This design comes from an exercise in tuning for small area, a short achievable clock period and few clock cycles per item on the open sky130 flow, not from production work.
RTL that was checked went through simulation tests only; none was proved equivalent to the original.
Not every run is shown, and edits may drop behaviour that the tests do not exercise.
No functional check of the RTL was part of runs 2 to 9.

File: config.mk
export PLATFORM = sky130hd
export DESIGN_NAME = seq_multiplier
export DESIGN_NICKNAME = seq_multiplier
export VERILOG_FILES = /design/flow/design.v
export SDC_FILE = /design/flow/constraint.sdc
export NUM_CORES = 4
export LEC_CHECK = 0
export CAP_MARGIN = 20
export CORE_MARGIN = 2
export CORE_UTILIZATION = 40
export SLEW_MARGIN = 20
File: constraint.sdc
create_clock -name core_clock -period 4.5 [get_ports {clk}]
set_input_delay 0.9000 -clock core_clock [delete_from_list [all_inputs] [get_ports {clk}]]
set_output_delay 0.9000 -clock core_clock [all_outputs]
set_load 0.01 [all_outputs]
File: design.v
module seq_multiplier #(parameter N = 32) (
    input  logic clk, rst_n, start,
    input  logic [N-1:0] a, b,
    output logic [(2*N)-1:0] prod,
    output logic ready
);
    logic [(2*N)-1:0] multiplicand;
    logic [N-1:0] multiplier;
    logic [$clog2(N):0] count;
    always_ff @(posedge clk or negedge rst_n) begin
        if (!rst_n) begin
            prod <= '0; ready <= 0; count <= '0;
        end else if (start) begin
            multiplicand <= { {N{1'b0}}, a };
            multiplier <= b;
            prod <= '0;
            count <= N;
            ready <= 0;
        end else if (count > 0) begin
            if (multiplier[0]) prod <= prod + multiplicand;
            multiplicand <= multiplicand << 1;
            multiplier <= multiplier >> 1;
            count <= count - 1;
        end else begin
            ready <= 1;
        end
    end
endmodule
File: run.sh
#!/bin/bash
# synth_recipe.tcl (not shown) runs the flow's synth.tcl, then flattens the netlist and writes it again
# the make line also repeats each setting of config.mk as NAME=value (left out here)
make -C /OpenROAD-flow-scripts/flow DESIGN_CONFIG=/design/flow/config.mk WORK_HOME=/design/flow/orfs CLKGATE_MAP_FILE= SYNTH_SCRIPT=/design/flow/synth_recipe.tcl finish
==> run_1/m1.png <==
Drawn at 2 px/um. Supply wires on this layer in grey. Cells faint in the background.
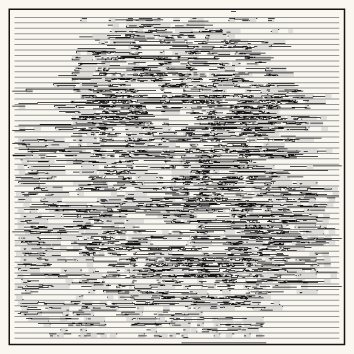
nets with wire on the layer: 1183
share of all routed wire: 48%
drt total wl: 26.6 mm
vias after detailed routing: 8273
GR Util met1: 27.4%

==> run_1/m2.png <==
Drawn at 3 px/um.
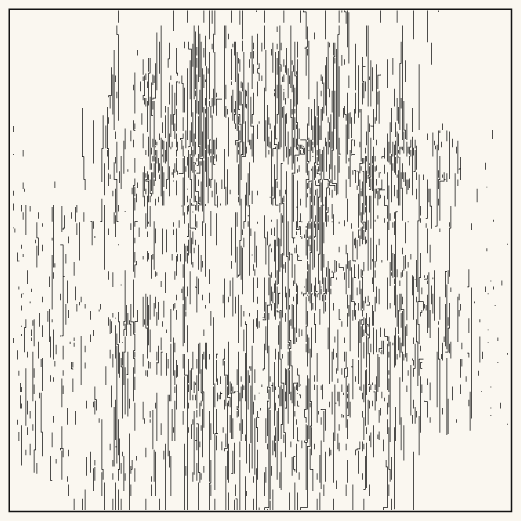
wire length on this layer: 12000 um
main direction: vertical
longest straight run: 53.1 um
met2 Track Usage GR: 30.5%

==> run_1/m3.png <==
Drawn at 2 px/um.
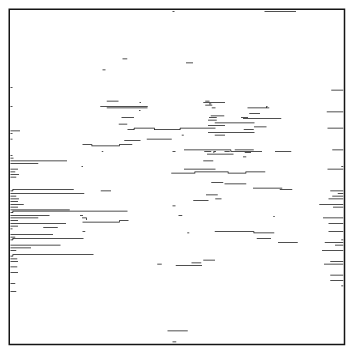
nets with wire on the layer: 116
longest straight run: 57.3 um
grt met3 use: 3.85%

==> key figures, run 1 <==
Run status
  – Status: no timing/DRC/antenna violations

Worst setup path
  – Critical Path Max Stage Delay: 440 ps
  – Crit end category: flip-flop
  – CP Class: reg -> reg
  – CP max FO: 3
  – Worst Setup Start Kind: flip-flop
  – Crit-path cells: ha_1 -> inv_1 -> fa_1 -> and2b_1 -> o2111ai_2 -> a311oi_1 -> o21ai_1 -> a2111oi_4 -> o21ai_2 -> o31ai_4 -> a21oi_1 -> and4b_1 -> or3_1
  – CP arrival: 4160 ps
  – CP max-delay cell: a311oi_1
  – Crit path required time: 4810 ps
  – R2r setup slk: 650 ps

Final layout
  – Nets@finish: 1281
  – Layout Cells excl Fill: 1497
  – Syn-to-layout area delta: 19.5%
  – Share of cells above drive strength 1: 11.3%
  – Most frequent cells in the layout: 133 x nand2_1, 129 x clkdlybuf4s50_1, 126 x a21oi_1, 96 x edfxtp_1, 71 x dfrtp_1
  – ANT cells: 0
  – Final Cell Area: 12700 sq um
  – # fillers: 2458
  – Multi-input gate area: 5550 sq um
  – Sequential cell area: 4660 sq um
  – Most common cell after layout, fill and taps aside: nand2_1

Synthesis
  – Mapped Area: 10600 sq um
  – Area fraction of the dominant cell type after synthesis: 27.2%
  – Syn_nets: 1182
  – Sequential cell area fraction in the yosys report: 43.9%
  – Synth area leaders: edfxtp_1 27%, dfrtp_1 17%, ha_1 7.5%
  – Distinct cells, synth: 78
  – FF+latch count, synth: 167
  – Number of flops mapped to enable cells by yosys: 96
  – Yosys Warn Count: 1
  – Cell count after synthesis: 1050
  – Most used DFF post-synth: edfxtp_1
  – Syn_area_per_cell: 10.1 sq um
  – Leading area contributor after synthesis: edfxtp_1
  – Async SR Flop Fraction: 42.5%

Clocking
  – Sinks on Clock Net: 167
  – Clock transition at the registers of the reported paths: 80 ps
  – Clk buf depth: 2
  – Postcts setup bufs: 0
  – Skew-Pair Late Insertion Delay: 450 ps
  – CTS tree: done
  – Total CTS buffers: 17
  – CTS Hold Bufs: 0
  – Clock H-tree levels: 4
  – CTS root buf: clkbuf_16
  – Post-CTS resize count: 0

Placement
  – Placed insts: 1465
  – Post-placement cell area: 12100 sq um
  – GP Congestion: 0.867
  – Final HPWL DP: 19.0 mm
  – IO Port Bufs: 131

Die
  – Die Ht: 167 um
  – Row cnt: 59
  – Initial Util: 40.7%
  – Die Area: 27900 sq um
  – Core box area: 26100 sq um
  – DIE WIDTH: 167 um
  – Top-level I/O count: 132

Routing
  – Avg WL per Cell: 17.8 um
  – # DRC: 0
  – Pre-antenna DRT Iters: 5
  – 1st-iter DRT viols: 755
  – Vias per inst: 5.53
  – Antenna-violating nets left: 0

Global routing
  – Initial antenna violation count: 1
  – Gr usage total: 19.5%
  – Largest net degree at the start of global routing: 83
  – Vias in the first global route: 8309
  – Total gr overflow: 0
  – First-pass GRT wire length: 44.0 mm

STA
  – Unrepaired setup endpoints after global routing: no
  – F_max: 0.260 GHz
  – Final Slew Violations: 0
  – Total negative setup slack: 0 ps
  – Normalized max-slew margin: 33.6%
  – # setup viols final: 0
  – Period utilization: 85.5%
  – Worst slew pin tran: 996 ps
  – Hold Fails Final Rpt: 0
  – Min cycle time layout: 3850 ps
  – Clk_skew: 17.7 ps

Worst hold path
  – Worst Hold Class: in -> async

Job
  – Max_cap viols: 0
Testbench counts for the RTL of run 1, summed over its fixed seeds: cycles 81,600, items 2,400.
==> run 1: synth_stat cells, types with 9 or more instances <==
library cell  number
edfxtp_1          96
nand2_1          134
nand3_1           12
o21bai_1          21
dfrtp_1           71
nor3_1            15
o21ai_0           37
a31oi_1            9
mux2_2            62
a211oi_1           9
xnor2_1           28
clkbuf_1          28
ha_1              64
xor2_1            24
a21oi_1          126
nand4_1           22
a21o_1            34
nor2_1            59
nor2b_1           36
inv_1             20
==> run 1: metrics by stage <==
step | setup slack (ps) | util (%) | hold slack [ps]
after floorplan | 761 | - | 496
after global placement | 869 | 46.3 | 503
after detailed placement | 736 | 46.3 | 514
after CTS | 642 | 48.7 | 402
after global routing | 395 | 48.7 | 415
final | 653 | 48.7 | 384
==> run 1: state kept, by name (all words and copies together), names as in the netlist <==
| name | flops |
|---|---|
| ready | 1 |
| prod | 64 |
| multiplicand | 64 |
| count | 6 |
| multiplier | 32 |
==> run 1: final cells by class <==
class	count	share of cell area, %
sequential	167	36.7
tap	335	3.30
timing repair buffer	138	10.7
clock inverter	15	1.57
multi-input combinational	805	43.7
inverter	20	0.592
clock buffer	17	3.35
==> run 1: per-layer routing <==
layer	GRT usage, %	vias to the layer above	wire length, um
li1	-	4059	-
met1	27.4	3982	12800
met2	30.5	193	12000
met3	3.85	37	1250
met4	5.55	2	553
met5	0	-	13
==> run 1: worst paths after layout <==
path                       startpoint  endpoint  depth (start not counted)
setup / recovery              prod[0]  prod[60]                         13
hold / removal                  rst_n  prod[42]                          1
setup reg to reg              prod[0]  prod[60]                         13
hold reg to reg                 ready     ready                          2
max in group asynchronous       rst_n  count[3]                          2
min in group core_clock         ready     ready                          2
==> run 1: critical path, delay by kind of cell (launching register included) <==
kind | cells | cell delay [ps]
flip-flops | 1 | 390
adder cells (fa/ha/maj) | 2 | 570
AO/OA/AOI/OAI | 7 | 1860
AND/OR/NAND/NOR | 3 | 840
buffers and inverters | 1 | 60
==> run 1: cells by family after synthesis <==
group / count (synthesis) / synth area share (%)
AND/OR/NAND/NOR: 333 / 15.2
multiplexers: 62 / 6.58
buffers and inverters: 78 / 3.96
adder cells (fa/ha/maj): 65 / 7.73
XOR/XNOR: 52 / 4.29
flip-flops: 167 / 43.9
AO/OA/AOI/OAI: 293 / 18.3
## Run 2: what changed since run 1
==> design.v (replaced) <==
module seq_multiplier #(parameter N = 32) (
    input  logic clk, rst_n, start,
    input  logic [N-1:0] a, b,
    output logic [(2*N)-1:0] prod,
    output logic ready
);
    localparam int K  = 4;             
    localparam int ND = N / K;         
    localparam int IW = $clog2(ND);    
    logic [N-1:0]     mcand;           
    logic [N-1:0]     mplier;          
    logic [2*N-1:0]   acc;
    logic [IW-1:0]    idx;             
    logic             busy;
    logic [IW:0] nda, ndb;
    always_comb begin
        nda = '0;
        ndb = '0;
        for (int i = 0; i < ND; i++) begin
            if (|a[i*K +: K]) nda = (IW+1)'(i + 1);
            if (|b[i*K +: K]) ndb = (IW+1)'(i + 1);
        end
    end
    logic        swap;
    logic [IW:0] nd;
    assign swap = ndb > nda;
    assign nd   = swap ? nda : ndb;
    logic [K-1:0] dig;
    assign dig = mplier[idx*K +: K];
    always_ff @(posedge clk or negedge rst_n) begin
        if (!rst_n) begin
            busy  <= 1'b0;
            ready <= 1'b0;
        end else if (start) begin
            busy  <= nd != 0;
            ready <= nd == 0;
        end else if (busy && idx == 0) begin
            busy  <= 1'b0;
            ready <= 1'b1;
        end
    end
    always_ff @(posedge clk) begin
        if (start) begin
            mcand  <= swap ? b : a;
            mplier <= swap ? a : b;
            acc    <= '0;
            idx    <= IW'(nd - 1);
        end else if (busy) begin
            acc <= (acc << K) + mcand * dig;
            idx <= idx - 1'b1;
        end
    end
    assign prod = acc;
endmodule
==> run_2/ir_map.png <==
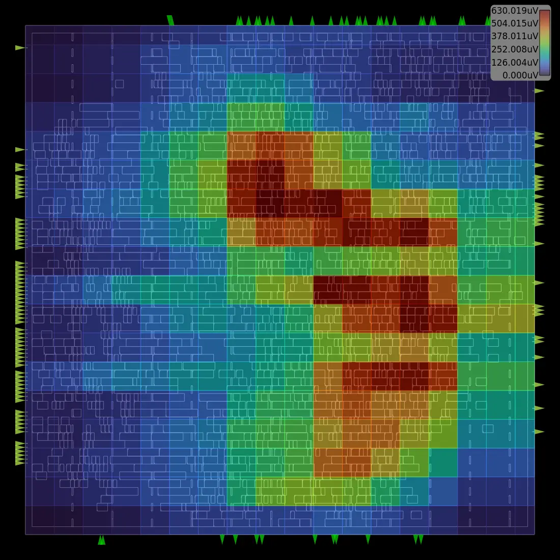

==> key figures, run 2 <==
Run status
  – Status: failed layout checks
  – SO Faults: negative setup slack

Job
  – Max_cap viols: 0 (unchanged)

STA
  – Unrepaired setup endpoints after global routing: yes
  – # setup viols final: 54 (+54)
  – Hold Fails Final Rpt: 0 (unchanged)
  – Worst slew pin tran: 762 ps (-235 ps)
  – Min cycle time layout: 5350 ps (+1500 ps)
  – PnR worst setup slack: -849 ps (-1500 ps)

Final layout
  – Final Cell Area: 16000 sq um (+26%)
  – Syn-to-layout area delta: 34.2%
  – Top Registers: acc: 64 flops, mcand: 32 flops, mplier: 32 flops
  – Nets@finish: 1850 (+44%)
  – Most common cell after layout, fill and taps aside: nand2_1

Clocking
  – CTS root buf: clkbuf_16
  – Clk buf depth: 2 (unchanged)
  – Sinks on Clock Net: 133 (-20%)
  – CTS tree: done

Synthesis
  – Yosys Warn Count: 1 (unchanged)
  – Sequential cell area fraction in the yosys report: 28.0% (-16 points)
  – Syn_area_per_cell: 8.59 sq um (-15%)
  – Number of flops mapped to enable cells by yosys: 67 (-30%)
  – Syn_nets: 1596 (+35%)
  – Mapped Area: 11900 sq um (+12%)
  – Top cells by count, synth: 254 x nand2_1, 157 x inv_1, 127 x nor2b_1
  – Distinct cells, synth: 84 (+7.7%)
  – Most used DFF post-synth: edfxtp_1
  – Cell count after synthesis: 1389 (+32%)

Routing
  – 1st-iter DRT viols: 705 (-6.6%)
  – Antenna-violating nets left: 0 (unchanged)
  – Pre-antenna DRT Iters: 7 (+2)
  – Vias per inst: 5.18 (-6.3%)
  – Drt total wl: 33.1 mm (+24%)

Die
  – Top-level I/O count: 132 (unchanged)
  – DIE WIDTH: 177 um (+5.9%)
  – Initial Util: 40.5% (-0.25 points)
  – Die Ht: 177 um (+5.9%)

Global routing
  – Initial antenna violation count: 0 (-1)
  – Total gr overflow: 0 (unchanged)
  – First-pass GRT wire length: 53.6 mm (+22%)

Placement
  – IO Port Bufs: 131 (unchanged)
  – GP Congestion: 0.926 (+6.8%)
  – Final HPWL DP: 26.0 mm (+37%)

Worst setup path
  – CP arrival: 5660 ps (+1500 ps)
  – Worst Setup Start Kind: flip-flop
  – CP max FO: 9 (+6)
  – CP Class: reg -> reg
  – Crit path required time: 4810 ps (about the same)
==> run_2/m3.png <==
Drawn at 2 px/um.
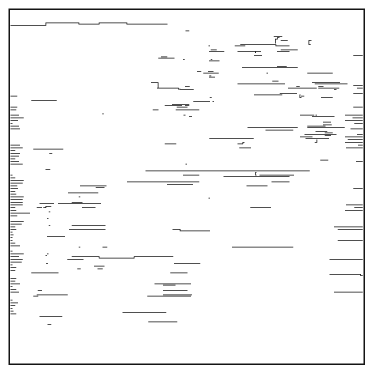
wire length on this layer: 1690 um
main direction: horizontal
nets with wire on the layer: 176
vias after detailed routing: 10.6k
grt met3 use: 2.88%

[run 2: final timing paths]
path	startpoint	to	slack (ps)	cells past startpoint
min	acc[4]	acc[4]	490	2
min in group asynchronous	rst_n	ready	630	1
min reg2reg	acc[4]	acc[4]	490	2
max	idx[0]	acc[33]	-850	18
max in group asynchronous	rst_n	busy	3740	1
max reg2reg	idx[0]	acc[33]	-850	18
[run 2: routing by layer]
metal / GRT usage (%) / share of wire [%] / vias up / wire length, um
met5: 0 / 0 / - / 0
met4: 6.54 / 1.9 / 0 / 637
met3: 2.88 / 5.1 / 43 / 1690
met2: 33.3 / 44 / 340 / 14500
met1: 31.9 / 49 / 5016 / 16200
li1: - / - / 5191 / -
[run 2: timing repair]
action                     in CTS  in global routing
setup endpoints to repair      56                 56
resized for setup              50                 20
gates cloned                    0                  0
buffers inserted               11                  2
pin swaps                      23                  7
[run 2: worst max-delay path: stages, from the launching register on]
cell and delay (ps):
edfxtp_1 350, buf_6 150, mux4_2 530, mux2i_4 180, buf_12 150, nor2b_1 60, fa_1 500, fa_1 540
inv_1 50, fa_1 480, fa_2 380, nand2b_4 150, a21o_1 220, a211oi_4 290, a311oi_4 170, o311ai_4 410
nor2_2 100, o2111a_1 250, a221o_1 250
[run 2: area by class of cell]
| type | count | area [sq um] |
|---|---|---|
| Fill cell | 2690 | 13500 |
| Multi-Input combinational cell | 1028 | 8270 |
| Sequential cell | 133 | 3340 |
| Timing Repair Buffer | 306 | 2740 |
| Inverter | 157 | 589 |
| Tap cell | 390 | 488 |
| Clock buffer | 17 | 425 |
| Clock inverter | 15 | 156 |
[run 2: through the flow]
stage                     setup slack (ps)  cells  setup TNS, ps  hold WS [ps]  util [%]
after global routing                 -1050   2046         -46130           526      54.3
after global placement                -894   2001         -36440           479      50.8
after CTS                             -840   2044         -34770           496      53.9
final                                 -849   2046         -33780           494      54.3
after floorplan                       -652   1389         -19740           500         -
after detailed placement              -987   2001         -40610           492      50.8
[run 2: logic make-up (layout without fill, tap and decap cells)]
group | after synthesis | after routing | share of synthesized area, %
xor+xnor | 29 | 29 | 2.13
simple gates | 606 | 606 | 25.2
mux | 40 | 40 | 4.19
compound gates | 213 | 213 | 12.5
flops | 133 | 133 | 28.0
fa+ha+maj | 140 | 140 | 20.4
buf+inv | 228 | 495 | 7.47
## Run 3: what changed since run 2
--- a/design.v
+++ b/design.v
@@ -6,3 +6,3 @@
 );
-    localparam int K  = 4;             
+    localparam int K  = 2;             
     localparam int ND = N / K;         
@@ -12,2 +12,3 @@
     logic [2*N-1:0]   acc;
+    logic [K-1:0]     dig;             
     logic [IW-1:0]    idx;             
@@ -23,8 +24,24 @@
     end
-    logic        swap;
-    logic [IW:0] nd;
-    assign swap = ndb > nda;
-    assign nd   = swap ? nda : ndb;
-    logic [K-1:0] dig;
-    assign dig = mplier[idx*K +: K];
+    logic          swap;
+    logic [IW:0]   nd;
+    logic [N-1:0]  ld_mcand, ld_mplier;
+    assign swap      = ndb > nda;
+    assign nd        = swap ? nda : ndb;
+    assign ld_mcand  = swap ? b : a;
+    assign ld_mplier = swap ? a : b;
+    logic [K-1:0] ld_dig;
+    always_comb begin
+        ld_dig = '0;
+        for (int i = 0; i < ND; i++)
+            if (nd == (IW+1)'(i + 1)) ld_dig = ld_mplier[i*K +: K];
+    end
+    logic [N+K-1:0]   win;
+    logic [N+K:0]     wsum;
+    logic [N-K-1:0]   up, up_inc;
+    assign win    = mcand * dig;
+    assign wsum   = {1'b0, acc[N-1:0], {K{1'b0}}} + {1'b0, win};
+    assign up     = acc[2*N-K-1:N];
+    assign up_inc = up + 1'b1;
+    logic [2*N-1:0] nxt;
+    assign nxt = {wsum[N+K] ? up_inc : up, wsum[N+K-1:0]};
     always_ff @(posedge clk or negedge rst_n) begin
@@ -43,9 +60,11 @@
         if (start) begin
-            mcand  <= swap ? b : a;
-            mplier <= swap ? a : b;
+            mcand  <= ld_mcand;
+            mplier <= ld_mplier;
             acc    <= '0;
+            dig    <= ld_dig;
             idx    <= IW'(nd - 1);
         end else if (busy) begin
-            acc <= (acc << K) + mcand * dig;
-            idx <= idx - 1'b1;
+            acc    <= nxt;
+            dig    <= mplier[(idx - 1'b1)*K +: K];
+            idx    <= idx - 1'b1;
         end
==> key figures, run 3 <==
Routing
  – Vias per inst: 5.28 (+2.0%)
  – 1st-iter DRT viols: 716 (+1.6%)
  – # DRC: 0
  – Avg WL per Cell: 17.1 um
  – Antenna-violating nets left: 0 (unchanged)
  – Pre-antenna DRT Iters: 5 (-2)

Global routing
  – Initial antenna violation count: 0 (unchanged)
  – Gr usage total: 21.8%
  – First-pass GRT wire length: 45.2 mm (-16%)
  – Total gr overflow: 0 (unchanged)
  – Largest net degree at the start of global routing: 69
  – Vias in the first global route: 8648

Job
  – Max_cap viols: 0 (unchanged)

Synthesis
  – Syn_area_per_cell: 9.27 sq um (+7.9%)
  – Async SR Flop Fraction: 1.47%
  – Syn_nets: 1216 (-24%)
  – Synth area leaders: edfxtp_1 21%, dfxtp_1 13%, mux2_2 7.3%
  – Cell count after synthesis: 1076 (-23%)
  – FF+latch count, synth: 136
  – Most used DFF post-synth: edfxtp_1
  – Count leader, synth: inv_1
  – Mapped Area: 9980 sq um (-16%)
  – Number of flops mapped to enable cells by yosys: 70 (+4.5%)
  – Distinct cells, synth: 73 (-13%)
  – Sequential cell area fraction in the yosys report: 34.4% (+6.4 points)
  – Yosys Warn Count: 1 (unchanged)
  – Leading area contributor after synthesis: edfxtp_1
  – Area fraction of the dominant cell type after synthesis: 21.1%
  – Top cells by count, synth: 115 x inv_1, 106 x nand2_1, 97 x nor2_1

Final layout
  – Layout Cells excl Fill: 1683 (-18%)
  – Biggest register: acc
  – Most common cell after layout, fill and taps aside: buf_4
  – Top Registers: acc: 64 flops, mcand: 32 flops, mplier: 32 flops
  – Syn-to-layout area delta: 39.5%
  – Final Cell Area: 13900 sq um (-13%)
  – Nets@finish: 1486 (-20%)
  – Most frequent cells in the layout: 154 x buf_4, 113 x inv_1, 104 x nand2_1, 102 x clkdlybuf4s50_1, 94 x nor2_1
  – ANT cells: 0
  – Share of cells above drive strength 1: 25.1%
  – Max reg flops: 64

Worst setup path
  – Worst r2r dst: acc[31]
  – CP Class: in -> reg
  – Worst Setup Start Kind: input port
  – Crit-path cells: clkdlybuf4s50_1 -> or4_4 -> o21ai_0 -> o21ai_1 -> nand2_2 -> ha_4 -> nand2b_4 -> a21oi_2 -> o31ai_4 -> buf_12 -> buf_12 -> mux2_2 -> a211oi_2 -> a211oi_1 -> or4_1 -> o21ai_1 -> o22ai_1
  – R2r setup slk: 310 ps (+1160 ps)
  – Critical Path Max Stage Delay: 520 ps (-20 ps)
  – Crit path required time: 4650 ps (-160 ps)
  – Critical R2R Launch: dig[1]
  – CP max FO: 11 (+2)
  – CP arrival: 4700 ps (-960 ps)
  – Crit end category: flip-flop
  – Reg2reg path depth: 15 (-3)
  – CP max-delay cell: or4_4
  – Crit path from: a[18]

STA
  – Normalized max-slew margin: 43.8%
  – # setup viols final: 2 (-96%)
  – PnR worst setup slack: -54.8 ps (+794 ps)
  – WHS: 474 ps (-20.4 ps)
  – Total negative setup slack: -101 ps (+33680 ps)
  – Period utilization: 101%
  – Unrepaired setup endpoints after global routing: yes
  – F_max: 0.220 GHz
  – Clk_skew: 9.18 ps
  – Final Slew Violations: 0
  – Min cycle time layout: 4550 ps (-794 ps)
  – Hold Fails Final Rpt: 0 (unchanged)
  – Worst slew pin tran: 844 ps (+81.8 ps)

Clocking
  – CTS root buf: clkbuf_16
  – Sinks on Clock Net: 136 (+2.3%)
  – CTS tree: done
  – Clock transition at the registers of the reported paths: 60 ps
  – Clock H-tree levels: 4
  – CTS Hold Bufs: 0
  – Skew-Pair Late Insertion Delay: 420 ps
  – Total CTS buffers: 17
  – Clk buf depth: 2 (unchanged)

Die
  – Core box area: 24400 sq um
  – Row cnt: 57
  – Top-level I/O count: 132 (unchanged)
  – DIE WIDTH: 162 um (-8.4%)
  – Die Ht: 162 um (-8.4%)
  – Initial Util: 40.9% (+0.43 points)
  – Die Area: 26200 sq um

Worst hold path
  – Hold Path Origin: acc[0]
  – Hold-critical path endpoint: acc[0]
  – Hold depth: 2 (unchanged)
  – Worst Hold Class: reg -> reg

Placement
  – Post-placement cell area: 12600 sq um
  – Final HPWL DP: 21.8 mm (-16%)
  – GP Congestion: 0.926 (about the same)
  – Placed insts: 1628 (-19%)
  – IO Port Bufs: 131 (unchanged)

Run status
  – SO Faults: negative setup slack
  – Status: failed layout checks
[run 3: worst max-delay path by stage]
| stage | end | slack, ps | depth (start not counted) |
|---|---|---|---|
| floorplan | dig[1] | 30 | 15 |
| global placement | dig[1] | -710 | 17 |
| detailed placement | dig[1] | -720 | 17 |
| CTS | dig[0] | 2 | 19 |
| global route | dig[0] | -140 | 21 |
| finish | dig[0] | -50 | 17 |
[run 3: area by class of cell]
| cell class | count | area [sq um] |
|---|---|---|
| inverter | 116 | 435 |
| timing repair buffer | 295 | 2710 |
| tap | 324 | 405 |
| clock inverter | 10 | 100 |
| clock buffer | 22 | 528 |
| fill | 2149 | 10500 |
| multi-input combinational | 780 | 6300 |
| sequential | 136 | 3430 |
[run 3: critical path: cells and delay by family]
| family | cells | cell delay, ps |
|---|---|---|
| fa+ha+maj | 1 | 230 |
| buf+inv | 3 | 710 |
| simple gates | 4 | 1220 |
| compound gates | 8 | 1290 |
| mux | 1 | 350 |
[run 3: kinds of logic after synthesis]
group / share of synthesized area [%]
buffers and inverters: 6.23
muxes: 12.1
AOI/OAI and AO/OA: 15.0
and+or+nand+nor: 16.2
adders and majority gates: 11.5
xor gates and xnor gates: 4.56
DFF: 34.4
[run 3: repair_timing]
action,in CTS,in global routing
endpoints found under the setup margin,5,23
gates cloned,1,1
pin swaps,19,17
gates resized for setup,49,62
buffers inserted,15,8
[run 3: metrics by stage]
stage	setup slack [ps]	util, %
after floorplan	30.9	-
after global placement	-709	51.9
after detailed placement	-717	51.9
after CTS	2.24	55.8
after global routing	-144	57.1
final	-54.8	57.1
[run 3: layer usage]
layer / global-route usage (%) / routed length, um
met5: 0 / 0
met2: 36.0 / 13500
met3: 3.73 / 1300
met1: 28.9 / 13200
met4: 7.48 / 796
==> run_3/m4.png <==
Drawn at 2 px/um. Supply wires on this layer in grey. Cells faint in the background.
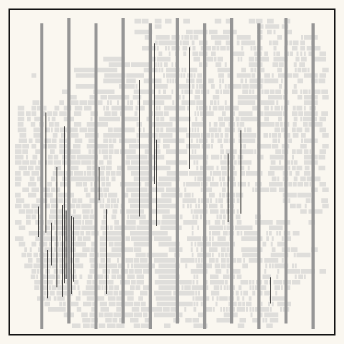
main direction: vertical
share of all routed wire: 2.8%
vias after detailed routing: 8885
drt total wl: 28.8 mm

==> run_3/m1.png <==
Drawn at 2 px/um. Supply wires on this layer in grey. Cells faint in the background.
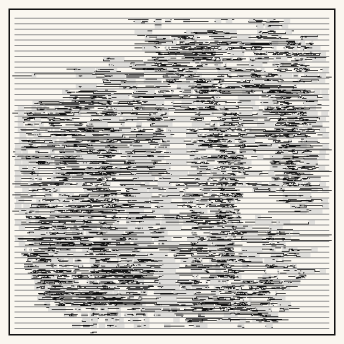
main direction: horizontal
nets with wire on the layer: 1372
longest straight run: 45.5 um
wire length on this layer: 13200 um
GR Util met1: 28.9%

==> run_3/congestion_map.png <==
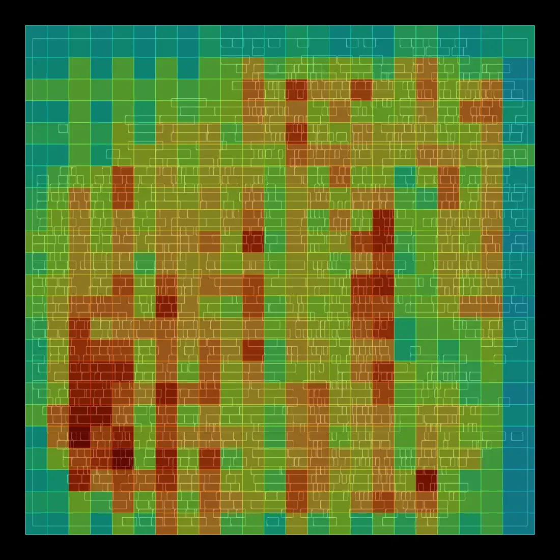

## Run 4: what changed since run 3
--- a/design.v
+++ b/design.v
@@ -6,3 +6,3 @@
 );
-    localparam int K  = 2;             
+    localparam int K  = 4;             
     localparam int ND = N / K;         
==> run_4/congestion_map.png <==
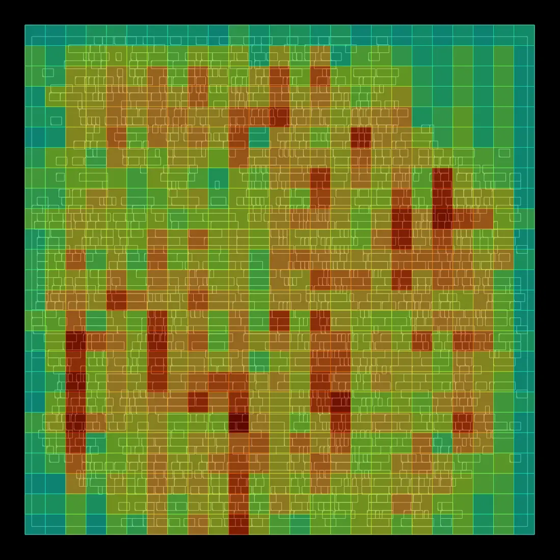
GR Util met1: 32.4%
met2 Track Usage GR: 36.2%
GR peak layer: met2

==> run_4/m2.png <==
Drawn at 3 px/um.
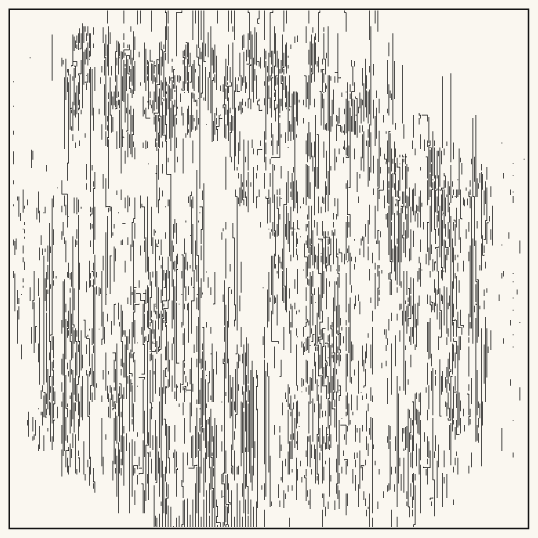
longest straight run: 57.1 um
wire length on this layer: 15400 um
nets with wire on the layer: 1486
vias after detailed routing: 10.1k
drt total wl: 33.7 mm

==> key figures, run 4 <==
STA
  – F_max: 0.202 GHz (-7.8%)
  – Final Slew Violations: 0 (unchanged)
  – # setup viols final: 29 (+27)
  – Min cycle time layout: 4940 ps (+387 ps)
  – Period utilization: 110% (+8.6 points)
  – PnR worst setup slack: -442 ps (-387 ps)

Routing
  – # DRC: 0 (unchanged)
  – Vias per inst: 5.32 (+0.68%)
  – Avg WL per Cell: 17.8 um (+3.8%)
  – Pre-antenna DRT Iters: 5 (unchanged)

Final layout
  – Sequential cell area: 3460 sq um (+0.87%)
  – Nets@finish: 1711 (+15%)
  – Syn-to-layout area delta: 41.9%
  – Multi-input gate area: 7950 sq um (+26%)
  – ANT cells: 0 (unchanged)
  – # fillers: 2396 (+11%)

Die
  – Row cnt: 61 (+7.0%)
  – Top-level I/O count: 132 (unchanged)
  – Die Area: 29800 sq um (+14%)

Placement
  – Final HPWL DP: 25.9 mm (+19%)
  – IO Port Bufs: 131 (unchanged)
  – Placed insts: 1848 (+14%)

Worst setup path
  – Crit-path cells: buf_12 -> buf_8 -> and2_4 -> fa_1 -> fa_1 -> fa_1 -> ha_4 -> a21o_1 -> a21o_1 -> a21oi_2 -> and2_4 -> or3b_4 -> a31oi_4 -> buf_12 -> o211ai_4 -> or3_1 -> a311oi_2
  – Critical Path Max Stage Delay: 560 ps (+40 ps)
  – Critical R2R Launch: dig[3]
  – Crit end category: flip-flop
  – Delay-heaviest family, CP: adder cells
  – CP max FO: 13 (+2)
  – Crit path required time: 4840 ps (+190 ps)

Worst hold path
  – Hold depth: 2 (unchanged)
  – Hold-critical path endpoint: acc[62]

Synthesis
  – Mapped Area: 11400 sq um (+14%)
  – Synth area leaders: edfxtp_1 19%, fa_1 16%, dfxtp_1 11%
  – Leading area contributor after synthesis: edfxtp_1

Run status
  – Status: failed layout checks
  – SO Faults: negative setup slack

Clocking
  – Total CTS buffers: 17 (unchanged)
  – Skew-Pair Late Insertion Delay: 440 ps (+20 ps)
  – Sinks on Clock Net: 137 (+0.74%)
  – CTS root buf: clkbuf_16

Global routing
  – Vias in the first global route: 10.1k (+16%)
  – Gr usage total: 22.6% (+0.85 points)
  – First-pass GRT wire length: 53.8 mm (+19%)

Job
  – Max_cap viols: 0 (unchanged)
## run 4: cell types whose count changed after synthesis, sizes merged, moves of 11 or more
| cell | change |
|---|---|
| fa | +60 |
| and2 | +41 |
| inv | -16 |
| nand3 | +21 |
| xnor2 | -20 |
| nor2 | -31 |
| nor4 | -11 |
| nand2 | +36 |
| a211oi | -33 |
## run 4: logic make-up (layout without fill, tap and decap cells)
kind of cell / after synthesis / after routing / synth area share [%]
xor gates and xnor gates: 31 / 31 / 2.39
DFF: 137 / 137 / 30.5
and+or+nand+nor: 399 / 399 / 17.2
adders and majority gates: 142 / 142 / 21.6
buffers and inverters: 152 / 498 / 5.19
muxes: 109 / 109 / 11.2
AOI/OAI and AO/OA: 198 / 199 / 11.8
## run 4: stage by stage
step	util [%]	setup slack, ps	TNS [ps]
after floorplan	-	-164	-1020
after global placement	53.9	-741	-13040
after detailed placement	53.9	-655	-14920
after CTS	56.6	-416	-9700
after global routing	57.9	-604	-14630
final	57.9	-442	-9710
## run 4: metal layers
metal	vias up	wire, um	part of all wire (%)
li1	4824	-	-
met1	4927	16100	48
met2	275	15400	46
met3	36	1580	4.7
met4	0	553	1.6
met5	-	0	0
## run 4: cell type report
| cell class | count | share of cell area (%) |
|---|---|---|
| multi-input combinational | 880 | 49.3 |
| sequential | 137 | 21.5 |
| timing repair buffer | 367 | 20.5 |
| tap | 378 | 2.93 |
| clock buffer | 19 | 2.75 |
| inverter | 99 | 2.30 |
| clock inverter | 13 | 0.729 |
## run 4: worst max-delay path by stage
stage               cells after the start      end  slack (ps)   start
floorplan                              17  acc[61]        -160  dig[3]
global placement                       16   dig[1]        -740   b[16]
detailed placement                     16   dig[1]        -660    a[8]
CTS                                    20  acc[50]        -420  dig[3]
global route                           19  acc[50]        -600  dig[3]
finish                                 17  acc[54]        -440  dig[3]
## run 4: worst min-delay path, stage by stage (launching register included)
cell,delay [ps]
dfxtp_1,310
nor2_1,80
nor4_1,50
## run 4: repair_timing
| item | in CTS | in global routing |
|---|---|---|
| setup endpoints to repair | 37 | 48 |
| pin swaps | 11 | 28 |
| cloned | 2 | 2 |
| buffers inserted | 5 | 4 |
| gates resized for setup | 39 | 59 |
## Run 5: what changed since run 4
==> design.v (replaced) <==
module seq_multiplier #(parameter N = 32) (
    input  logic clk, rst_n, start,
    input  logic [N-1:0] a, b,
    output logic [(2*N)-1:0] prod,
    output logic ready
);
    logic [63:0] r;
    logic [31:0] mcand;
    logic [2:0]  top;        
    logic [2:0]  cnt;        
    logic        busy;
    logic        one0, two0, neg0, one1, two1, neg1;
    logic [3:0] nda, ndb;    
    logic [3:0] tna, tnb;    
    logic       tla, tlb;    
    always_comb begin
        nda = '0; ndb = '0;
        tna = '0; tnb = '0;
        tla = 1'b0; tlb = 1'b0;
        for (int i = 0; i < 8; i++) begin
            if (|a[i*4 +: 4]) begin
                nda = 4'(i + 1);
                tna = a[i*4 +: 4];
                tla = (i == 0) ? 1'b0 : a[i*4 - 1];
            end
            if (|b[i*4 +: 4]) begin
                ndb = 4'(i + 1);
                tnb = b[i*4 +: 4];
                tlb = (i == 0) ? 1'b0 : b[i*4 - 1];
            end
        end
    end
    logic        swap;
    logic [3:0]  nd;
    logic [3:0]  tn;
    logic        tl;
    logic [31:0] ld_mcand, ld_mpl;
    assign swap     = ndb > nda;
    assign nd       = swap ? nda : ndb;
    assign tn       = swap ? tna : tnb;
    assign tl       = swap ? tla : tlb;
    assign ld_mcand = swap ? b : a;
    assign ld_mpl   = swap ? a : b;
    logic [3:0] en;
    logic       el;
    logic [5:0] enc;
    assign en  = start ? tn : nn;
    assign el  = start ? tl : nl;
    assign enc = {en[2] ^ en[1],
                  (en[3] & ~en[2] & ~en[1]) | (~en[3] & en[2] & en[1]),
                  en[3],
                  en[0] ^ el,
                  (en[1] & ~en[0] & ~el) | (~en[1] & en[0] & el),
                  en[1]};
    logic [3:0] nn;
    logic       nl;
    always_comb begin
        nn = '0;
        nl = 1'b0;
        for (int i = 1; i < 8; i++)
            if (top == 3'(i)) begin
                nn = r[28 + 4*i +: 4];
                nl = r[27 + 4*i];
            end
        if (cnt == 3'd1) nl = 1'b0;
    end
    logic [33:0] row0, row1;
    always_comb begin
        for (int k = 0; k < 33; k++) begin
            row0[k] = ((one0 & (k < 32 ? mcand[k] : 1'b0)) |
                       (two0 & (k > 0 ? mcand[k-1] : 1'b0))) ^ neg0;
            row1[k] = ((one1 & (k < 32 ? mcand[k] : 1'b0)) |
                       (two1 & (k > 0 ? mcand[k-1] : 1'b0))) ^ neg1;
        end
        row0[33] = neg0;
        row1[33] = neg1;
    end
    logic [37:0] u0, u1, u2, cs_s, cs_c;
    assign u0 = {{4{neg0}}, row0};
    assign u1 = {{2{neg1}}, row1, 1'b0, neg0};
    assign u2 = {2'b0, r[31:0], 1'b0, neg1, 2'b0};
    assign cs_s = u0 ^ u1 ^ u2;
    assign cs_c = ((u0 & u1) | (u0 & u2) | (u1 & u2)) << 1;
    logic [37:0] w;
    assign w = cs_s + cs_c;
    logic [31:0] hm;
    always_comb begin
        hm = r[63:32];
        for (int i = 0; i < 8; i++)
            if (top == 3'(i)) hm[4*i +: 4] = 4'b0;
    end
    logic [27:0] up, up_inc, up_dec, up_nxt;
    assign up     = hm[27:0];
    assign up_inc = up + 1'b1;
    assign up_dec = up - 1'b1;
    assign up_nxt = (w[37:36] == 2'b01) ? up_inc :
                    (w[37]            ) ? up_dec : up;
    always_ff @(posedge clk or negedge rst_n) begin
        if (!rst_n) begin
            busy  <= 1'b0;
            ready <= 1'b0;
        end else if (start) begin
            busy  <= nd != 0;
            ready <= nd == 0;
        end else if (busy && cnt == 0) begin
            busy  <= 1'b0;
            ready <= 1'b1;
        end
    end
    always_ff @(posedge clk) begin
        if (start) begin
            mcand <= ld_mcand;
            r     <= {ld_mpl, ld_mcand & {32{tn[3]}}};
            top   <= 3'(nd - 1'b1);
            cnt   <= 3'(nd - 1'b1);
            {one1, two1, neg1, one0, two0, neg0} <= enc;
        end else if (busy) begin
            r     <= {up_nxt, w[35:0]};
            cnt   <= cnt - 1'b1;
            {one1, two1, neg1, one0, two0, neg0} <= enc;
        end
    end
    assign prod = r;
endmodule
==> run_5/ir_map.png <==
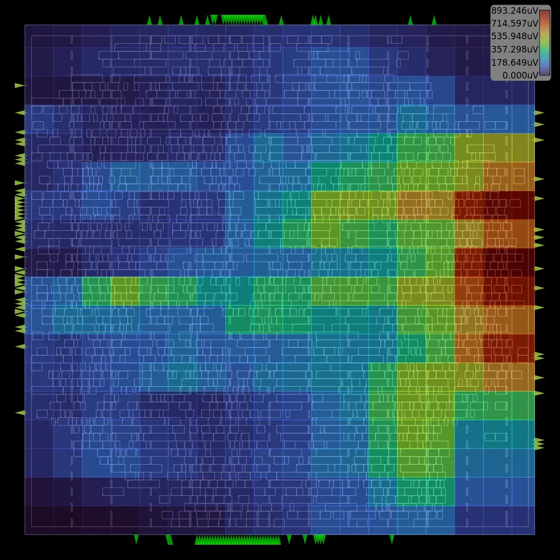

==> run_5/congestion_map.png <==
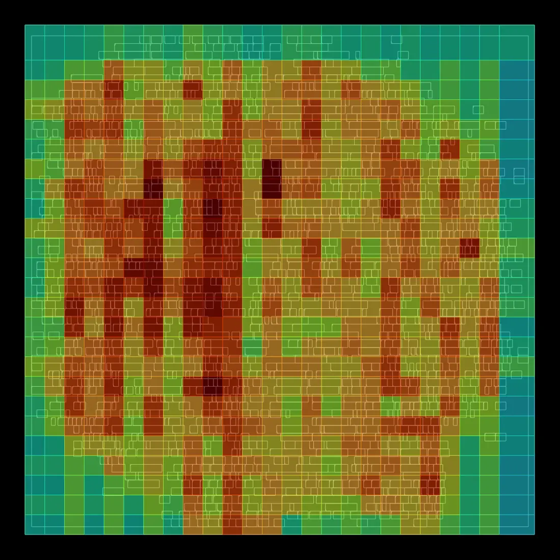
Core Util, Final: 56.5%
Avg WL per Cell: 22.3 um
grt met3 use: 2.91%

==> key figures, run 5 <==
Worst setup path
  – Worst Setup Start Kind: flip-flop
  – Crit path required time: 4620 ps (-220 ps)
  – CP Class: reg -> reg
  – Reg2reg path depth: 17
  – Delay-heaviest family, CP: compound AO/OA/AOI/OAI gates
  – CP arrival: 4700 ps
  – CP max-delay cell: fa_1
  – Crit end category: flip-flop
  – Critical Path Max Stage Delay: 520 ps (-40 ps)
  – Critical R2R Launch: one0
  – CP max FO: 18 (+5)
  – Levels on crit path: 17 (unchanged)
  – Crit path from: one0
  – Crit-path cells: buf_12 -> a22oi_1 -> xnor2_1 -> fa_1 -> inv_1 -> ha_1 -> buf_4 -> nand2_1 -> o211ai_1 -> a41o_1 -> a41o_1 -> o2111a_2 -> buf_4 -> o311a_4 -> buf_6 -> a2111o_1 -> o221a_2

STA
  – WHS: 550 ps
  – Unrepaired setup endpoints after global routing: yes
  – Clk_skew: 18.7 ps
  – Final Slew Violations: 0 (unchanged)
  – F_max: 0.218 GHz (+7.9%)
  – Normalized max-slew margin: 35.0%
  – Min cycle time layout: 4580 ps (-360 ps)
  – Total negative setup slack: -355 ps (+9360 ps)
  – PnR worst setup slack: -82.5 ps (+360 ps)
  – # setup viols final: 10 (-66%)
  – Period utilization: 102% (-8.0 points)

Global routing
  – Initial antenna violation count: 0
  – Vias in the first global route: 12.5k (+24%)
  – First-pass GRT wire length: 72.1 mm (+34%)
  – Gr usage total: 29.6% (+7.0 points)

Placement
  – GP Congestion: 0.963
  – IO Port Bufs: 131 (unchanged)
  – Pre-CTS WS: -323 ps (+332 ps)
  – Placed insts: 2096 (+13%)
  – Final HPWL DP: 36.7 mm (+42%)

Run status
  – SO Faults: negative setup slack
  – Status: failed layout checks

Synthesis
  – Synth area leaders: edfxtp_1 27%, xnor2_1 6.7%, fa_1 5.5%
  – FF+latch count, synth: 110
  – Top cells by count, synth: 122 x inv_1, 109 x nand2_1, 108 x edfxtp_1
  – Mapped Area: 12100 sq um (+6.4%)
  – Number of flops mapped to enable cells by yosys: 108
  – Leading area contributor after synthesis: edfxtp_1
  – Sequential cell area fraction in the yosys report: 27.2%
  – Count leader, synth: inv_1
  – Async SR Flop Fraction: 1.82%
  – Yosys Warn Count: 1

Routing
  – Vias after detailed routing: 12.7k (+27%)
  – Pre-antenna DRT Iters: 7 (+2)
  – Vias per inst: 6.01 (+13%)
  – # DRC: 0 (unchanged)
  – Drt total wl: 47.2 mm (+40%)

Final layout
  – Nets@finish: 1876 (+9.6%)
  – Max reg flops: 64
  – Share of cells above drive strength 1: 26.9%
  – Most common cell after layout, fill and taps aside: buf_4
  – Layout Cells excl Fill: 2121
  – Syn-to-layout area delta: 38.9%
  – Top Registers: r: 64 flops, mcand: 32 flops
  – Most frequent cells in the layout: 260 x buf_4, 130 x clkdlybuf4s50_1, 120 x inv_1, 108 x nand2_1, 108 x edfxtp_1
  – ANT cells: 0 (unchanged)

Clocking
  – Skew-Pair Late Insertion Delay: 370 ps (-70 ps)
  – CTS root buf: clkbuf_16
  – Total CTS buffers: 9 (-8)
  – Sinks on Clock Net: 110 (-20%)
  – CTS Hold Bufs: 0
  – Clk buf depth: 2

Die
  – Row cnt: 63 (+3.3%)
  – Initial Util: 40.7%
  – Top-level I/O count: 132 (unchanged)
  – Die Area: 31600 sq um (+6.2%)

Job
  – Max_cap viols: 0 (unchanged)

Worst hold path
  – Hold Path Origin: ready
  – Hold depth: 2 (unchanged)
==> run 5: cell count changes in the layout (fill, tap and decap cells not counted), moves of 22 or more <==
cell and delta:
a22oi_1 +35, and2_1 -36, a21oi_1 +54, xnor2_1 +69, inv_1 +25, fa_1 -49
a22oi_2 +28, buf_4 +45, a41o_1 +27, edfxtp_1 +37, nor2_1 +23, dfxtp_1 -64
nand2_1 -22
==> run 5: final cells by class <==
type,instances,area [sq um]
Fill cell,2642,12900
Clock buffer,9,225
Inverter,125,474
Multi-Input combinational cell,1068,8620
Clock inverter,6,56.3
Tap cell,390,488
Sequential cell,110,3290
Timing Repair Buffer,413,3630
==> run 5: final timing paths <==
| check | end | slack, ps |
|---|---|---|
| min in group asynchronous | ready | 700 |
| min reg2reg | ready | 550 |
| max reg2reg | r[61] | -80 |
| min | ready | 550 |
| max | r[61] | -80 |
| max in group asynchronous | busy | 3670 |
==> run 5: logic make-up (layout without fill, tap and decap cells) <==
| group | count (synthesis) | in the layout | share of synthesized area, % |
|---|---|---|---|
| multiplexers | 79 | 79 | 7.07 |
| buffers and inverters | 209 | 553 | 6.67 |
| XOR/XNOR | 107 | 107 | 7.87 |
| AO/OA/AOI/OAI | 446 | 446 | 26.3 |
| flip-flops | 110 | 110 | 27.2 |
| AND/OR/NAND/NOR | 354 | 354 | 14.3 |
| adder cells (fa/ha/maj) | 82 | 82 | 10.5 |
==> run 5: repair_timing <==
action,4_1_cts,5_1_grt
setup endpoints to repair,21,53
resized for setup,44,69
gates cloned,0,0
pin swaps,23,20
endpoints found under the hold margin,0,0
buffers inserted,6,4
==> run 5: through the flow <==
step / area [sq um]
final: 16800
after global routing: 16800
after detailed placement: 15800
after global placement: 15800
after floorplan: 12100
after CTS: 16400
==> run 5: worst min-delay path, stage by stage, from the launching register on <==
cell	delay, ps
dfrtp_1	370
a311oi_1	60
nor2_1	80
==> run 5: routing by layer <==
| layer | wire length [um] | share of wire [%] | GRT usage (%) | up-vias |
|---|---|---|---|---|
| li1 | - | - | - | 5859 |
| met1 | 20100 | 43 | 40.2 | 6224 |
| met2 | 22500 | 48 | 49.9 | 570 |
| met3 | 3160 | 6.7 | 2.91 | 95 |
| met4 | 1430 | 3.0 | 8.61 | 0 |
| met5 | 0 | 0 | 0 | - |
## Run 6: what changed since run 5
--- a/config.mk
+++ b/config.mk
@@ -10,2 +10,3 @@
 export CORE_UTILIZATION = 40
+export GPL_TIMING_DRIVEN = 0
 export SLEW_MARGIN = 20
==> key figures, run 6 <==
Placement
  – GP Congestion: 0.991 (+2.9%)
  – Placed insts: 1910 (-8.9%)
  – Pre-CTS WS: -1880 ps (-1550 ps)
  – IO Port Bufs: 131 (unchanged)
  – Final HPWL DP: 37.0 mm (+0.87%)

Synthesis
  – Async SR Flop Fraction: 1.82% (unchanged)
  – Count leader, synth: inv_1
  – Post-synthesis mux area share: 7.07% (unchanged)
  – Largest family of logic cells by synthesized area: compound AO/OA/AOI/OAI gates
  – Post-Synth Simple-Gate Area: 14.3% (unchanged)
  – Mapped Area: 12100 sq um (unchanged)
  – Leading area contributor after synthesis: edfxtp_1
  – Area fraction of the dominant cell type after synthesis: 26.8%
  – Synth Area in Adders: 10.5% (unchanged)
  – Post-synthesis xor/xnor area fraction: 7.87% (unchanged)
  – Yosys Warn Count: 1 (unchanged)
  – Compound-cell area share of the yosys netlist: 26.3% (unchanged)
  – Synth area leaders: edfxtp_1 27%, xnor2_1 6.7%, fa_1 5.5%
  – FF+latch count, synth: 110 (unchanged)

Job
  – Max_cap viols: 0 (unchanged)

Die
  – Die Area: 31600 sq um (unchanged)
  – Initial Util: 40.7% (unchanged)
  – Die Ht: 178 um
  – Row cnt: 63 (unchanged)
  – Top-level I/O count: 132 (unchanged)

Worst setup path
  – Crit-path cells: buf_8 -> a22oi_2 -> xnor2_2 -> fa_1 -> inv_1 -> ha_4 -> nand4_1 -> nor2_2 -> a32oi_4 -> a2111oi_4 -> o2111a_2 -> o311ai_4 -> buf_6 -> or3_4 -> a211oi_2 -> a211oi_2
  – CP arrival: 4760 ps (+60 ps)
  – Critical Path Max Stage Delay: 530 ps (about the same)
  – CP Class: reg -> reg
  – Delay-heaviest family, CP: compound AO/OA/AOI/OAI gates
  – CP max-delay cell: edfxtp_1
  – Worst Setup Start Kind: flip-flop
  – Crit end category: flip-flop

STA
  – Normalized max-slew margin: 16.8% (-18 points)
  – # setup viols final: 19 (+9)
  – PnR worst setup slack: -160 ps (-77.7 ps)
  – F_max: 0.215 GHz (-1.7%)
  – Final Slew Violations: 0 (unchanged)
  – Clk_skew: 23.8 ps (+5.07 ps)
  – Total negative setup slack: -1830 ps (-1470 ps)
  – Period utilization: 104% (+1.7 points)
  – Min cycle time layout: 4660 ps (+77.7 ps)
  – WHS: 527 ps (-23.3 ps)

Global routing
  – Vias in the first global route: 12.6k (+0.78%)
  – Gr usage total: 31.9% (+2.3 points)
  – First-pass GRT wire length: 75.2 mm (+4.4%)
  – Initial antenna violation count: 0 (unchanged)

Routing
  – Avg WL per Cell: 25.9 um (+16%)
  – Pre-antenna DRT Iters: 8 (+1)
  – # DRC: 0 (unchanged)
  – Vias per inst: 6.37 (+6.0%)
  – 1st-iter DRT viols: 1090

Clocking
  – CTS root buf: clkbuf_16
  – Sinks on Clock Net: 110 (unchanged)
  – Clk buf depth: 2 (unchanged)
  – Total CTS buffers: 9 (unchanged)
  – CTS Hold Bufs: 0 (unchanged)
  – Skew-Pair Late Insertion Delay: 390 ps (+20 ps)

Final layout
  – Layout Cells excl Fill: 2005 (-5.5%)
  – Core Util, Final: 56.4% (-0.13 points)
  – Syn-to-layout area delta: 38.6%
  – ANT cells: 0 (unchanged)
  – Most frequent cells in the layout: 113 x inv_1, 108 x edfxtp_1, 107 x clkdlybuf4s50_1, 104 x nand2_1
  – Nets@finish: 1759 (-6.2%)
  – Share of cells above drive strength 1: 24.9% (-2.0 points)
  – Most common cell after layout, fill and taps aside: inv_1
  – Top Registers: r: 64 flops, mcand: 32 flops
  – Max reg flops: 64 (unchanged)
  – # fillers: 2644 (+0.076%)

Run status
  – SO Faults: negative setup slack
  – Status: failed layout checks

Worst hold path
  – Worst Hold Class: reg -> reg
[run 6: cell counts after synthesis]
Identical to the previous run, type by type.
[run 6: per-layer routing]
layer | share of wire [%] | GRT usage [%] | vias to the layer above
li1 | - | - | 5628
met1 | 38 | 39.1 | 6199
met2 | 48 | 54.6 | 725
met3 | 7.5 | 4.16 | 218
met4 | 6.6 | 16.6 | 0
met5 | 0 | 0 | -
[run 6: cells by family after synthesis]
logic type      Yosys count
compound gates          446
xor+xnor                107
fa+ha+maj                82
buf+inv                 209
flops                   110
mux                      79
simple gates            354
[run 6: final cells by class]
type,count,area [sq um],share of cell area [%]
clock buffer,10,229,1.37
buffer,71,616,3.67
sequential,110,3290,19.7
timing repair buffer,225,2230,13.3
multi-input combinational,1068,9360,55.9
tap,390,488,2.91
inverter,125,494,2.95
clock inverter,6,45.0,0.269
[run 6: tightest hold or removal path: stages (launching register included)]
cell	delay, ps
dfrtp_1	360
a311oi_1	50
nor2_1	80
[run 6: worst paths after layout]
check	start	endpoint	slack (ps)	depth (start not counted)
max in group asynchronous	rst_n	busy	3710	1
max reg2reg	two1	r[50]	-160	16
min reg2reg	ready	ready	530	2
min	ready	ready	530	2
min in group asynchronous	rst_n	ready	670	1
max	two1	r[50]	-160	16
[run 6: timing repair]
| action | in CTS | in global routing |
|---|---|---|
| resized for setup | 248 | 136 |
| setup buffers | 53 | 32 |
| endpoints found under the setup margin | 110 | 67 |
| pin swaps | 53 | 70 |
| gates cloned | 5 | 4 |
==> run_6/m3.png <==
Drawn at 2 px/um.
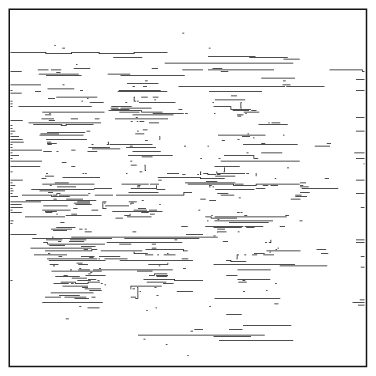
main direction: horizontal
longest straight run: 72.9 um
nets with wire on the layer: 291
wire length on this layer: 3890 um
vias after detailed routing: 12.8k
grt met3 use: 4.16%
drt total wl: 52.0 mm

==> run_6/m1.png <==
Drawn at 2 px/um. Supply wires on this layer in grey. Cells faint in the background.
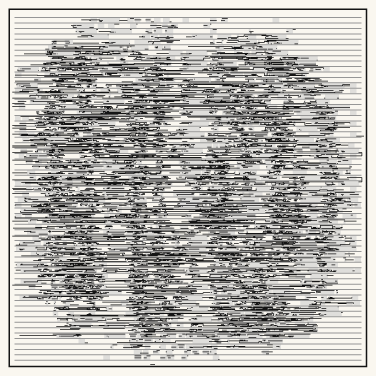
longest straight run: 68.5 um
wire length on this layer: 19600 um
nets with wire on the layer: 1648
share of all routed wire: 38%
main direction: horizontal
GR Util met1: 39.1%

==> run_6/m4.png <==
Drawn at 2 px/um. Supply wires on this layer in grey. Cells faint in the background.
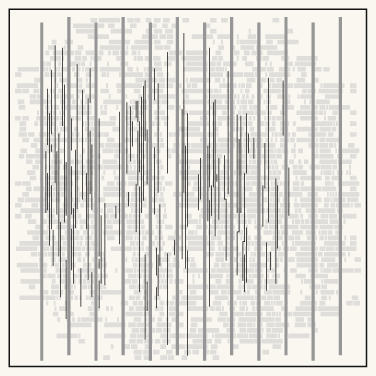

## Run 7: what changed since run 6
==> flow/run.sh (new file) <==
#!/bin/bash
# The standard layout, with the port buffers made of the smallest buffer
# cell instead of the default delay buffer.
set -euo pipefail
export BUFFER_PORTS_ARGS="-buffer_cell sky130_fd_sc_hd__buf_1"
bash standard.sh > standard_flow.log 2>&1
==> standard.sh (new file) <==
#!/bin/bash
# synth_recipe.tcl (not shown) runs the flow's synth.tcl, then flattens the netlist and writes it again
# the make line also repeats each setting of config.mk as NAME=value (left out here)
make -C /OpenROAD-flow-scripts/flow DESIGN_CONFIG=/design/flow/config.mk WORK_HOME=/design/flow/orfs CLKGATE_MAP_FILE= SYNTH_SCRIPT=/design/flow/synth_recipe.tcl "${@:-finish}"
removed: run.sh
==> run_7/m4.png <==
Drawn at 2 px/um. Supply wires on this layer in grey. Cells faint in the background.
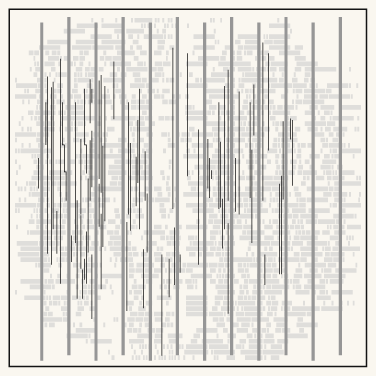
wire length on this layer: 2760 um
share of all routed wire: 5.3%
vias after detailed routing: 12.5k
drt total wl: 51.6 mm

==> run_7/m1.png <==
Drawn at 2 px/um. Supply wires on this layer in grey. Cells faint in the background.
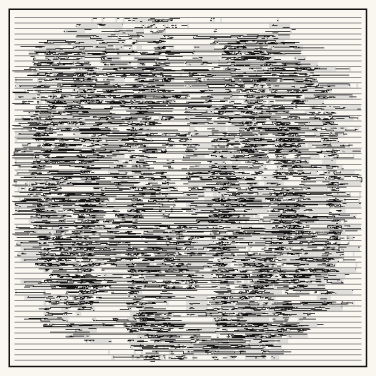
share of all routed wire: 39%
wire length on this layer: 20.4 mm
longest straight run: 57.5 um
GR Util met1: 39.4%

==> key figures, run 7 <==
Run status
  – Status: failed layout checks
  – SO Faults: negative setup slack

Final layout
  – Layout Cells excl Fill: 1985 (-1.0%)
  – Syn-to-layout area delta: 27.3%
  – Core Util, Final: 51.8% (-4.6 points)
  – Most common cell after layout, fill and taps aside: buf_1
  – Share of cells above drive strength 1: 21.6% (-3.3 points)
  – Max reg flops: 64 (unchanged)
  – Top Registers: r: 64 flops, mcand: 32 flops
  – Most frequent cells in the layout: 138 x buf_1, 116 x inv_1, 108 x edfxtp_1, 103 x nand2_1, 85 x xnor2_1
  – # fillers: 2790 (+5.5%)

Synthesis
  – Area fraction of the dominant cell type after synthesis: 26.8% (unchanged)
  – Mapped Area: 12100 sq um (unchanged)
  – Count leader, synth: inv_1
  – FF+latch count, synth: 110 (unchanged)

STA
  – F_max: 0.211 GHz (-1.8%)
  – PnR worst setup slack: -247 ps (-86.6 ps)
  – # setup viols final: 22 (+3)
  – Final Slew Violations: 0 (unchanged)
  – Period utilization: 105% (+1.9 points)
  – Clk_skew: 17.6 ps (-6.21 ps)

Die
  – Top-level I/O count: 132 (unchanged)
  – Row cnt: 63 (unchanged)
  – Initial Util: 40.7% (unchanged)
  – Die Ht: 178 um (unchanged)
  – Die Area: 31600 sq um (unchanged)

Placement
  – Final HPWL DP: 37.9 mm (+2.4%)
  – GP Congestion: 0.937 (-5.4%)
  – Placed insts: 1910 (unchanged)
  – IO Port Bufs: 131 (unchanged)

Clocking
  – Total CTS buffers: 9 (unchanged)
  – Clk buf depth: 2 (unchanged)
  – CTS root buf: clkbuf_16
  – Sinks on Clock Net: 110 (unchanged)
  – Skew-Pair Late Insertion Delay: 380 ps (about the same)

Routing
  – Avg WL per Cell: 26.0 um (+0.35%)
  – Vias per inst: 6.27 (-1.5%)
  – 1st-iter DRT viols: 1174 (+7.7%)
  – Pre-antenna DRT Iters: 7 (-1)

Worst setup path
  – Worst Setup Start Kind: flip-flop
  – CP Class: reg -> reg
  – Crit end category: flip-flop
  – Crit-path cells: buf_6 -> clkbuf_16 -> a22oi_2 -> xnor2_2 -> fa_1 -> inv_2 -> ha_4 -> a21o_1 -> a211o_1 -> o211ai_1 -> o2111ai_4 -> buf_6 -> o21ai_4 -> o311ai_4 -> buf_4 -> or4_4 -> o2111a_1 -> a211oi_2
  – Critical Path Max Stage Delay: 550 ps (+20 ps)

Global routing
  – Initial antenna violation count: 0 (unchanged)
  – Vias in the first global route: 12.3k (-2.0%)
  – First-pass GRT wire length: 75.0 mm (-0.24%)
  – Met2 Track Usage GR: 55.6% (+0.99 points)
  – Gr usage total: 32.2% (+0.29 points)

Worst hold path
  – Worst Hold Class: in -> async
run 7: through the flow:
| step | hold slack (ps) | instance area, sq um | setup slack [ps] | setup TNS [ps] |
|---|---|---|---|---|
| 6_report | 308 | 15400 | -247 | -2340 |
| 5_1_grt | 324 | 15400 | -386 | -6370 |
| 4_1_cts | 309 | 14800 | -129 | -830 |
| 3_5_place_dp | 538 | 13200 | -1420 | -86920 |
| 3_3_place_gp | 523 | 13100 | -1730 | -222380 |
| 2_1_floorplan | 504 | 12100 | -2.03 | -2.03 |
run 7: layout make-up:
class	instances	area (sq um)	share of cell area, %
Buffer	71	544	3.54
Sequential cell	110	3290	21.4
Multi-Input combinational cell	1068	9080	59.0
Inverter	125	489	3.18
Clock inverter	4	51.3	0.333
Timing Repair Buffer	208	1220	7.93
Clock buffer	9	225	1.46
Tap cell	390	488	3.17
run 7: per-layer routing:
layer / routed length (um) / vias to the layer above / share of wire (%)
met1: 20400 / 6118 / 39
met3: 3510 / 153 / 6.8
met4: 2760 / 0 / 5.3
met2: 25000 / 590 / 48
li1: - / 5591 / -
met5: 0 / - / 0
run 7: worst paths after layout:
kind	from	endpoint	slack, ps	cells past startpoint
worst max-delay path	one0	r[50]	-250	18
worst min-delay path	rst_n	busy	310	1
worst max register to register	one0	r[50]	-250	18
worst min register to register	ready	ready	540	2
max in group asynchronous	rst_n	ready	4060	1
min in group core_clock	ready	ready	540	2
run 7: cells by family after synthesis:
logic type / Yosys count / synth area share [%]
AOI/OAI and AO/OA: 446 / 26.3
and+or+nand+nor: 354 / 14.3
buffers and inverters: 209 / 6.67
DFF: 110 / 27.2
xor gates and xnor gates: 107 / 7.87
adders and majority gates: 82 / 10.5
muxes: 79 / 7.07
run 7: what timing repair did:
item                                    in CTS  in global routing
hold buffers                                 0                  0
gates resized for setup                    215                 75
pin swaps                                   36                 44
gates cloned                                 7                  1
endpoints found under the setup margin     100                 61
setup buffers                               43                 25
run 7: critical path: cells and delay by family, from the launching register on:
family	cells	cell delay, ps
buffers and inverters	5	770
flip-flops	1	430
adder cells (fa/ha/maj)	2	760
AO/OA/AOI/OAI	9	2050
XOR/XNOR	1	110
AND/OR/NAND/NOR	1	450
==> run_7/m2.png <==
Drawn at 3 px/um.
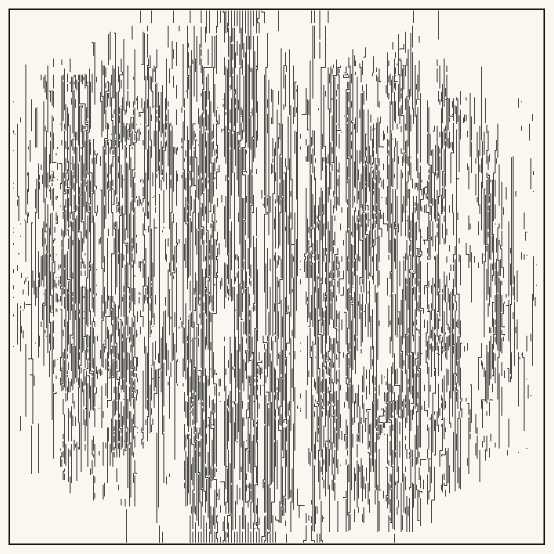

## Run 8: what changed since run 7
==> design.v (replaced) <==
module seq_multiplier #(parameter N = 32) (
    input  logic clk, rst_n, start,
    input  logic [N-1:0] a, b,
    output logic [(2*N)-1:0] prod,
    output logic ready
);
    logic [63:0] r;
    logic [31:0] mcand;
    logic [1:0]  dlt;        
    logic [2:0]  top;        
    logic [2:0]  cnt;        
    logic        busy;
    logic        one0, two0, neg0, one1, two1, neg1;
    function automatic logic [5:0] benc(input logic [3:0] n, input logic l);
        benc = {n[2] ^ n[1],
                (n[3] & ~n[2] & ~n[1]) | (~n[3] & n[2] & n[1]),
                n[3],
                n[0] ^ l,
                (n[1] & ~n[0] & ~l) | (~n[1] & n[0] & l),
                n[1]};
    endfunction
    logic [7:0] fa, fb;      
    logic [7:0] ta, tb;      
    logic [7:0] ha, hb;      
    always_comb begin
        for (int i = 0; i < 8; i++) begin
            fa[i] = |a[4*i +: 4];
            fb[i] = |b[4*i +: 4];
        end
        ta[7] = fa[7];
        tb[7] = fb[7];
        for (int i = 6; i >= 0; i--) begin
            ta[i] = ta[i+1] | fa[i];
            tb[i] = tb[i+1] | fb[i];
        end
        ha = ta & ~{1'b0, ta[7:1]};
        hb = tb & ~{1'b0, tb[7:1]};
    end
    logic [2:0] pa, pb;
    logic [3:0] na, nb;
    logic       la, lb;
    always_comb begin
        pa = '0; pb = '0;
        na = '0; nb = '0;
        la = 1'b0; lb = 1'b0;
        for (int i = 0; i < 8; i++) begin
            pa = pa | ({3{ha[i]}} & 3'(i));
            pb = pb | ({3{hb[i]}} & 3'(i));
            na = na | ({4{ha[i]}} & a[4*i +: 4]);
            nb = nb | ({4{hb[i]}} & b[4*i +: 4]);
            if (i > 0) begin
                la = la | (ha[i] & a[4*i - 1]);
                lb = lb | (hb[i] & b[4*i - 1]);
            end
        end
    end
    logic       swap;        
    assign swap = |(tb & ~ta);
    logic [5:0] enc_a, enc_b;
    assign enc_a = benc(na, la);
    assign enc_b = benc(nb, lb);
    logic [3:0] nn;
    logic       nl;
    always_comb begin
        nn = '0;
        nl = 1'b0;
        for (int i = 1; i < 8; i++)
            if (top == 3'(i)) begin
                nn = r[28 + 4*i +: 4];
                nl = r[27 + 4*i];
            end
        if (cnt == 3'd1) nl = 1'b0;
    end
    logic [33:0] row0, row1;
    always_comb begin
        for (int k = 0; k < 33; k++) begin
            row0[k] = ((one0 & (k < 32 ? mcand[k] : 1'b0)) |
                       (two0 & (k > 0 ? mcand[k-1] : 1'b0))) ^ neg0;
            row1[k] = ((one1 & (k < 32 ? mcand[k] : 1'b0)) |
                       (two1 & (k > 0 ? mcand[k-1] : 1'b0))) ^ neg1;
        end
        row0[33] = neg0;
        row1[33] = neg1;
    end
    logic [37:0] u0, u1, u2, cs_s, cs_c, w;
    assign u0   = {{4{neg0}}, row0};
    assign u1   = {{2{neg1}}, row1, 1'b0, neg0};
    assign u2   = {2'b0, r[31:0], 1'b0, neg1, 2'b0};
    assign cs_s = u0 ^ u1 ^ u2;
    assign cs_c = ((u0 & u1) | (u0 & u2) | (u1 & u2)) << 1;
    assign w    = cs_s + cs_c;
    logic [31:0] hm;
    always_comb begin
        hm = r[63:32];
        for (int i = 0; i < 8; i++)
            if (top == 3'(i)) hm[4*i +: 4] = 4'b0;
    end
    logic [27:0] up_nxt;
    assign up_nxt = {hm[27:4] + {{23{dlt[1]}}, dlt[0]}, hm[3:0]};
    always_ff @(posedge clk or negedge rst_n) begin
        if (!rst_n) begin
            busy  <= 1'b0;
            ready <= 1'b0;
        end else if (start) begin
            busy  <= ta[0] & tb[0];
            ready <= ~(ta[0] & tb[0]);
        end else if (busy && cnt == 0) begin
            busy  <= 1'b0;
            ready <= 1'b1;
        end
    end
    always_ff @(posedge clk) begin
        if (start) begin
            mcand <= swap ? b : a;
            r     <= swap ? {a, b & {32{na[3]}}} : {b, a & {32{nb[3]}}};
            dlt   <= 2'b00;
            top   <= swap ? pa : pb;
            cnt   <= swap ? pa : pb;
            {one1, two1, neg1, one0, two0, neg0} <= swap ? enc_a : enc_b;
        end else if (busy) begin
            r     <= {up_nxt, w[35:0]};
            dlt   <= w[37:36];
            cnt   <= cnt - 1'b1;
            {one1, two1, neg1, one0, two0, neg0} <= benc(nn, nl);
        end
    end
    assign prod = {r[63:36] + {{27{dlt[1]}}, dlt[0]}, r[35:0]};
endmodule
--- a/config.mk
+++ b/config.mk
@@ -10,3 +10,2 @@
 export CORE_UTILIZATION = 40
-export GPL_TIMING_DRIVEN = 0
 export SLEW_MARGIN = 20
==> run_8/m2.png <==
Drawn at 3 px/um.
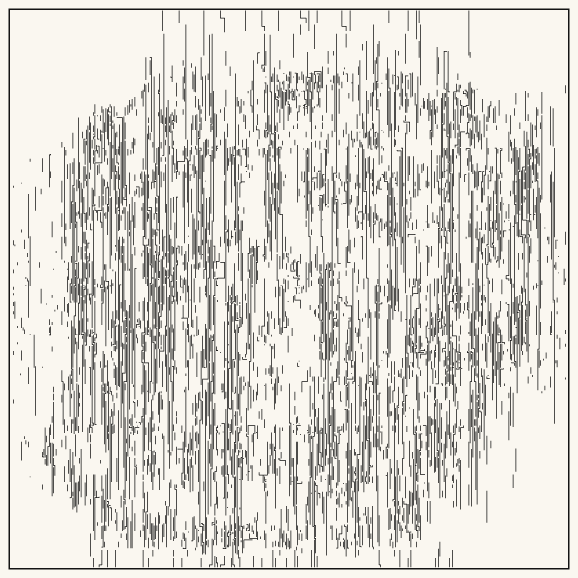
main direction: vertical
nets with wire on the layer: 1587
wire length on this layer: 19100 um
share of all routed wire: 42%
drt total wl: 45.9 mm
met2 Track Usage GR: 38.7%
vias after detailed routing: 12.6k

==> key figures, run 8 <==
STA
  – Period utilization: 103% (-3.0 points)
  – F_max: 0.217 GHz (+2.9%)
  – Final Slew Violations: 0 (unchanged)
  – Total negative setup slack: -114 ps (+2230 ps)
  – PnR worst setup slack: -114 ps (+133 ps)
  – # setup viols final: 1 (-95%)

Routing
  – Pre-antenna DRT Iters: 6 (-1)
  – 1st-iter DRT viols: 1367 (+16%)
  – Vias per inst: 5.89 (-6.0%)
  – Avg WL per Cell: 21.4 um (-18%)

Final layout
  – Max reg flops: 64 (unchanged)
  – Syn-to-layout area delta: 13.3%
  – Core Util, Final: 46.1% (-5.7 points)
  – Layout Cells excl Fill: 2145 (+8.1%)
  – Final Cell Area: 15000 sq um (-2.5%)
  – Most frequent cells in the layout: 190 x nand2_1, 131 x a21oi_1, 128 x buf_1, 112 x buf_4, 108 x edfxtp_1
  – Top Registers: r: 64 flops, mcand: 32 flops
  – Share of cells above drive strength 1: 12.3% (-9.4 points)

Clocking
  – Clk buf depth: 2 (unchanged)
  – Total CTS buffers: 9 (unchanged)
  – CTS Hold Bufs: 0 (unchanged)
  – Skew-Pair Late Insertion Delay: 370 ps (about the same)

Worst setup path
  – Crit end category: primary output
  – Delay-heaviest family, CP: compound AO/OA/AOI/OAI gates
  – CP Class: reg -> out
  – Worst Setup Start Kind: flip-flop
  – Crit-path cells: ha_2 -> inv_2 -> fa_2 -> nor2b_2 -> o31a_1 -> o31a_1 -> o211ai_1 -> buf_4 -> a21oi_2 -> or3b_4 -> a41oi_2 -> a21oi_2 -> or4b_1 -> o211ai_1 -> buf_2
  – CP Buf/Inv Count: 3 (-2)

Die
  – Initial Util: 40.7% (about the same)
  – Die Ht: 186 um (+4.6%)
  – Top-level I/O count: 132 (unchanged)
  – Die Area: 34600 sq um (+9.3%)
  – Row cnt: 66 (+4.8%)
  – Core box area: 32500 sq um

Job
  – Max_cap viols: 0

Global routing
  – First-pass GRT wire length: 69.5 mm (-7.3%)
  – Initial antenna violation count: 2 (+2)
  – Vias in the first global route: 11.9k (-3.4%)
  – Gr usage total: 26.6% (-5.5 points)

Placement
  – GP Congestion: 0.931 (-0.71%)
  – Post-placement cell area: 14500 sq um (+10%)

Synthesis
  – FF+latch count, synth: 112 (+1.8%)

Worst hold path
  – Worst Hold Class: in -> async

Run status
  – SO Faults: negative setup slack
  – Status: failed layout checks
==> run_8/m4.png <==
Drawn at 2 px/um. Supply wires on this layer in grey. Cells faint in the background.
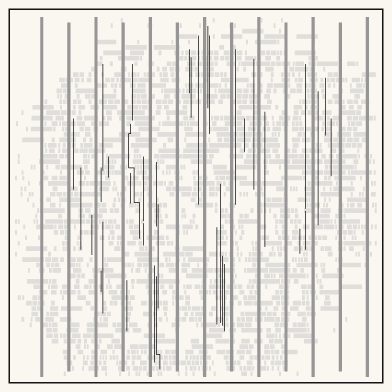
share of all routed wire: 3.2%
main direction: vertical
longest straight run: 84.3 um
wire length on this layer: 1450 um
nets with wire on the layer: 35

run 8: logic make-up (layout without fill, tap and decap cells):
family          Yosys count  after routing  synth area share, %
compound gates          483            483                 25.0
fa+ha+maj               127            127                 14.0
simple gates            452            452                 16.4
mux                      28             28                 2.55
buf+inv                 202            364                 7.82
xor+xnor                136            136                 9.10
other cells               0              1                    0
flops                   112            112                 25.2
run 8: path summary, 6_finish.rpt:
kind / slack (ps) / cells past startpoint / start / to
max: -110 / 15 / r[36] / prod[62]
min: 310 / 1 / rst_n / ready
max reg2reg: 240 / 16 / one0 / r[34]
min reg2reg: 540 / 2 / dlt[0] / dlt[0]
max in group asynchronous: 4060 / 1 / rst_n / busy
min in group core_clock: 540 / 2 / dlt[0] / dlt[0]
run 8: final cells by class:
cell class              count  area (sq um)
inverters                  96           360
well taps                 442           553
clock buffers               9           225
flip-flops and latches    112          3340
repair buffers            252          1520
multi-input cells        1226          8950
diodes                      1          2.50
fillers                  3225         17500
clock inverters             7          61.3
run 8: per-layer routing:
metal,wire (um),track usage [%],vias to the layer above
met5,12,0,-
met4,1450,9.42,2
met3,3750,4.42,80
met2,19100,38.7,583
met1,21600,39.5,6050
li1,-,-,5928
run 8: stage by stage:
stage               worst slack [ps]  hold WS, ps
floorplan                       95.7          498
global placement                66.5          524
detailed placement              45.8          502
CTS                            -71.1          303
global route                    -276          301
finish                          -114          305
run 8: repair_timing:
item,4_1_cts,5_1_grt
pin swaps,9,11
endpoints found under the setup margin,5,20
gates resized for setup,10,12
setup buffers,7,3
cloned,0,1
run 8: worst reg2reg max path: stages, from the launching register on:
cell and delay (ps):
edfxtp_1 420, buf_12 170, buf_4 130, a22oi_1 200
xnor2_1 200, fa_1 470, ha_1 330, nand4_1 90
nor3b_1 350, o31ai_2 160, o31ai_2 310, o21ai_1 130
buf_4 170, o21ai_0 350, a31oi_1 190, xor2_1 210
o21ai_0 100
## Run 9: what changed since run 8
==> run.sh (new file) <==
#!/bin/bash
# synth_recipe.tcl (not shown) runs the flow's synth.tcl, then flattens the netlist and writes it again
# the make line also repeats each setting of config.mk as NAME=value (left out here)
make -C /OpenROAD-flow-scripts/flow DESIGN_CONFIG=/design/flow/config.mk WORK_HOME=/design/flow/orfs CLKGATE_MAP_FILE= SYNTH_SCRIPT=/design/flow/synth_recipe.tcl finish
removed: flow/run.sh
removed: standard.sh
==> run_9/ir_map.png <==
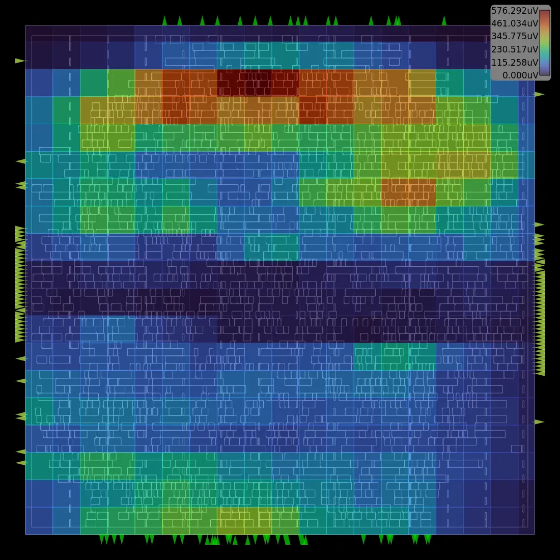

==> key figures, run 9 <==
STA
  – Normalized max-slew margin: 28.9%
  – Unrepaired setup endpoints after global routing: yes
  – Clk_skew: 17.4 ps
  – Final Slew Violations: 0 (unchanged)
  – Total negative setup slack: -19.9 ps (+93.7 ps)
  – # setup viols final: 1 (unchanged)
  – PnR worst setup slack: -19.9 ps (+93.7 ps)
  – F_max: 0.221 GHz (+2.1%)
  – Hold Fails Final Rpt: 0
  – Period utilization: 100% (-2.1 points)
  – WHS: 543 ps (+238 ps)

Global routing
  – Total gr overflow: 0
  – First-pass GRT wire length: 71.3 mm (+2.5%)
  – Vias in the first global route: 12.3k (+3.3%)
  – Initial antenna violation count: 0 (-2)
  – Gr usage total: 27.1% (+0.46 points)

Worst hold path
  – Hold-critical path endpoint: ready
  – Worst Hold Class: reg -> reg
  – Hold depth: 2
  – Hold Path Origin: ready

Clocking
  – Skew-Pair Late Insertion Delay: 370 ps (about the same)
  – Clk buf depth: 2 (unchanged)
  – Total CTS buffers: 9 (unchanged)
  – Clock transition at the registers of the reported paths: 80 ps
  – CTS Hold Bufs: 0 (unchanged)
  – CTS root buf: clkbuf_16
  – CTS tree: done
  – Sinks on Clock Net: 112

Worst setup path
  – CP Class: reg -> out
  – R2r setup slk: 150 ps (-90 ps)
  – Critical R2R Launch: one0
  – CP max FO: 2
  – Worst r2r dst: r[32]
  – Reg2reg path depth: 19 (+3)
  – Crit end category: primary output
  – Worst Setup Start Kind: flip-flop

Die
  – Core box area: 32500 sq um (unchanged)
  – Row cnt: 66 (unchanged)
  – DIE WIDTH: 186 um
  – Die Ht: 186 um (unchanged)
  – Die Area: 34600 sq um (unchanged)
  – Top-level I/O count: 132 (unchanged)
  – Initial Util: 40.7% (unchanged)

Final layout
  – Syn-to-layout area delta: 26.2%
  – Multi-input gate area: 9070 sq um (+1.3%)
  – Max reg flops: 64 (unchanged)
  – ANT cells: 0 (-1)
  – Core Util, Final: 51.4% (+5.3 points)
  – Most frequent cells in the layout: 222 x buf_4, 189 x nand2_1, 127 x a21oi_1, 124 x clkdlybuf4s50_1, 108 x edfxtp_1
  – Final Cell Area: 16700 sq um (+11%)
  – Layout Cells excl Fill: 2252 (+5.0%)
  – # fillers: 3183 (-1.3%)
  – Top Registers: r: 64 flops, mcand: 32 flops
  – Sequential cell area: 3340 sq um (unchanged)
  – Nets@finish: 1999
  – Share of cells above drive strength 1: 18.3% (+6.0 points)
  – Most common cell after layout, fill and taps aside: buf_4

Synthesis
  – Syn_nets: 1734
  – Mapped Area: 13200 sq um
  – Area fraction of the dominant cell type after synthesis: 24.5%
  – Count leader, synth: nand2_1
  – Distinct cells, synth: 89
  – Synth area leaders: edfxtp_1 24%, ha_1 8.7%, xnor2_1 6.9%
  – Syn_area_per_cell: 8.60 sq um
  – Number of flops mapped to enable cells by yosys: 108
  – Yosys Warn Count: 1
  – Cell count after synthesis: 1540
  – FF+latch count, synth: 112 (unchanged)

Routing
  – # DRC: 0
  – Pre-antenna DRT Iters: 8 (+2)
  – Max Used Layer: met4
  – 1st-iter DRT viols: 1399 (+2.3%)
  – Routed wl met2: 20.0 mm (+4.9%)
  – Avg WL per Cell: 20.6 um (-3.6%)
  – Vias per inst: 5.73 (-2.8%)
  – WL met1: 21.9 mm (+1.5%)
  – Wire length on met3: 3.30 mm (-12%)
  – Antenna-violating nets left: 0

Run status
  – SO Faults: negative setup slack
  – Status: failed layout checks

Placement
  – Post-placement cell area: 16200 sq um (+11%)
  – Placed insts: 2227
  – GP Congestion: 0.991 (+6.5%)
  – Final HPWL DP: 36.7 mm
  – IO Port Bufs: 131

Job
  – Max_cap viols: 0 (unchanged)
==> run_9/m3.png <==
Drawn at 2 px/um.
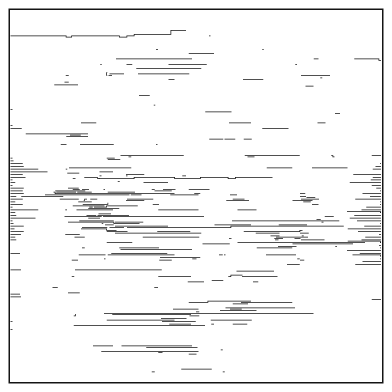
nets with wire on the layer: 236
longest straight run: 104 um
wire length on this layer: 3300 um
share of all routed wire: 7.1%
main direction: horizontal
grt met3 use: 4.75%
vias after detailed routing: 12.9k
drt total wl: 46.4 mm

-- run 9: cell counts after synthesis --
No cell type changed its count.
-- run 9: final cells by class --
type,count,share of cell area (%)
clock buffers,9,1.35
clock inverters,7,0.471
inverters,96,2.15
multi-input cells,1226,54.2
flip-flops and latches,112,20.0
well taps,442,3.31
repair buffers,360,18.5
-- run 9: critical path, stage by stage, from the launching register on --
cell      delay [ps]
edfxtp_1         420
ha_2             220
inv_2             50
fa_2             220
nor2b_4           50
o31a_1           250
o31a_1           280
o211ai_1         170
buf_4            160
a21oi_2           50
or3b_4           410
a41oi_4          160
a21oi_2           90
or4b_1           460
o211ai_1         110
buf_2            160
-- run 9: what timing repair did --
item | 4_1_cts | 5_1_grt
pin swaps | 3 | 7
setup endpoints to repair | 12 | 16
resized for setup | 18 | 40
setup buffers | 3 | 6
-- run 9: cell families after synthesis --
logic type / synth area share, %
buffers and inverters: 7.82
DFF: 25.2
adders and majority gates: 14.0
xor gates and xnor gates: 9.10
AOI/OAI and AO/OA: 25.0
muxes: 2.55
and+or+nand+nor: 16.4
-- run 9: worst max path at each step --
stage,endpoint,from,cells after the start,slack [ps]
after floorplan,prod[62],dlt[1],11,100
after global placement,prod[62],r[36],14,-270
after detailed placement,prod[62],r[36],14,-280
after CTS,prod[62],r[36],15,-150
after global routing,prod[62],r[36],15,-130
final,prod[62],r[36],15,-20
-- run 9: metrics by stage --
step           worst slack (ps)
2_1_floorplan              95.7
3_3_place_gp               -267
3_5_place_dp               -277
4_1_cts                    -146
5_1_grt                    -130
6_report                  -19.9
-- run 9: metal layers --
| layer | up-vias | track usage, % |
|---|---|---|
| met5 | - | 0 |
| met4 | 0 | 6.90 |
| met3 | 57 | 4.75 |
| met2 | 486 | 40.9 |
| met1 | 6233 | 39.8 |
| li1 | 6127 | - |
## Run 10: what changed since run 9
--- a/design.v
+++ b/design.v
@@ -90,3 +90,18 @@
     assign cs_c = ((u0 & u1) | (u0 & u2) | (u1 & u2)) << 1;
-    assign w    = cs_s + cs_c;
+    logic [37:0] kg [0:6];
+    logic [37:0] kp [0:6];
+    always_comb begin
+        kg[0] = cs_s & cs_c;
+        kp[0] = cs_s ^ cs_c;
+        for (int l = 0; l < 6; l++)
+            for (int i = 0; i < 38; i++)
+                if (i >= (1 << l)) begin
+                    kg[l+1][i] = kg[l][i] | (kp[l][i] & kg[l][i - (1 << l)]);
+                    kp[l+1][i] = kp[l][i] & kp[l][i - (1 << l)];
+                end else begin
+                    kg[l+1][i] = kg[l][i];
+                    kp[l+1][i] = kp[l][i];
+                end
+    end
+    assign w = kp[0] ^ {kg[6][36:0], 1'b0};
     logic [31:0] hm;
@@ -126,3 +141,19 @@
     end
-    assign prod = {r[63:36] + {{27{dlt[1]}}, dlt[0]}, r[35:0]};
+    logic [27:0] oa [0:5];   
+    logic [27:0] oz [0:5];   
+    always_comb begin
+        oa[0] = {r[62:36], 1'b1};
+        oz[0] = {~r[62:36], 1'b1};
+        for (int l = 0; l < 5; l++)
+            for (int i = 0; i < 28; i++)
+                if (i >= (1 << l)) begin
+                    oa[l+1][i] = oa[l][i] & oa[l][i - (1 << l)];
+                    oz[l+1][i] = oz[l][i] & oz[l][i - (1 << l)];
+                end else begin
+                    oa[l+1][i] = oa[l][i];
+                    oz[l+1][i] = oz[l][i];
+                end
+    end
+    assign prod = {r[63:36] ^ (({28{dlt == 2'b01}} & oa[5]) |
+                               ({28{dlt == 2'b11}} & oz[5])), r[35:0]};
 endmodule
==> run_10/ir_map.png <==
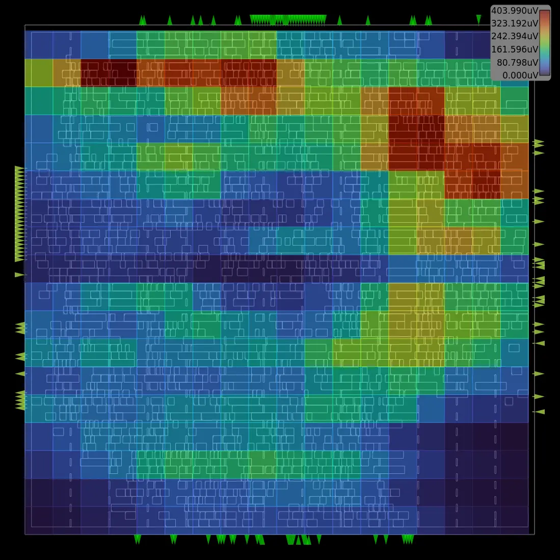

==> key figures, run 10 <==
Synthesis
  – Leading area contributor after synthesis: edfxtp_1
  – Syn_nets: 1561 (-10%)
  – Number of flops mapped to enable cells by yosys: 108 (unchanged)
  – FF+latch count, synth: 112 (unchanged)
  – Cell count after synthesis: 1395 (-9.4%)
  – Syn_area_per_cell: 9.10 sq um (+5.8%)
  – Count leader, synth: edfxtp_1
  – Most used DFF post-synth: edfxtp_1
  – Yosys Warn Count: 5 (+4)
  – Async SR Flop Fraction: 1.79%
  – Area fraction of the dominant cell type after synthesis: 25.6% (+1.1 points)
  – Top cells by count, synth: 108 x edfxtp_1, 107 x a21oi_1, 107 x xnor2_1
  – Sequential cell area fraction in the yosys report: 26.3%
  – Distinct cells, synth: 85 (-4.5%)
  – Mapped Area: 12700 sq um (-4.2%)
  – Synth area leaders: edfxtp_1 26%, xnor2_1 7.4%, ha_1 6.4%

STA
  – Hold Fails Final Rpt: 0 (unchanged)
  – Final Slew Violations: 0 (unchanged)
  – PnR worst setup slack: 167 ps (+187 ps)
  – Min cycle time layout: 4330 ps
  – Normalized max-slew margin: 45.6% (+17 points)
  – # setup viols final: 0 (-1)
  – Clk_skew: 14.3 ps (-3.08 ps)
  – Worst slew pin tran: 809 ps
  – WHS: 645 ps (+102 ps)
  – F_max: 0.231 GHz (+4.3%)
  – Period utilization: 96.3% (-4.1 points)

Clocking
  – Total CTS buffers: 9 (unchanged)
  – CTS Hold Bufs: 0 (unchanged)
  – Sinks on Clock Net: 112 (unchanged)
  – Clock H-tree levels: 3
  – CTS root buf: clkbuf_16
  – Clock transition at the registers of the reported paths: 80 ps (about the same)
  – Clk buf depth: 2 (unchanged)
  – CTS tree: done
  – Skew-Pair Late Insertion Delay: 370 ps (about the same)

Worst setup path
  – R2r setup slk: 190 ps (+40 ps)
  – Crit path required time: 3600 ps
  – Crit end category: primary output
  – CP Class: reg -> out
  – Worst r2r dst: r[28]
  – Reg2reg path depth: 15 (-4)
  – CP arrival: 3430 ps
  – CP max FO: 5 (+3)
  – Critical R2R Launch: one1
  – Worst Setup Start Kind: flip-flop

Die
  – Initial Util: 40.4% (-0.29 points)
  – DIE WIDTH: 182 um (-2.1%)
  – Row cnt: 65 (-1.5%)
  – Die Ht: 182 um (-2.1%)
  – Core box area: 31400 sq um (-3.5%)
  – Top-level I/O count: 132 (unchanged)
  – Die Area: 33200 sq um (-4.1%)

Final layout
  – Core Util, Final: 49.5% (-1.9 points)
  – Nets@finish: 1745 (-13%)
  – Share of cells above drive strength 1: 15.6% (-2.7 points)
  – Top Registers: r: 64 flops, mcand: 32 flops
  – Layout Cells excl Fill: 1987 (-12%)
  – Final Cell Area: 15500 sq um (-7.1%)
  – Syn-to-layout area delta: 22.4%
  – Biggest register: r
  – Most frequent cells in the layout: 148 x buf_4, 129 x clkdlybuf4s50_1, 108 x edfxtp_1, 107 x a21oi_1, 107 x xnor2_1
  – Max reg flops: 64 (unchanged)
  – # fillers: 3023 (-5.0%)
  – Most common cell after layout, fill and taps aside: buf_4

Routing
  – # DRC: 0 (unchanged)
  – 1st-iter DRT viols: 1326 (-5.2%)
  – Avg WL per Cell: 23.5 um (+14%)
  – Vias per inst: 6.18 (+7.9%)
  – Antenna-violating nets left: 0 (unchanged)
  – Pre-antenna DRT Iters: 6 (-2)

Global routing
  – First-pass GRT wire length: 69.9 mm (-2.0%)
  – Largest net degree at the start of global routing: 74
  – Gr usage total: 27.7% (+0.57 points)
  – Initial antenna violation count: 1 (+1)
  – Vias in the first global route: 11.7k (-5.3%)
  – Total gr overflow: 0 (unchanged)

Worst hold path
  – Hold-critical path endpoint: ready
  – Worst Hold Class: reg -> reg
  – Hold depth: 2 (unchanged)
  – Hold Path Origin: ready

Run status
  – Status: no timing/DRC/antenna violations

Placement
  – IO Port Bufs: 131 (unchanged)
  – GP Congestion: 0.962 (-2.9%)
  – Post-placement cell area: 15100 sq um (-7.0%)
  – Pre-CTS WS: -180 ps (+96.8 ps)
  – Final HPWL DP: 36.5 mm (-0.70%)
  – Placed insts: 1957 (-12%)

Job
  – Max_cap viols: 0 (unchanged)
Testbench counts for the RTL of run 10, summed over its fixed seeds: cycles 10,280, items 2,400.
==> run_10/m3.png <==
Drawn at 2 px/um.
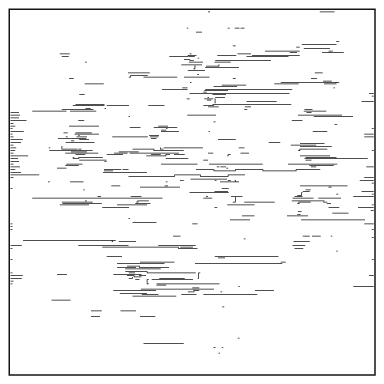
share of all routed wire: 6.3%
nets with wire on the layer: 250
longest straight run: 64.9 um
vias after detailed routing: 12.3k
grt met3 use: 2.45%
drt total wl: 46.6 mm

run 10: kinds of logic after synthesis:
family	count (synthesis)	synth area share, %
xor+xnor	137	9.56
compound gates	446	23.8
simple gates	361	15.5
buf+inv	165	6.45
fa+ha+maj	99	11.8
flops	112	26.3
mux	75	6.69
run 10: cell type report:
| class | count | area, sq um | area share, % |
|---|---|---|---|
| Inverter | 52 | 195 | 1.26 |
| Clock buffer | 9 | 225 | 1.45 |
| Clock inverter | 7 | 47.5 | 0.306 |
| Antenna cell | 1 | 2.50 | 0.0161 |
| Multi-Input combinational cell | 1118 | 8650 | 55.7 |
| Timing Repair Buffer | 286 | 2570 | 16.6 |
| Sequential cell | 112 | 3330 | 21.5 |
| Tap cell | 402 | 503 | 3.24 |
run 10: worst max-delay path by stage:
stage	start	end	cells past startpoint
2_1_floorplan	neg0	r[35]	15
3_3_place_gp	one1	dlt[1]	16
3_5_place_dp	one0	dlt[1]	16
4_1_cts	r[38]	prod[53]	9
5_1_grt	r[38]	prod[54]	9
6_report	r[38]	prod[53]	9
run 10: routing by layer:
layer  wire (um)  track usage, %
met5           0               0
met2       21300            44.3
met3        2950            2.45
met1       20900            39.8
met4        1450            8.10
run 10: stage by stage:
| stage | TNS (ps) |
|---|---|
| after floorplan | 0 |
| after global placement | -118 |
| after detailed placement | -180 |
| after CTS | 0 |
| after global routing | -4.54 |
| final | 0 |
run 10: worst max-delay path, stage by stage, from the launching register on:
cell and delay, ps:
edfxtp_1 430, nor4b_4 330, nor4b_4 310, nor4b_4 280, or3b_4 470, nor3_4 210
nand2b_4 100, o32ai_2 220, xnor2_1 150, clkdlybuf4s50_1 550
run 10: repair_timing:
item                       in CTS  in global routing
setup buffers                   1                 12
gates resized for setup         5                 16
pin swaps                       0                  3
hold endpoints to repair        0                  0
setup endpoints to repair      10                 13
## Run 11: what changed since run 10
==> flow/run.sh (new file) <==
#!/bin/bash
# The standard layout, with the port buffers made of the smallest buffer
# cell instead of the default delay buffer.
set -euo pipefail
export BUFFER_PORTS_ARGS="-buffer_cell sky130_fd_sc_hd__buf_1"
bash standard.sh > standard_flow.log 2>&1
==> standard.sh (new file) <==
#!/bin/bash
# synth_recipe.tcl (not shown) runs the flow's synth.tcl, then flattens the netlist and writes it again
# the make line also repeats each setting of config.mk as NAME=value (left out here)
make -C /OpenROAD-flow-scripts/flow DESIGN_CONFIG=/design/flow/config.mk WORK_HOME=/design/flow/orfs CLKGATE_MAP_FILE= SYNTH_SCRIPT=/design/flow/synth_recipe.tcl "${@:-finish}"
--- a/config.mk
+++ b/config.mk
@@ -10,2 +10,3 @@
 export CORE_UTILIZATION = 40
+export SETUP_SLACK_MARGIN = 0.6
 export SLEW_MARGIN = 20
removed: run.sh
==> key figures, run 11 <==
Run status
  – Status: no timing/DRC/antenna violations

Die
  – Die Ht: 182 um (unchanged)
  – Core box area: 31400 sq um (unchanged)
  – Top-level I/O count: 132 (unchanged)
  – Die Area: 33200 sq um (unchanged)
  – Initial Util: 40.4% (unchanged)

Synthesis
  – Mapped Area: 12700 sq um (unchanged)
  – Leading area contributor after synthesis: edfxtp_1
  – Top cells by count, synth: 108 x edfxtp_1, 107 x a21oi_1, 107 x xnor2_1
  – Yosys Warn Count: 5 (unchanged)
  – Cell count after synthesis: 1395 (unchanged)
  – Sequential cell area fraction in the yosys report: 26.3% (unchanged)
  – Synth area leaders: edfxtp_1 26%, xnor2_1 7.4%, ha_1 6.4%
  – Most used DFF post-synth: edfxtp_1
  – Area fraction of the dominant cell type after synthesis: 25.6% (unchanged)
  – FF+latch count, synth: 112 (unchanged)
  – Number of flops mapped to enable cells by yosys: 108 (unchanged)
  – Distinct cells, synth: 85 (unchanged)

STA
  – Clk_skew: 9.95 ps (-4.37 ps)
  – # setup viols final: 0 (unchanged)
  – Period utilization: 90.2% (-6.1 points)
  – Total negative setup slack: 0 ps (unchanged)
  – Hold Fails Final Rpt: 0 (unchanged)

Final layout
  – Most frequent cells in the layout: 116 x buf_1, 108 x edfxtp_1, 102 x buf_4, 100 x xnor2_1, 95 x a21oi_1
  – Max reg flops: 64 (unchanged)
  – Most common cell after layout, fill and taps aside: buf_1

Worst setup path
  – Levels on crit path: 14 (+5)
  – CP arrival: 4190 ps (+760 ps)
  – CP max-delay cell: edfxtp_1
  – Delay-heaviest family, CP: simple AND/OR/NAND/NOR gates
  – Reg2reg path depth: 14 (-1)
  – Crit end category: flip-flop
  – CP most frequent cell: and3_4
  – Crit path required time: 4630 ps (+1030 ps)

Global routing
  – Vias in the first global route: 11.0k (-5.6%)
  – Initial antenna violation count: 2 (+1)
  – Largest net degree at the start of global routing: 47 (-36%)
  – Total gr overflow: 0 (unchanged)

Clocking
  – Clk buf depth: 2 (unchanged)
  – CTS tree: done
  – Skew-Pair Late Insertion Delay: 380 ps (about the same)
  – CTS root buf: clkbuf_16

Routing
  – Pre-antenna DRT Iters: 6 (unchanged)
  – 1st-iter DRT viols: 1428 (+7.7%)
  – Vias per inst: 6.24 (+1.0%)

Placement
  – Final HPWL DP: 35.5 mm (-2.7%)

Job
  – Max_cap viols: 0 (unchanged)

Worst hold path
  – Worst Hold Class: in -> async
==> run 11: cell count changes in the layout (fill, tap and decap cells not counted), moves of 10 or more <==
| cell | previous run | this run |
|---|---|---|
| a21oi_1 | 107 | 95 |
| buf_4 | 148 | 102 |
| a21oi_2 | 0 | 10 |
| buf_2 | 0 | 14 |
| buf_6 | 0 | 11 |
| o21ai_0 | 67 | 57 |
| a22oi_2 | 1 | 27 |
| ha_1 | 65 | 45 |
| ha_4 | 0 | 15 |
| clkdlybuf4s50_1 | 129 | 0 |
| a22oi_1 | 74 | 48 |
| buf_1 | 0 | 116 |
==> run 11: metal layers <==
metal  share of wire [%]  track usage [%]  up-vias
li1                    -                -     5574
met1                  44             38.4     6033
met2                  45             42.3      577
met3                 7.8             4.31       78
met4                 2.6             6.97        0
met5                   0                0        -
==> run 11: logic make-up (layout without fill, tap and decap cells) <==
logic type	count (synthesis)	after routing	share of synthesized area [%]
compound gates	446	446	23.8
simple gates	361	361	15.5
flops	112	112	26.3
buf+inv	165	328	6.45
xor+xnor	137	137	9.56
fa+ha+maj	99	99	11.8
mux	75	75	6.69
other cells	0	4	0
==> run 11: worst register-to-register path, delay by kind of cell, from the launching register on <==
kind	cells	cell delay (ps)
xor+xnor	1	110
simple gates	6	1460
flops	1	570
fa+ha+maj	2	760
compound gates	3	570
buf+inv	2	370
==> run 11: per-stage QoR <==
step	setup slack, ps	utilization, %	instance area, sq um	hold slack [ps]	instances
after global placement	168	43.9	13800	628	1892
after CTS	505	45.9	14400	325	1928
after global routing	290	49.3	15500	322	1962
final	442	49.3	15500	338	1964
after floorplan	589	-	12700	549	1395
after detailed placement	165	43.9	13800	636	1892
==> run 11: what timing repair did <==
item / 4_1_cts / 5_1_grt
endpoints found under the setup margin: 35 / 44
pin swaps: 19 / 78
buffers inserted: 20 / 27
cloned: 0 / 5
resized for setup: 41 / 156
==> run 11: layout make-up <==
cell class	instances	area (sq um)
Fill cell	2940	15900
Multi-Input combinational cell	1118	9410
Sequential cell	112	3330
Timing Repair Buffer	260	1740
Tap cell	402	503
Clock buffer	12	246
Inverter	52	196
Clock inverter	4	31.3
Antenna cell	4	10.0
==> run 11: final timing paths <==
path / endpoint / slack [ps] / start
worst min-delay path: busy / 340 / rst_n
min in group core_clock: busy / 660 / cnt[2]
worst max-delay path: r[35] / 440 / two1
max in group asynchronous: ready / 3980 / rst_n
worst min register to register: busy / 660 / cnt[2]
worst max register to register: r[35] / 440 / two1
==> run_11/m1.png <==
Drawn at 2 px/um. Supply wires on this layer in grey. Cells faint in the background.
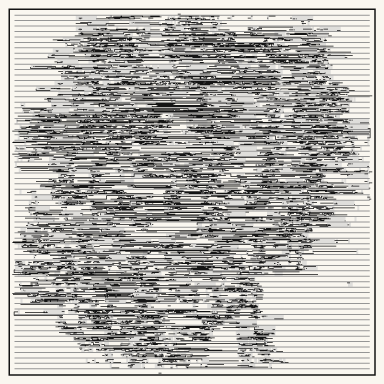
nets with wire on the layer: 1587
longest straight run: 54.0 um
main direction: horizontal
wire length on this layer: 20.9 mm
vias after detailed routing: 12.3k
GR Util met1: 38.4%
drt total wl: 47.3 mm

==> run_11/m2.png <==
Drawn at 3 px/um.
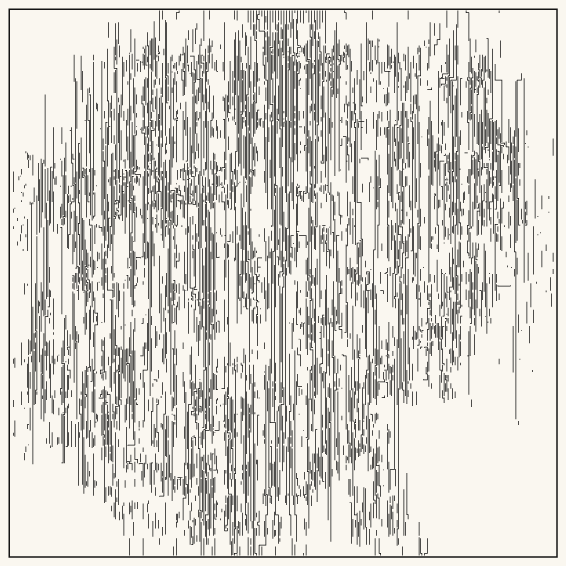
wire length on this layer: 21.5 mm
share of all routed wire: 45%
main direction: vertical
longest straight run: 68.0 um
nets with wire on the layer: 1489
met2 Track Usage GR: 42.3%

==> run_11/ir_map.png <==
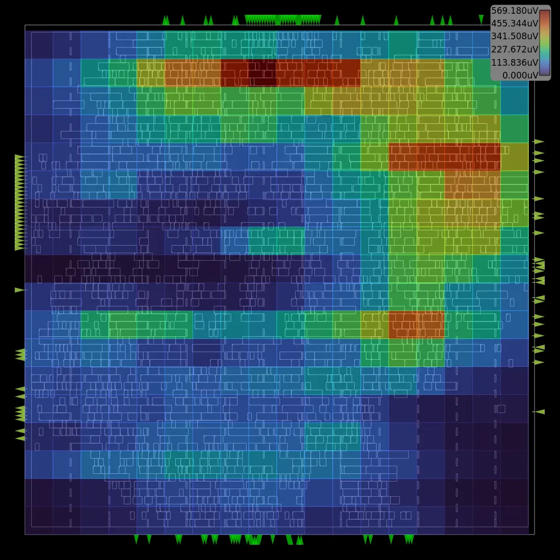

## Run 12: what changed since run 11
--- a/config.mk
+++ b/config.mk
@@ -10,3 +10,2 @@
 export CORE_UTILIZATION = 40
-export SETUP_SLACK_MARGIN = 0.6
 export SLEW_MARGIN = 20
==> run_12/ir_map.png <==
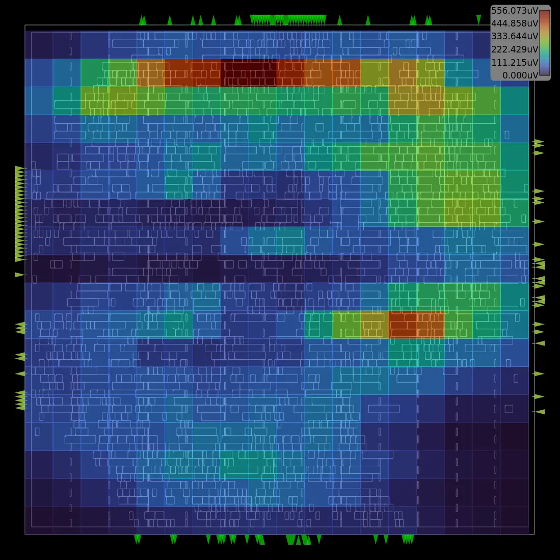

==> key figures, run 12 <==
Final layout
  – Share of cells above drive strength 1: 11.4%
  – Multi-input gate area: 8600 sq um (-8.6%)
  – Max reg flops: 64 (unchanged)
  – # fillers: 3132 (+6.5%)
  – Sequential cell area: 3330 sq um (about the same)
  – Most common cell after layout, fill and taps aside: buf_1

Worst setup path
  – Critical R2R Launch: two0
  – CP arrival: 3410 ps (-780 ps)
  – CP max-delay cell: edfxtp_1
  – Crit path required time: 3600 ps (-1030 ps)
  – Worst r2r dst: r[35]
  – CP most frequent cell: nor4b_4
  – Delay-heaviest family, CP: simple AND/OR/NAND/NOR gates
  – R2r setup slk: 230 ps (-210 ps)
  – Crit end category: primary output
  – Reg2reg path depth: 13 (-1)

Die
  – Die Ht: 182 um (unchanged)
  – Die Area: 33200 sq um (unchanged)
  – Top-level I/O count: 132 (unchanged)
  – Initial Util: 40.4% (unchanged)

Job
  – Max_cap viols: 0 (unchanged)

Synthesis
  – Distinct cells, synth: 85 (unchanged)
  – FF+latch count, synth: 112 (unchanged)
  – Top cells by count, synth: 108 x edfxtp_1, 107 x a21oi_1, 107 x xnor2_1
  – Mapped Area: 12700 sq um (unchanged)
  – Sequential cell area fraction in the yosys report: 26.3% (unchanged)
  – Most used DFF post-synth: edfxtp_1
  – Synth area leaders: edfxtp_1 26%, xnor2_1 7.4%, ha_1 6.4%
  – Leading area contributor after synthesis: edfxtp_1
  – Number of flops mapped to enable cells by yosys: 108 (unchanged)

Routing
  – 1st-iter DRT viols: 1042 (-27%)
  – Drt total wl: 44.7 mm (-5.5%)

Worst hold path
  – Worst Hold Class: in -> async

STA
  – Period utilization: 95.7% (+5.5 points)
  – # setup viols final: 0 (unchanged)
  – Total negative setup slack: 0 ps (unchanged)
  – Clk_skew: 13.0 ps (+3.04 ps)
  – Hold Fails Final Rpt: 0 (unchanged)
  – WHS: 336 ps (-1.30 ps)

Global routing
  – Initial antenna violation count: 0 (-2)
  – Largest net degree at the start of global routing: 74 (+57%)
  – Vias in the first global route: 11.2k (+1.9%)
  – Total gr overflow: 0 (unchanged)

Clocking
  – CTS tree: done
  – Skew-Pair Late Insertion Delay: 370 ps (about the same)
  – Clk buf depth: 2 (unchanged)

Run status
  – Status: no timing/DRC/antenna violations

Placement
  – Final HPWL DP: 34.9 mm (-1.6%)
==> run_12/m2.png <==
Drawn at 3 px/um.
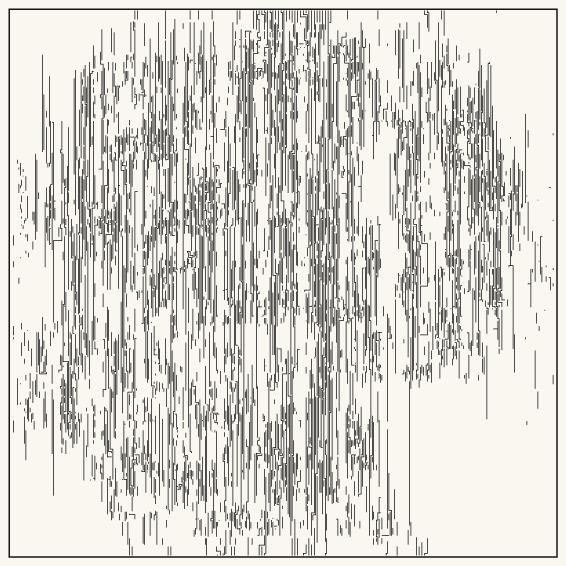
main direction: vertical
longest straight run: 92.1 um
nets with wire on the layer: 1422
wire length on this layer: 20.3 mm
met2 Track Usage GR: 42.5%
vias after detailed routing: 11.9k

run 12: cell count changes in the layout (fill, tap and decap cells not counted), sizes merged:
cell      change
buf          -37
clkbuf        -7
clkinvlp      -3
clkinv        +2
inv           +2
bufinv        +1
run 12: logic make-up after synthesis:
logic type	Yosys count	share of synthesized area [%]
flip-flops	112	26.3
buffers and inverters	165	6.45
AND/OR/NAND/NOR	361	15.5
XOR/XNOR	137	9.56
AO/OA/AOI/OAI	446	23.8
adder cells (fa/ha/maj)	99	11.8
multiplexers	75	6.69
run 12: final cells by class:
| type | instances | share of cell area [%] |
|---|---|---|
| repair buffers | 218 | 8.74 |
| inverters | 52 | 1.38 |
| multi-input cells | 1118 | 60.7 |
| well taps | 402 | 3.55 |
| clock buffers | 10 | 1.61 |
| diodes | 4 | 0.0706 |
| flip-flops and latches | 112 | 23.5 |
| clock inverters | 6 | 0.468 |
run 12: how the worst max path moves through the flow:
| stage | from | end | slack [ps] | cells after the start |
|---|---|---|---|---|
| 6_report | r[38] | prod[53] | 190 | 9 |
| 3_5_place_dp | one1 | r[28] | -100 | 12 |
| 3_3_place_gp | one0 | r[28] | -80 | 13 |
| 2_1_floorplan | neg0 | r[35] | 70 | 15 |
| 5_1_grt | r[38] | prod[51] | 20 | 9 |
| 4_1_cts | r[36] | prod[53] | 40 | 9 |
run 12: timing repair:
item                       4_1_cts  5_1_grt
pin swaps                        0        1
buffers inserted                 0        8
setup endpoints to repair        2       17
gates resized for setup          3        8
run 12: through the flow:
| stage | cells | instance area [sq um] | setup WS (ps) | utilization [%] |
|---|---|---|---|---|
| global route | 1918 | 14200 | 19.1 | 45.1 |
| floorplan | 1395 | 12700 | 65.4 | - |
| CTS | 1910 | 14100 | 39.4 | 44.8 |
| finish | 1922 | 14200 | 193 | 45.2 |
| global placement | 1894 | 13800 | -81.4 | 43.8 |
| detailed placement | 1894 | 13800 | -100 | 43.8 |
run 12: routing by layer:
metal | up-vias | global-route usage [%] | routed length, um
met1 | 5829 | 37.9 | 20300
li1 | 5492 | - | -
met3 | 64 | 3.17 | 2840
met4 | 0 | 8.39 | 1250
met2 | 479 | 42.5 | 20300
met5 | - | 0 | 0
==> run_12/m3.png <==
Drawn at 2 px/um.
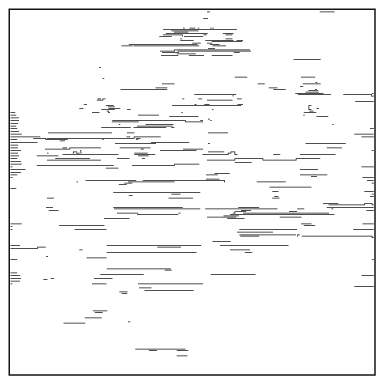

## Run 13: what changed since run 12
--- a/design.v
+++ b/design.v
@@ -106,5 +106,6 @@
     assign w = kp[0] ^ {kg[6][36:0], 1'b0};
+    logic [27:0] up_sum;
     logic [31:0] hm;
     always_comb begin
-        hm = r[63:32];
+        hm = {up_sum, r[35:32]};
         for (int i = 0; i < 8; i++)
@@ -113,3 +114,3 @@
     logic [27:0] up_nxt;
-    assign up_nxt = {hm[27:4] + {{23{dlt[1]}}, dlt[0]}, hm[3:0]};
+    assign up_nxt = hm[27:0];
     always_ff @(posedge clk or negedge rst_n) begin
@@ -156,4 +157,5 @@
     end
-    assign prod = {r[63:36] ^ (({28{dlt == 2'b01}} & oa[5]) |
-                               ({28{dlt == 2'b11}} & oz[5])), r[35:0]};
+    assign up_sum = r[63:36] ^ (({28{dlt == 2'b01}} & oa[5]) |
+                                ({28{dlt == 2'b11}} & oz[5]));
+    assign prod   = {up_sum, r[35:0]};
 endmodule
--- a/config.mk
+++ b/config.mk
@@ -9,3 +9,3 @@
 export CORE_MARGIN = 2
-export CORE_UTILIZATION = 40
+export CORE_UTILIZATION = 60
 export SLEW_MARGIN = 20
==> run_13/m3.png <==
Drawn at 3 px/um.
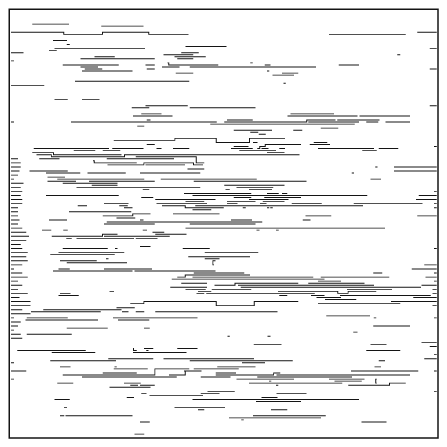
longest straight run: 66.2 um
nets with wire on the layer: 293
grt met3 use: 8.14%
vias after detailed routing: 10.6k
drt total wl: 38.1 mm

==> run_13/m4.png <==
Drawn at 3 px/um. Supply wires on this layer in grey. Cells faint in the background.
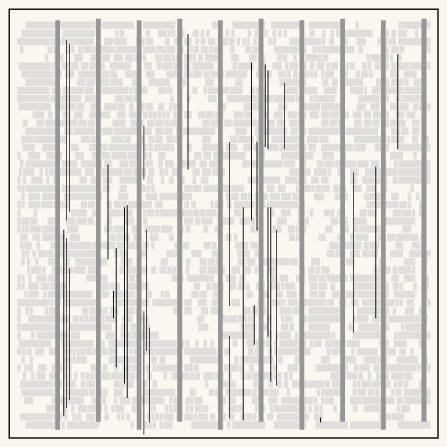
main direction: vertical
longest straight run: 70.7 um
wire length on this layer: 1260 um

==> key figures, run 13 <==
Worst setup path
  – CP arrival: 4490 ps (+1080 ps)
  – CP most frequent cell: and2_1
  – Worst r2r dst: r[35]
  – Delay-heaviest family, CP: compound AO/OA/AOI/OAI gates
  – R2r setup slk: 210 ps (-20 ps)
  – Reg2reg path depth: 14 (+1)
  – CP max-delay cell: fa_1
  – Crit path required time: 4700 ps (+1100 ps)

Synthesis
  – Leading area contributor after synthesis: edfxtp_1
  – Top cells by count, synth: 108 x edfxtp_1, 100 x xnor2_1, 97 x a21oi_1
  – Sequential cell area fraction in the yosys report: 29.0% (+2.7 points)
  – Most used DFF post-synth: edfxtp_1
  – FF+latch count, synth: 112 (unchanged)
  – Synth area leaders: edfxtp_1 28%, xnor2_1 7.6%, fa_1 5.7%
  – Distinct cells, synth: 81 (-4.7%)
  – Mapped Area: 11500 sq um (-9.4%)
  – Number of flops mapped to enable cells by yosys: 108 (unchanged)

Clocking
  – Skew-Pair Late Insertion Delay: 380 ps (about the same)
  – CTS tree: done
  – Clk buf depth: 2 (unchanged)

Worst hold path
  – Worst Hold Class: in -> async

Final layout
  – Share of cells above drive strength 1: 11.7% (+0.27 points)
  – Max reg flops: 64 (unchanged)
  – Final Cell Area: 12600 sq um (-11%)
  – Most frequent cells in the layout: 130 x buf_1, 108 x edfxtp_1, 100 x xnor2_1, 96 x a21oi_1, 84 x nand2_1
  – Most common cell after layout, fill and taps aside: buf_1
  – ANT cells: 0 (-4)

STA
  – Normalized max-slew margin: 48.0%
  – Total negative setup slack: 0 ps (unchanged)
  – # setup viols final: 0 (unchanged)
  – F_max: 0.233 GHz
  – Period utilization: 95.4% (-0.34 points)
  – Hold Fails Final Rpt: 0 (unchanged)

Die
  – Die Area: 20300 sq um (-39%)
  – Top-level I/O count: 132 (unchanged)
  – Initial Util: 61.2% (+21 points)
  – Die Ht: 142 um (-22%)

Global routing
  – Total gr overflow: 0 (unchanged)
  – Initial antenna violation count: 1 (+1)
  – Largest net degree at the start of global routing: 75 (+1.4%)
  – Vias in the first global route: 9599 (-14%)

Placement
  – Post-placement cell area: 12200 sq um (-11%)

Routing
  – 1st-iter DRT viols: 1193 (+14%)
  – Avg WL per Cell: 24.4 um

Job
  – Max_cap viols: 0 (unchanged)

Run status
  – Status: no timing/DRC/antenna violations
Testbench counts for the RTL of run 13, summed over its fixed seeds: cycles 10,280, items 2,400.
==> run 13: cell types whose count changed in the layout (fill, tap and decap cells not counted), moves of 8 or more <==
cell | previous run | this run
buf_4 | 79 | 53
ha_1 | 65 | 42
o21a_1 | 19 | 4
a221oi_2 | 0 | 12
nor2b_1 | 19 | 7
a21oi_1 | 107 | 96
nand3_1 | 25 | 14
or3_1 | 15 | 4
nor3_1 | 23 | 13
and3_1 | 15 | 6
nor4_1 | 19 | 11
==> run 13: cell type report <==
type                            instances  area, sq um
Clock buffer                            9          225
Clock inverter                          7         63.8
Fill cell                            1591         6140
Inverter                               48          180
Multi-Input combinational cell        958         7460
Sequential cell                       112         3330
Tap cell                              234          293
Timing Repair Buffer                  193         1070
==> run 13: metal layers <==
layer  wire length (um)  vias up  track usage [%]
met1              16300     5087             56.2
li1                   -     4784                -
met5                 13        -                0
met4               1260        2             12.8
met3               4340       66             8.14
met2              16200      669             53.2
==> run 13: metrics by stage <==
stage | cells | utilization, % | worst slack [ps] | hold WS, ps
floorplan | 1213 | - | 29.1 | 546
global placement | 1539 | 65.1 | 210 | 547
detailed placement | 1539 | 65.1 | 164 | 605
CTS | 1555 | 66.6 | 143 | 287
global route | 1561 | 67.3 | -44.6 | 288
finish | 1561 | 67.3 | 209 | 290
==> run 13: kinds of logic after synthesis <==
family,after synthesis,synth area share [%]
AOI/OAI and AO/OA,398,24.1
xor gates and xnor gates,124,9.57
adders and majority gates,75,10.3
buffers and inverters,143,6.42
DFF,112,29.0
muxes,77,7.46
and+or+nand+nor,284,13.1
==> run 13: worst max-delay path by stage <==
| stage | slack (ps) | to | from | cells after the start |
|---|---|---|---|---|
| 3_5_place_dp | 160 | r[35] | one0 | 13 |
| 4_1_cts | 140 | r[35] | one0 | 13 |
| 2_1_floorplan | 30 | dlt[0] | neg0 | 15 |
| 6_report | 210 | r[35] | one1 | 14 |
| 3_3_place_gp | 210 | dlt[0] | one0 | 14 |
| 5_1_grt | -40 | r[31] | one1 | 14 |
==> run 13: worst register-to-register path: stages, from the launching register on <==
cell and delay, ps:
edfxtp_1 330, buf_4 360, a22oi_1 190, xnor2_1 180, fa_1 510, inv_1 40, ha_1 220, a211oi_1 300
o21ai_0 210, and2_1 240, a221o_1 380, o211ai_1 410, nand3_1 260, and2_1 230, o311ai_1 260
==> run 13: what timing repair did <==
action	CTS	global route
setup endpoints to repair	0	21
buffers inserted	0	5
gates resized for setup	0	4
## Run 14: what changed since run 13
--- a/config.mk
+++ b/config.mk
@@ -9,3 +9,4 @@
 export CORE_MARGIN = 2
-export CORE_UTILIZATION = 60
+export CORE_UTILIZATION = 40
+export GPL_TIMING_DRIVEN = 0
 export SLEW_MARGIN = 20
==> run_14/m4.png <==
Drawn at 2 px/um. Supply wires on this layer in grey. Cells faint in the background.
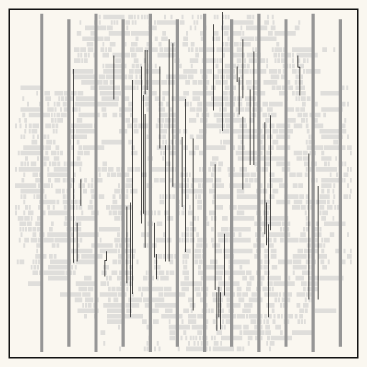
share of all routed wire: 4.3%
main direction: vertical
vias after detailed routing: 10.8k
drt total wl: 44.2 mm

==> key figures, run 14 <==
Final layout
  – Most frequent cells in the layout: 133 x buf_1, 108 x edfxtp_1, 98 x xnor2_1, 96 x a21oi_1, 84 x nand2_1
  – # fillers: 2821 (+77%)
  – Max reg flops: 64 (unchanged)
  – Nets@finish: 1506
  – Multi-input gate area: 7520 sq um (+0.81%)
  – Share of cells above drive strength 1: 13.4% (+1.8 points)
  – Core Util, Final: 45.7% (-22 points)
  – Sequential cell area: 3330 sq um (unchanged)
  – Most common cell after layout, fill and taps aside: buf_1

Global routing
  – Vias in the first global route: 10.4k (+8.1%)
  – Largest net degree at the start of global routing: 42 (-44%)
  – Total gr overflow: 0 (unchanged)
  – Initial antenna violation count: 2 (+1)

Synthesis
  – Leading area contributor after synthesis: edfxtp_1
  – Distinct cells, synth: 81 (unchanged)
  – Count leader, synth: edfxtp_1
  – Most used DFF post-synth: edfxtp_1
  – Sequential cell area fraction in the yosys report: 29.0% (unchanged)
  – Syn_nets: 1355
  – Number of flops mapped to enable cells by yosys: 108 (unchanged)
  – FF+latch count, synth: 112 (unchanged)
  – Synth area leaders: edfxtp_1 28%, xnor2_1 7.6%, fa_1 5.7%
  – Top cells by count, synth: 108 x edfxtp_1, 100 x xnor2_1, 97 x a21oi_1
  – Mapped Area: 11500 sq um (unchanged)

Die
  – Die Ht: 174 um (+22%)
  – Row cnt: 62
  – Die Area: 30100 sq um (+48%)
  – Top-level I/O count: 132 (unchanged)
  – Initial Util: 40.4% (-21 points)

STA
  – Normalized max-slew margin: 25.4% (-23 points)
  – Final Slew Violations: 0
  – Worst slew pin tran: 1120 ps
  – WHS: 298 ps (+8.53 ps)
  – F_max: 0.228 GHz (-2.3%)
  – Period utilization: 97.6% (+2.2 points)
  – # setup viols final: 0 (unchanged)
  – Hold Fails Final Rpt: 0 (unchanged)

Clocking
  – Skew-Pair Late Insertion Delay: 380 ps (about the same)
  – CTS tree: done
  – Clk buf depth: 2 (unchanged)

Job
  – Max_cap viols: 0 (unchanged)

Routing
  – Vias per inst: 6.15
  – Avg WL per Cell: 25.2 um (+3.2%)
  – 1st-iter DRT viols: 1086 (-9.0%)

Worst setup path
  – Crit end category: flip-flop
  – Crit path required time: 4600 ps (-100 ps)
  – CP arrival: 4490 ps (about the same)

Run status
  – Status: no timing/DRC/antenna violations

Worst hold path
  – Worst Hold Class: in -> async
==> run_14/ir_map.png <==
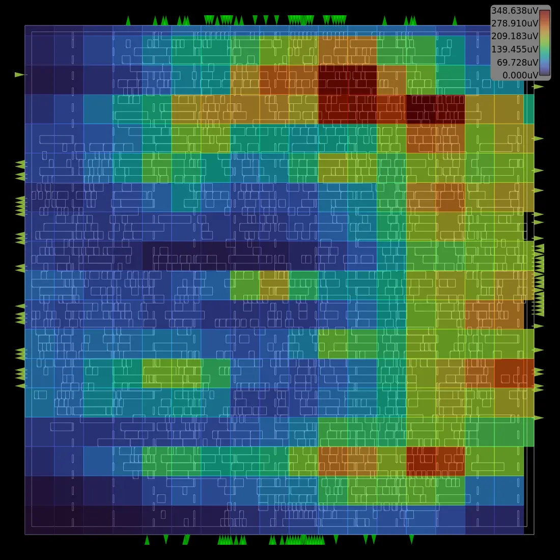

run 14: cell counts after synthesis:
Identical to the previous run, type by type.
run 14: per-layer routing:
layer  track usage (%)  wire [um]
met3              3.86       3040
met1              38.1      18500
met5                 0          0
met4              13.2       1880
met2              48.3      20800
run 14: kinds of logic after synthesis:
kind of cell               share of synthesized area, %
AOI/OAI and AO/OA                                  24.1
and+or+nand+nor                                    13.1
buffers and inverters                              6.42
xor gates and xnor gates                           9.57
DFF                                                29.0
muxes                                              7.46
adders and majority gates                          10.3
run 14: critical path: stages (launching register included):
cell and delay, ps:
edfxtp_1 580, clkbuf_2 330, a22oi_1 150, xnor2_1 220, fa_1 450, ha_1 350, a21oi_1 280, o211ai_1 150
a21oi_1 300, o21ai_1 210, o31ai_4 440, buf_4 220, o21bai_1 80, xnor2_1 250, a21oi_1 110
run 14: timing repair:
action	4_1_cts	5_1_grt
pin swaps	2	2
buffers inserted	2	7
resized for setup	32	23
setup endpoints to repair	28	22
cloned	0	0
hold buffers	0	0
run 14: layout make-up:
class                   instances  share of cell area, %
clock buffers                  10                   1.76
plain buffers                  93                   4.55
clock inverters                 6                  0.519
repair buffers                142                   4.67
diodes                          1                 0.0192
inverters                      48                   1.41
well taps                     384                   3.69
multi-input cells             958                   57.8
flip-flops and latches        112                   25.6
run 14: worst paths after layout:
kind / startpoint / endpoint / slack, ps / cells after the start
hold reg to reg: ready / ready / 640 / 2
max in group asynchronous: rst_n / busy / 4080 / 1
setup / recovery: one1 / r[28] / 110 / 14
hold / removal: rst_n / ready / 300 / 1
min in group core_clock: ready / ready / 640 / 2
setup reg to reg: one1 / r[28] / 110 / 14
run 14: per-stage QoR:
| stage | TNS [ps] | worst slack (ps) | cell area, sq um | std cells |
|---|---|---|---|---|
| finish | 0 | 108 | 13000 | 1754 |
| floorplan | 0 | 29.1 | 11500 | 1213 |
| global route | 0 | 1.73 | 13000 | 1754 |
| detailed placement | -26330 | -1890 | 12500 | 1730 |
| CTS | 0 | 9.34 | 12900 | 1748 |
| global placement | -112970 | -1990 | 12500 | 1728 |

[afterwards: timing with drivers on the ports]
The flow's constraints put no driver on any port. The routed layouts listed below were extracted and timed again, unchanged, in two steps.
Step 1: set_driving_cell puts a clkbuf_16 on clk and a buf_2 on each other input, an assumption about the parent block.
Step 2 times the ports against the registers' clock, not the clock port: input delays grow and output delays shrink by t, the midpoint of the rising clock arrivals with the driver on.
Slacks: no drivers / after step 1 / after step 2; pairs: no drivers / after step 1.
run | shift t [ns] | setup WS [ns] | worst setup path at the end
run 1 | 0.488 | 0.653 / 0.653 / 0.653 | register to register
run 2 | 0.476 | -0.849 / -0.849 / -0.849 | register to register
run 3 | 0.461 | -0.055 / -0.031 / -0.491 | input to register
run 4 | 0.481 | -0.442 / -0.442 / -0.442 | register to register
run 5 | 0.407 | -0.082 / -0.082 / -0.217 | input to register
run 6 | 0.427 | -0.160 / -0.160 / -0.381 | input to register
run 7 | 0.427 | -0.247 / -0.247 / -0.307 | input to register
run 8 | 0.415 | -0.114 / -0.161 / 0.237 | register to register
run 9 | 0.414 | -0.020 / -0.070 / -0.146 | input to register
run 10 | 0.415 | 0.167 / 0.116 / 0.117 | input to register
run 11 | 0.418 | 0.442 / 0.442 / 0.311 | input to register
run 12 | 0.416 | 0.193 / 0.143 / 0.228 | register to register
run 13 | 0.411 | 0.209 / 0.209 / 0.209 | register to register
run 14 | 0.423 | 0.108 / 0.108 / -0.139 | input to register
Met with ideal ports but missed after step 2: setup timing in run 14. The setup slack of run 3, which loses most, moves by +0.024 ns with the drivers and by -0.436 ns with both steps.
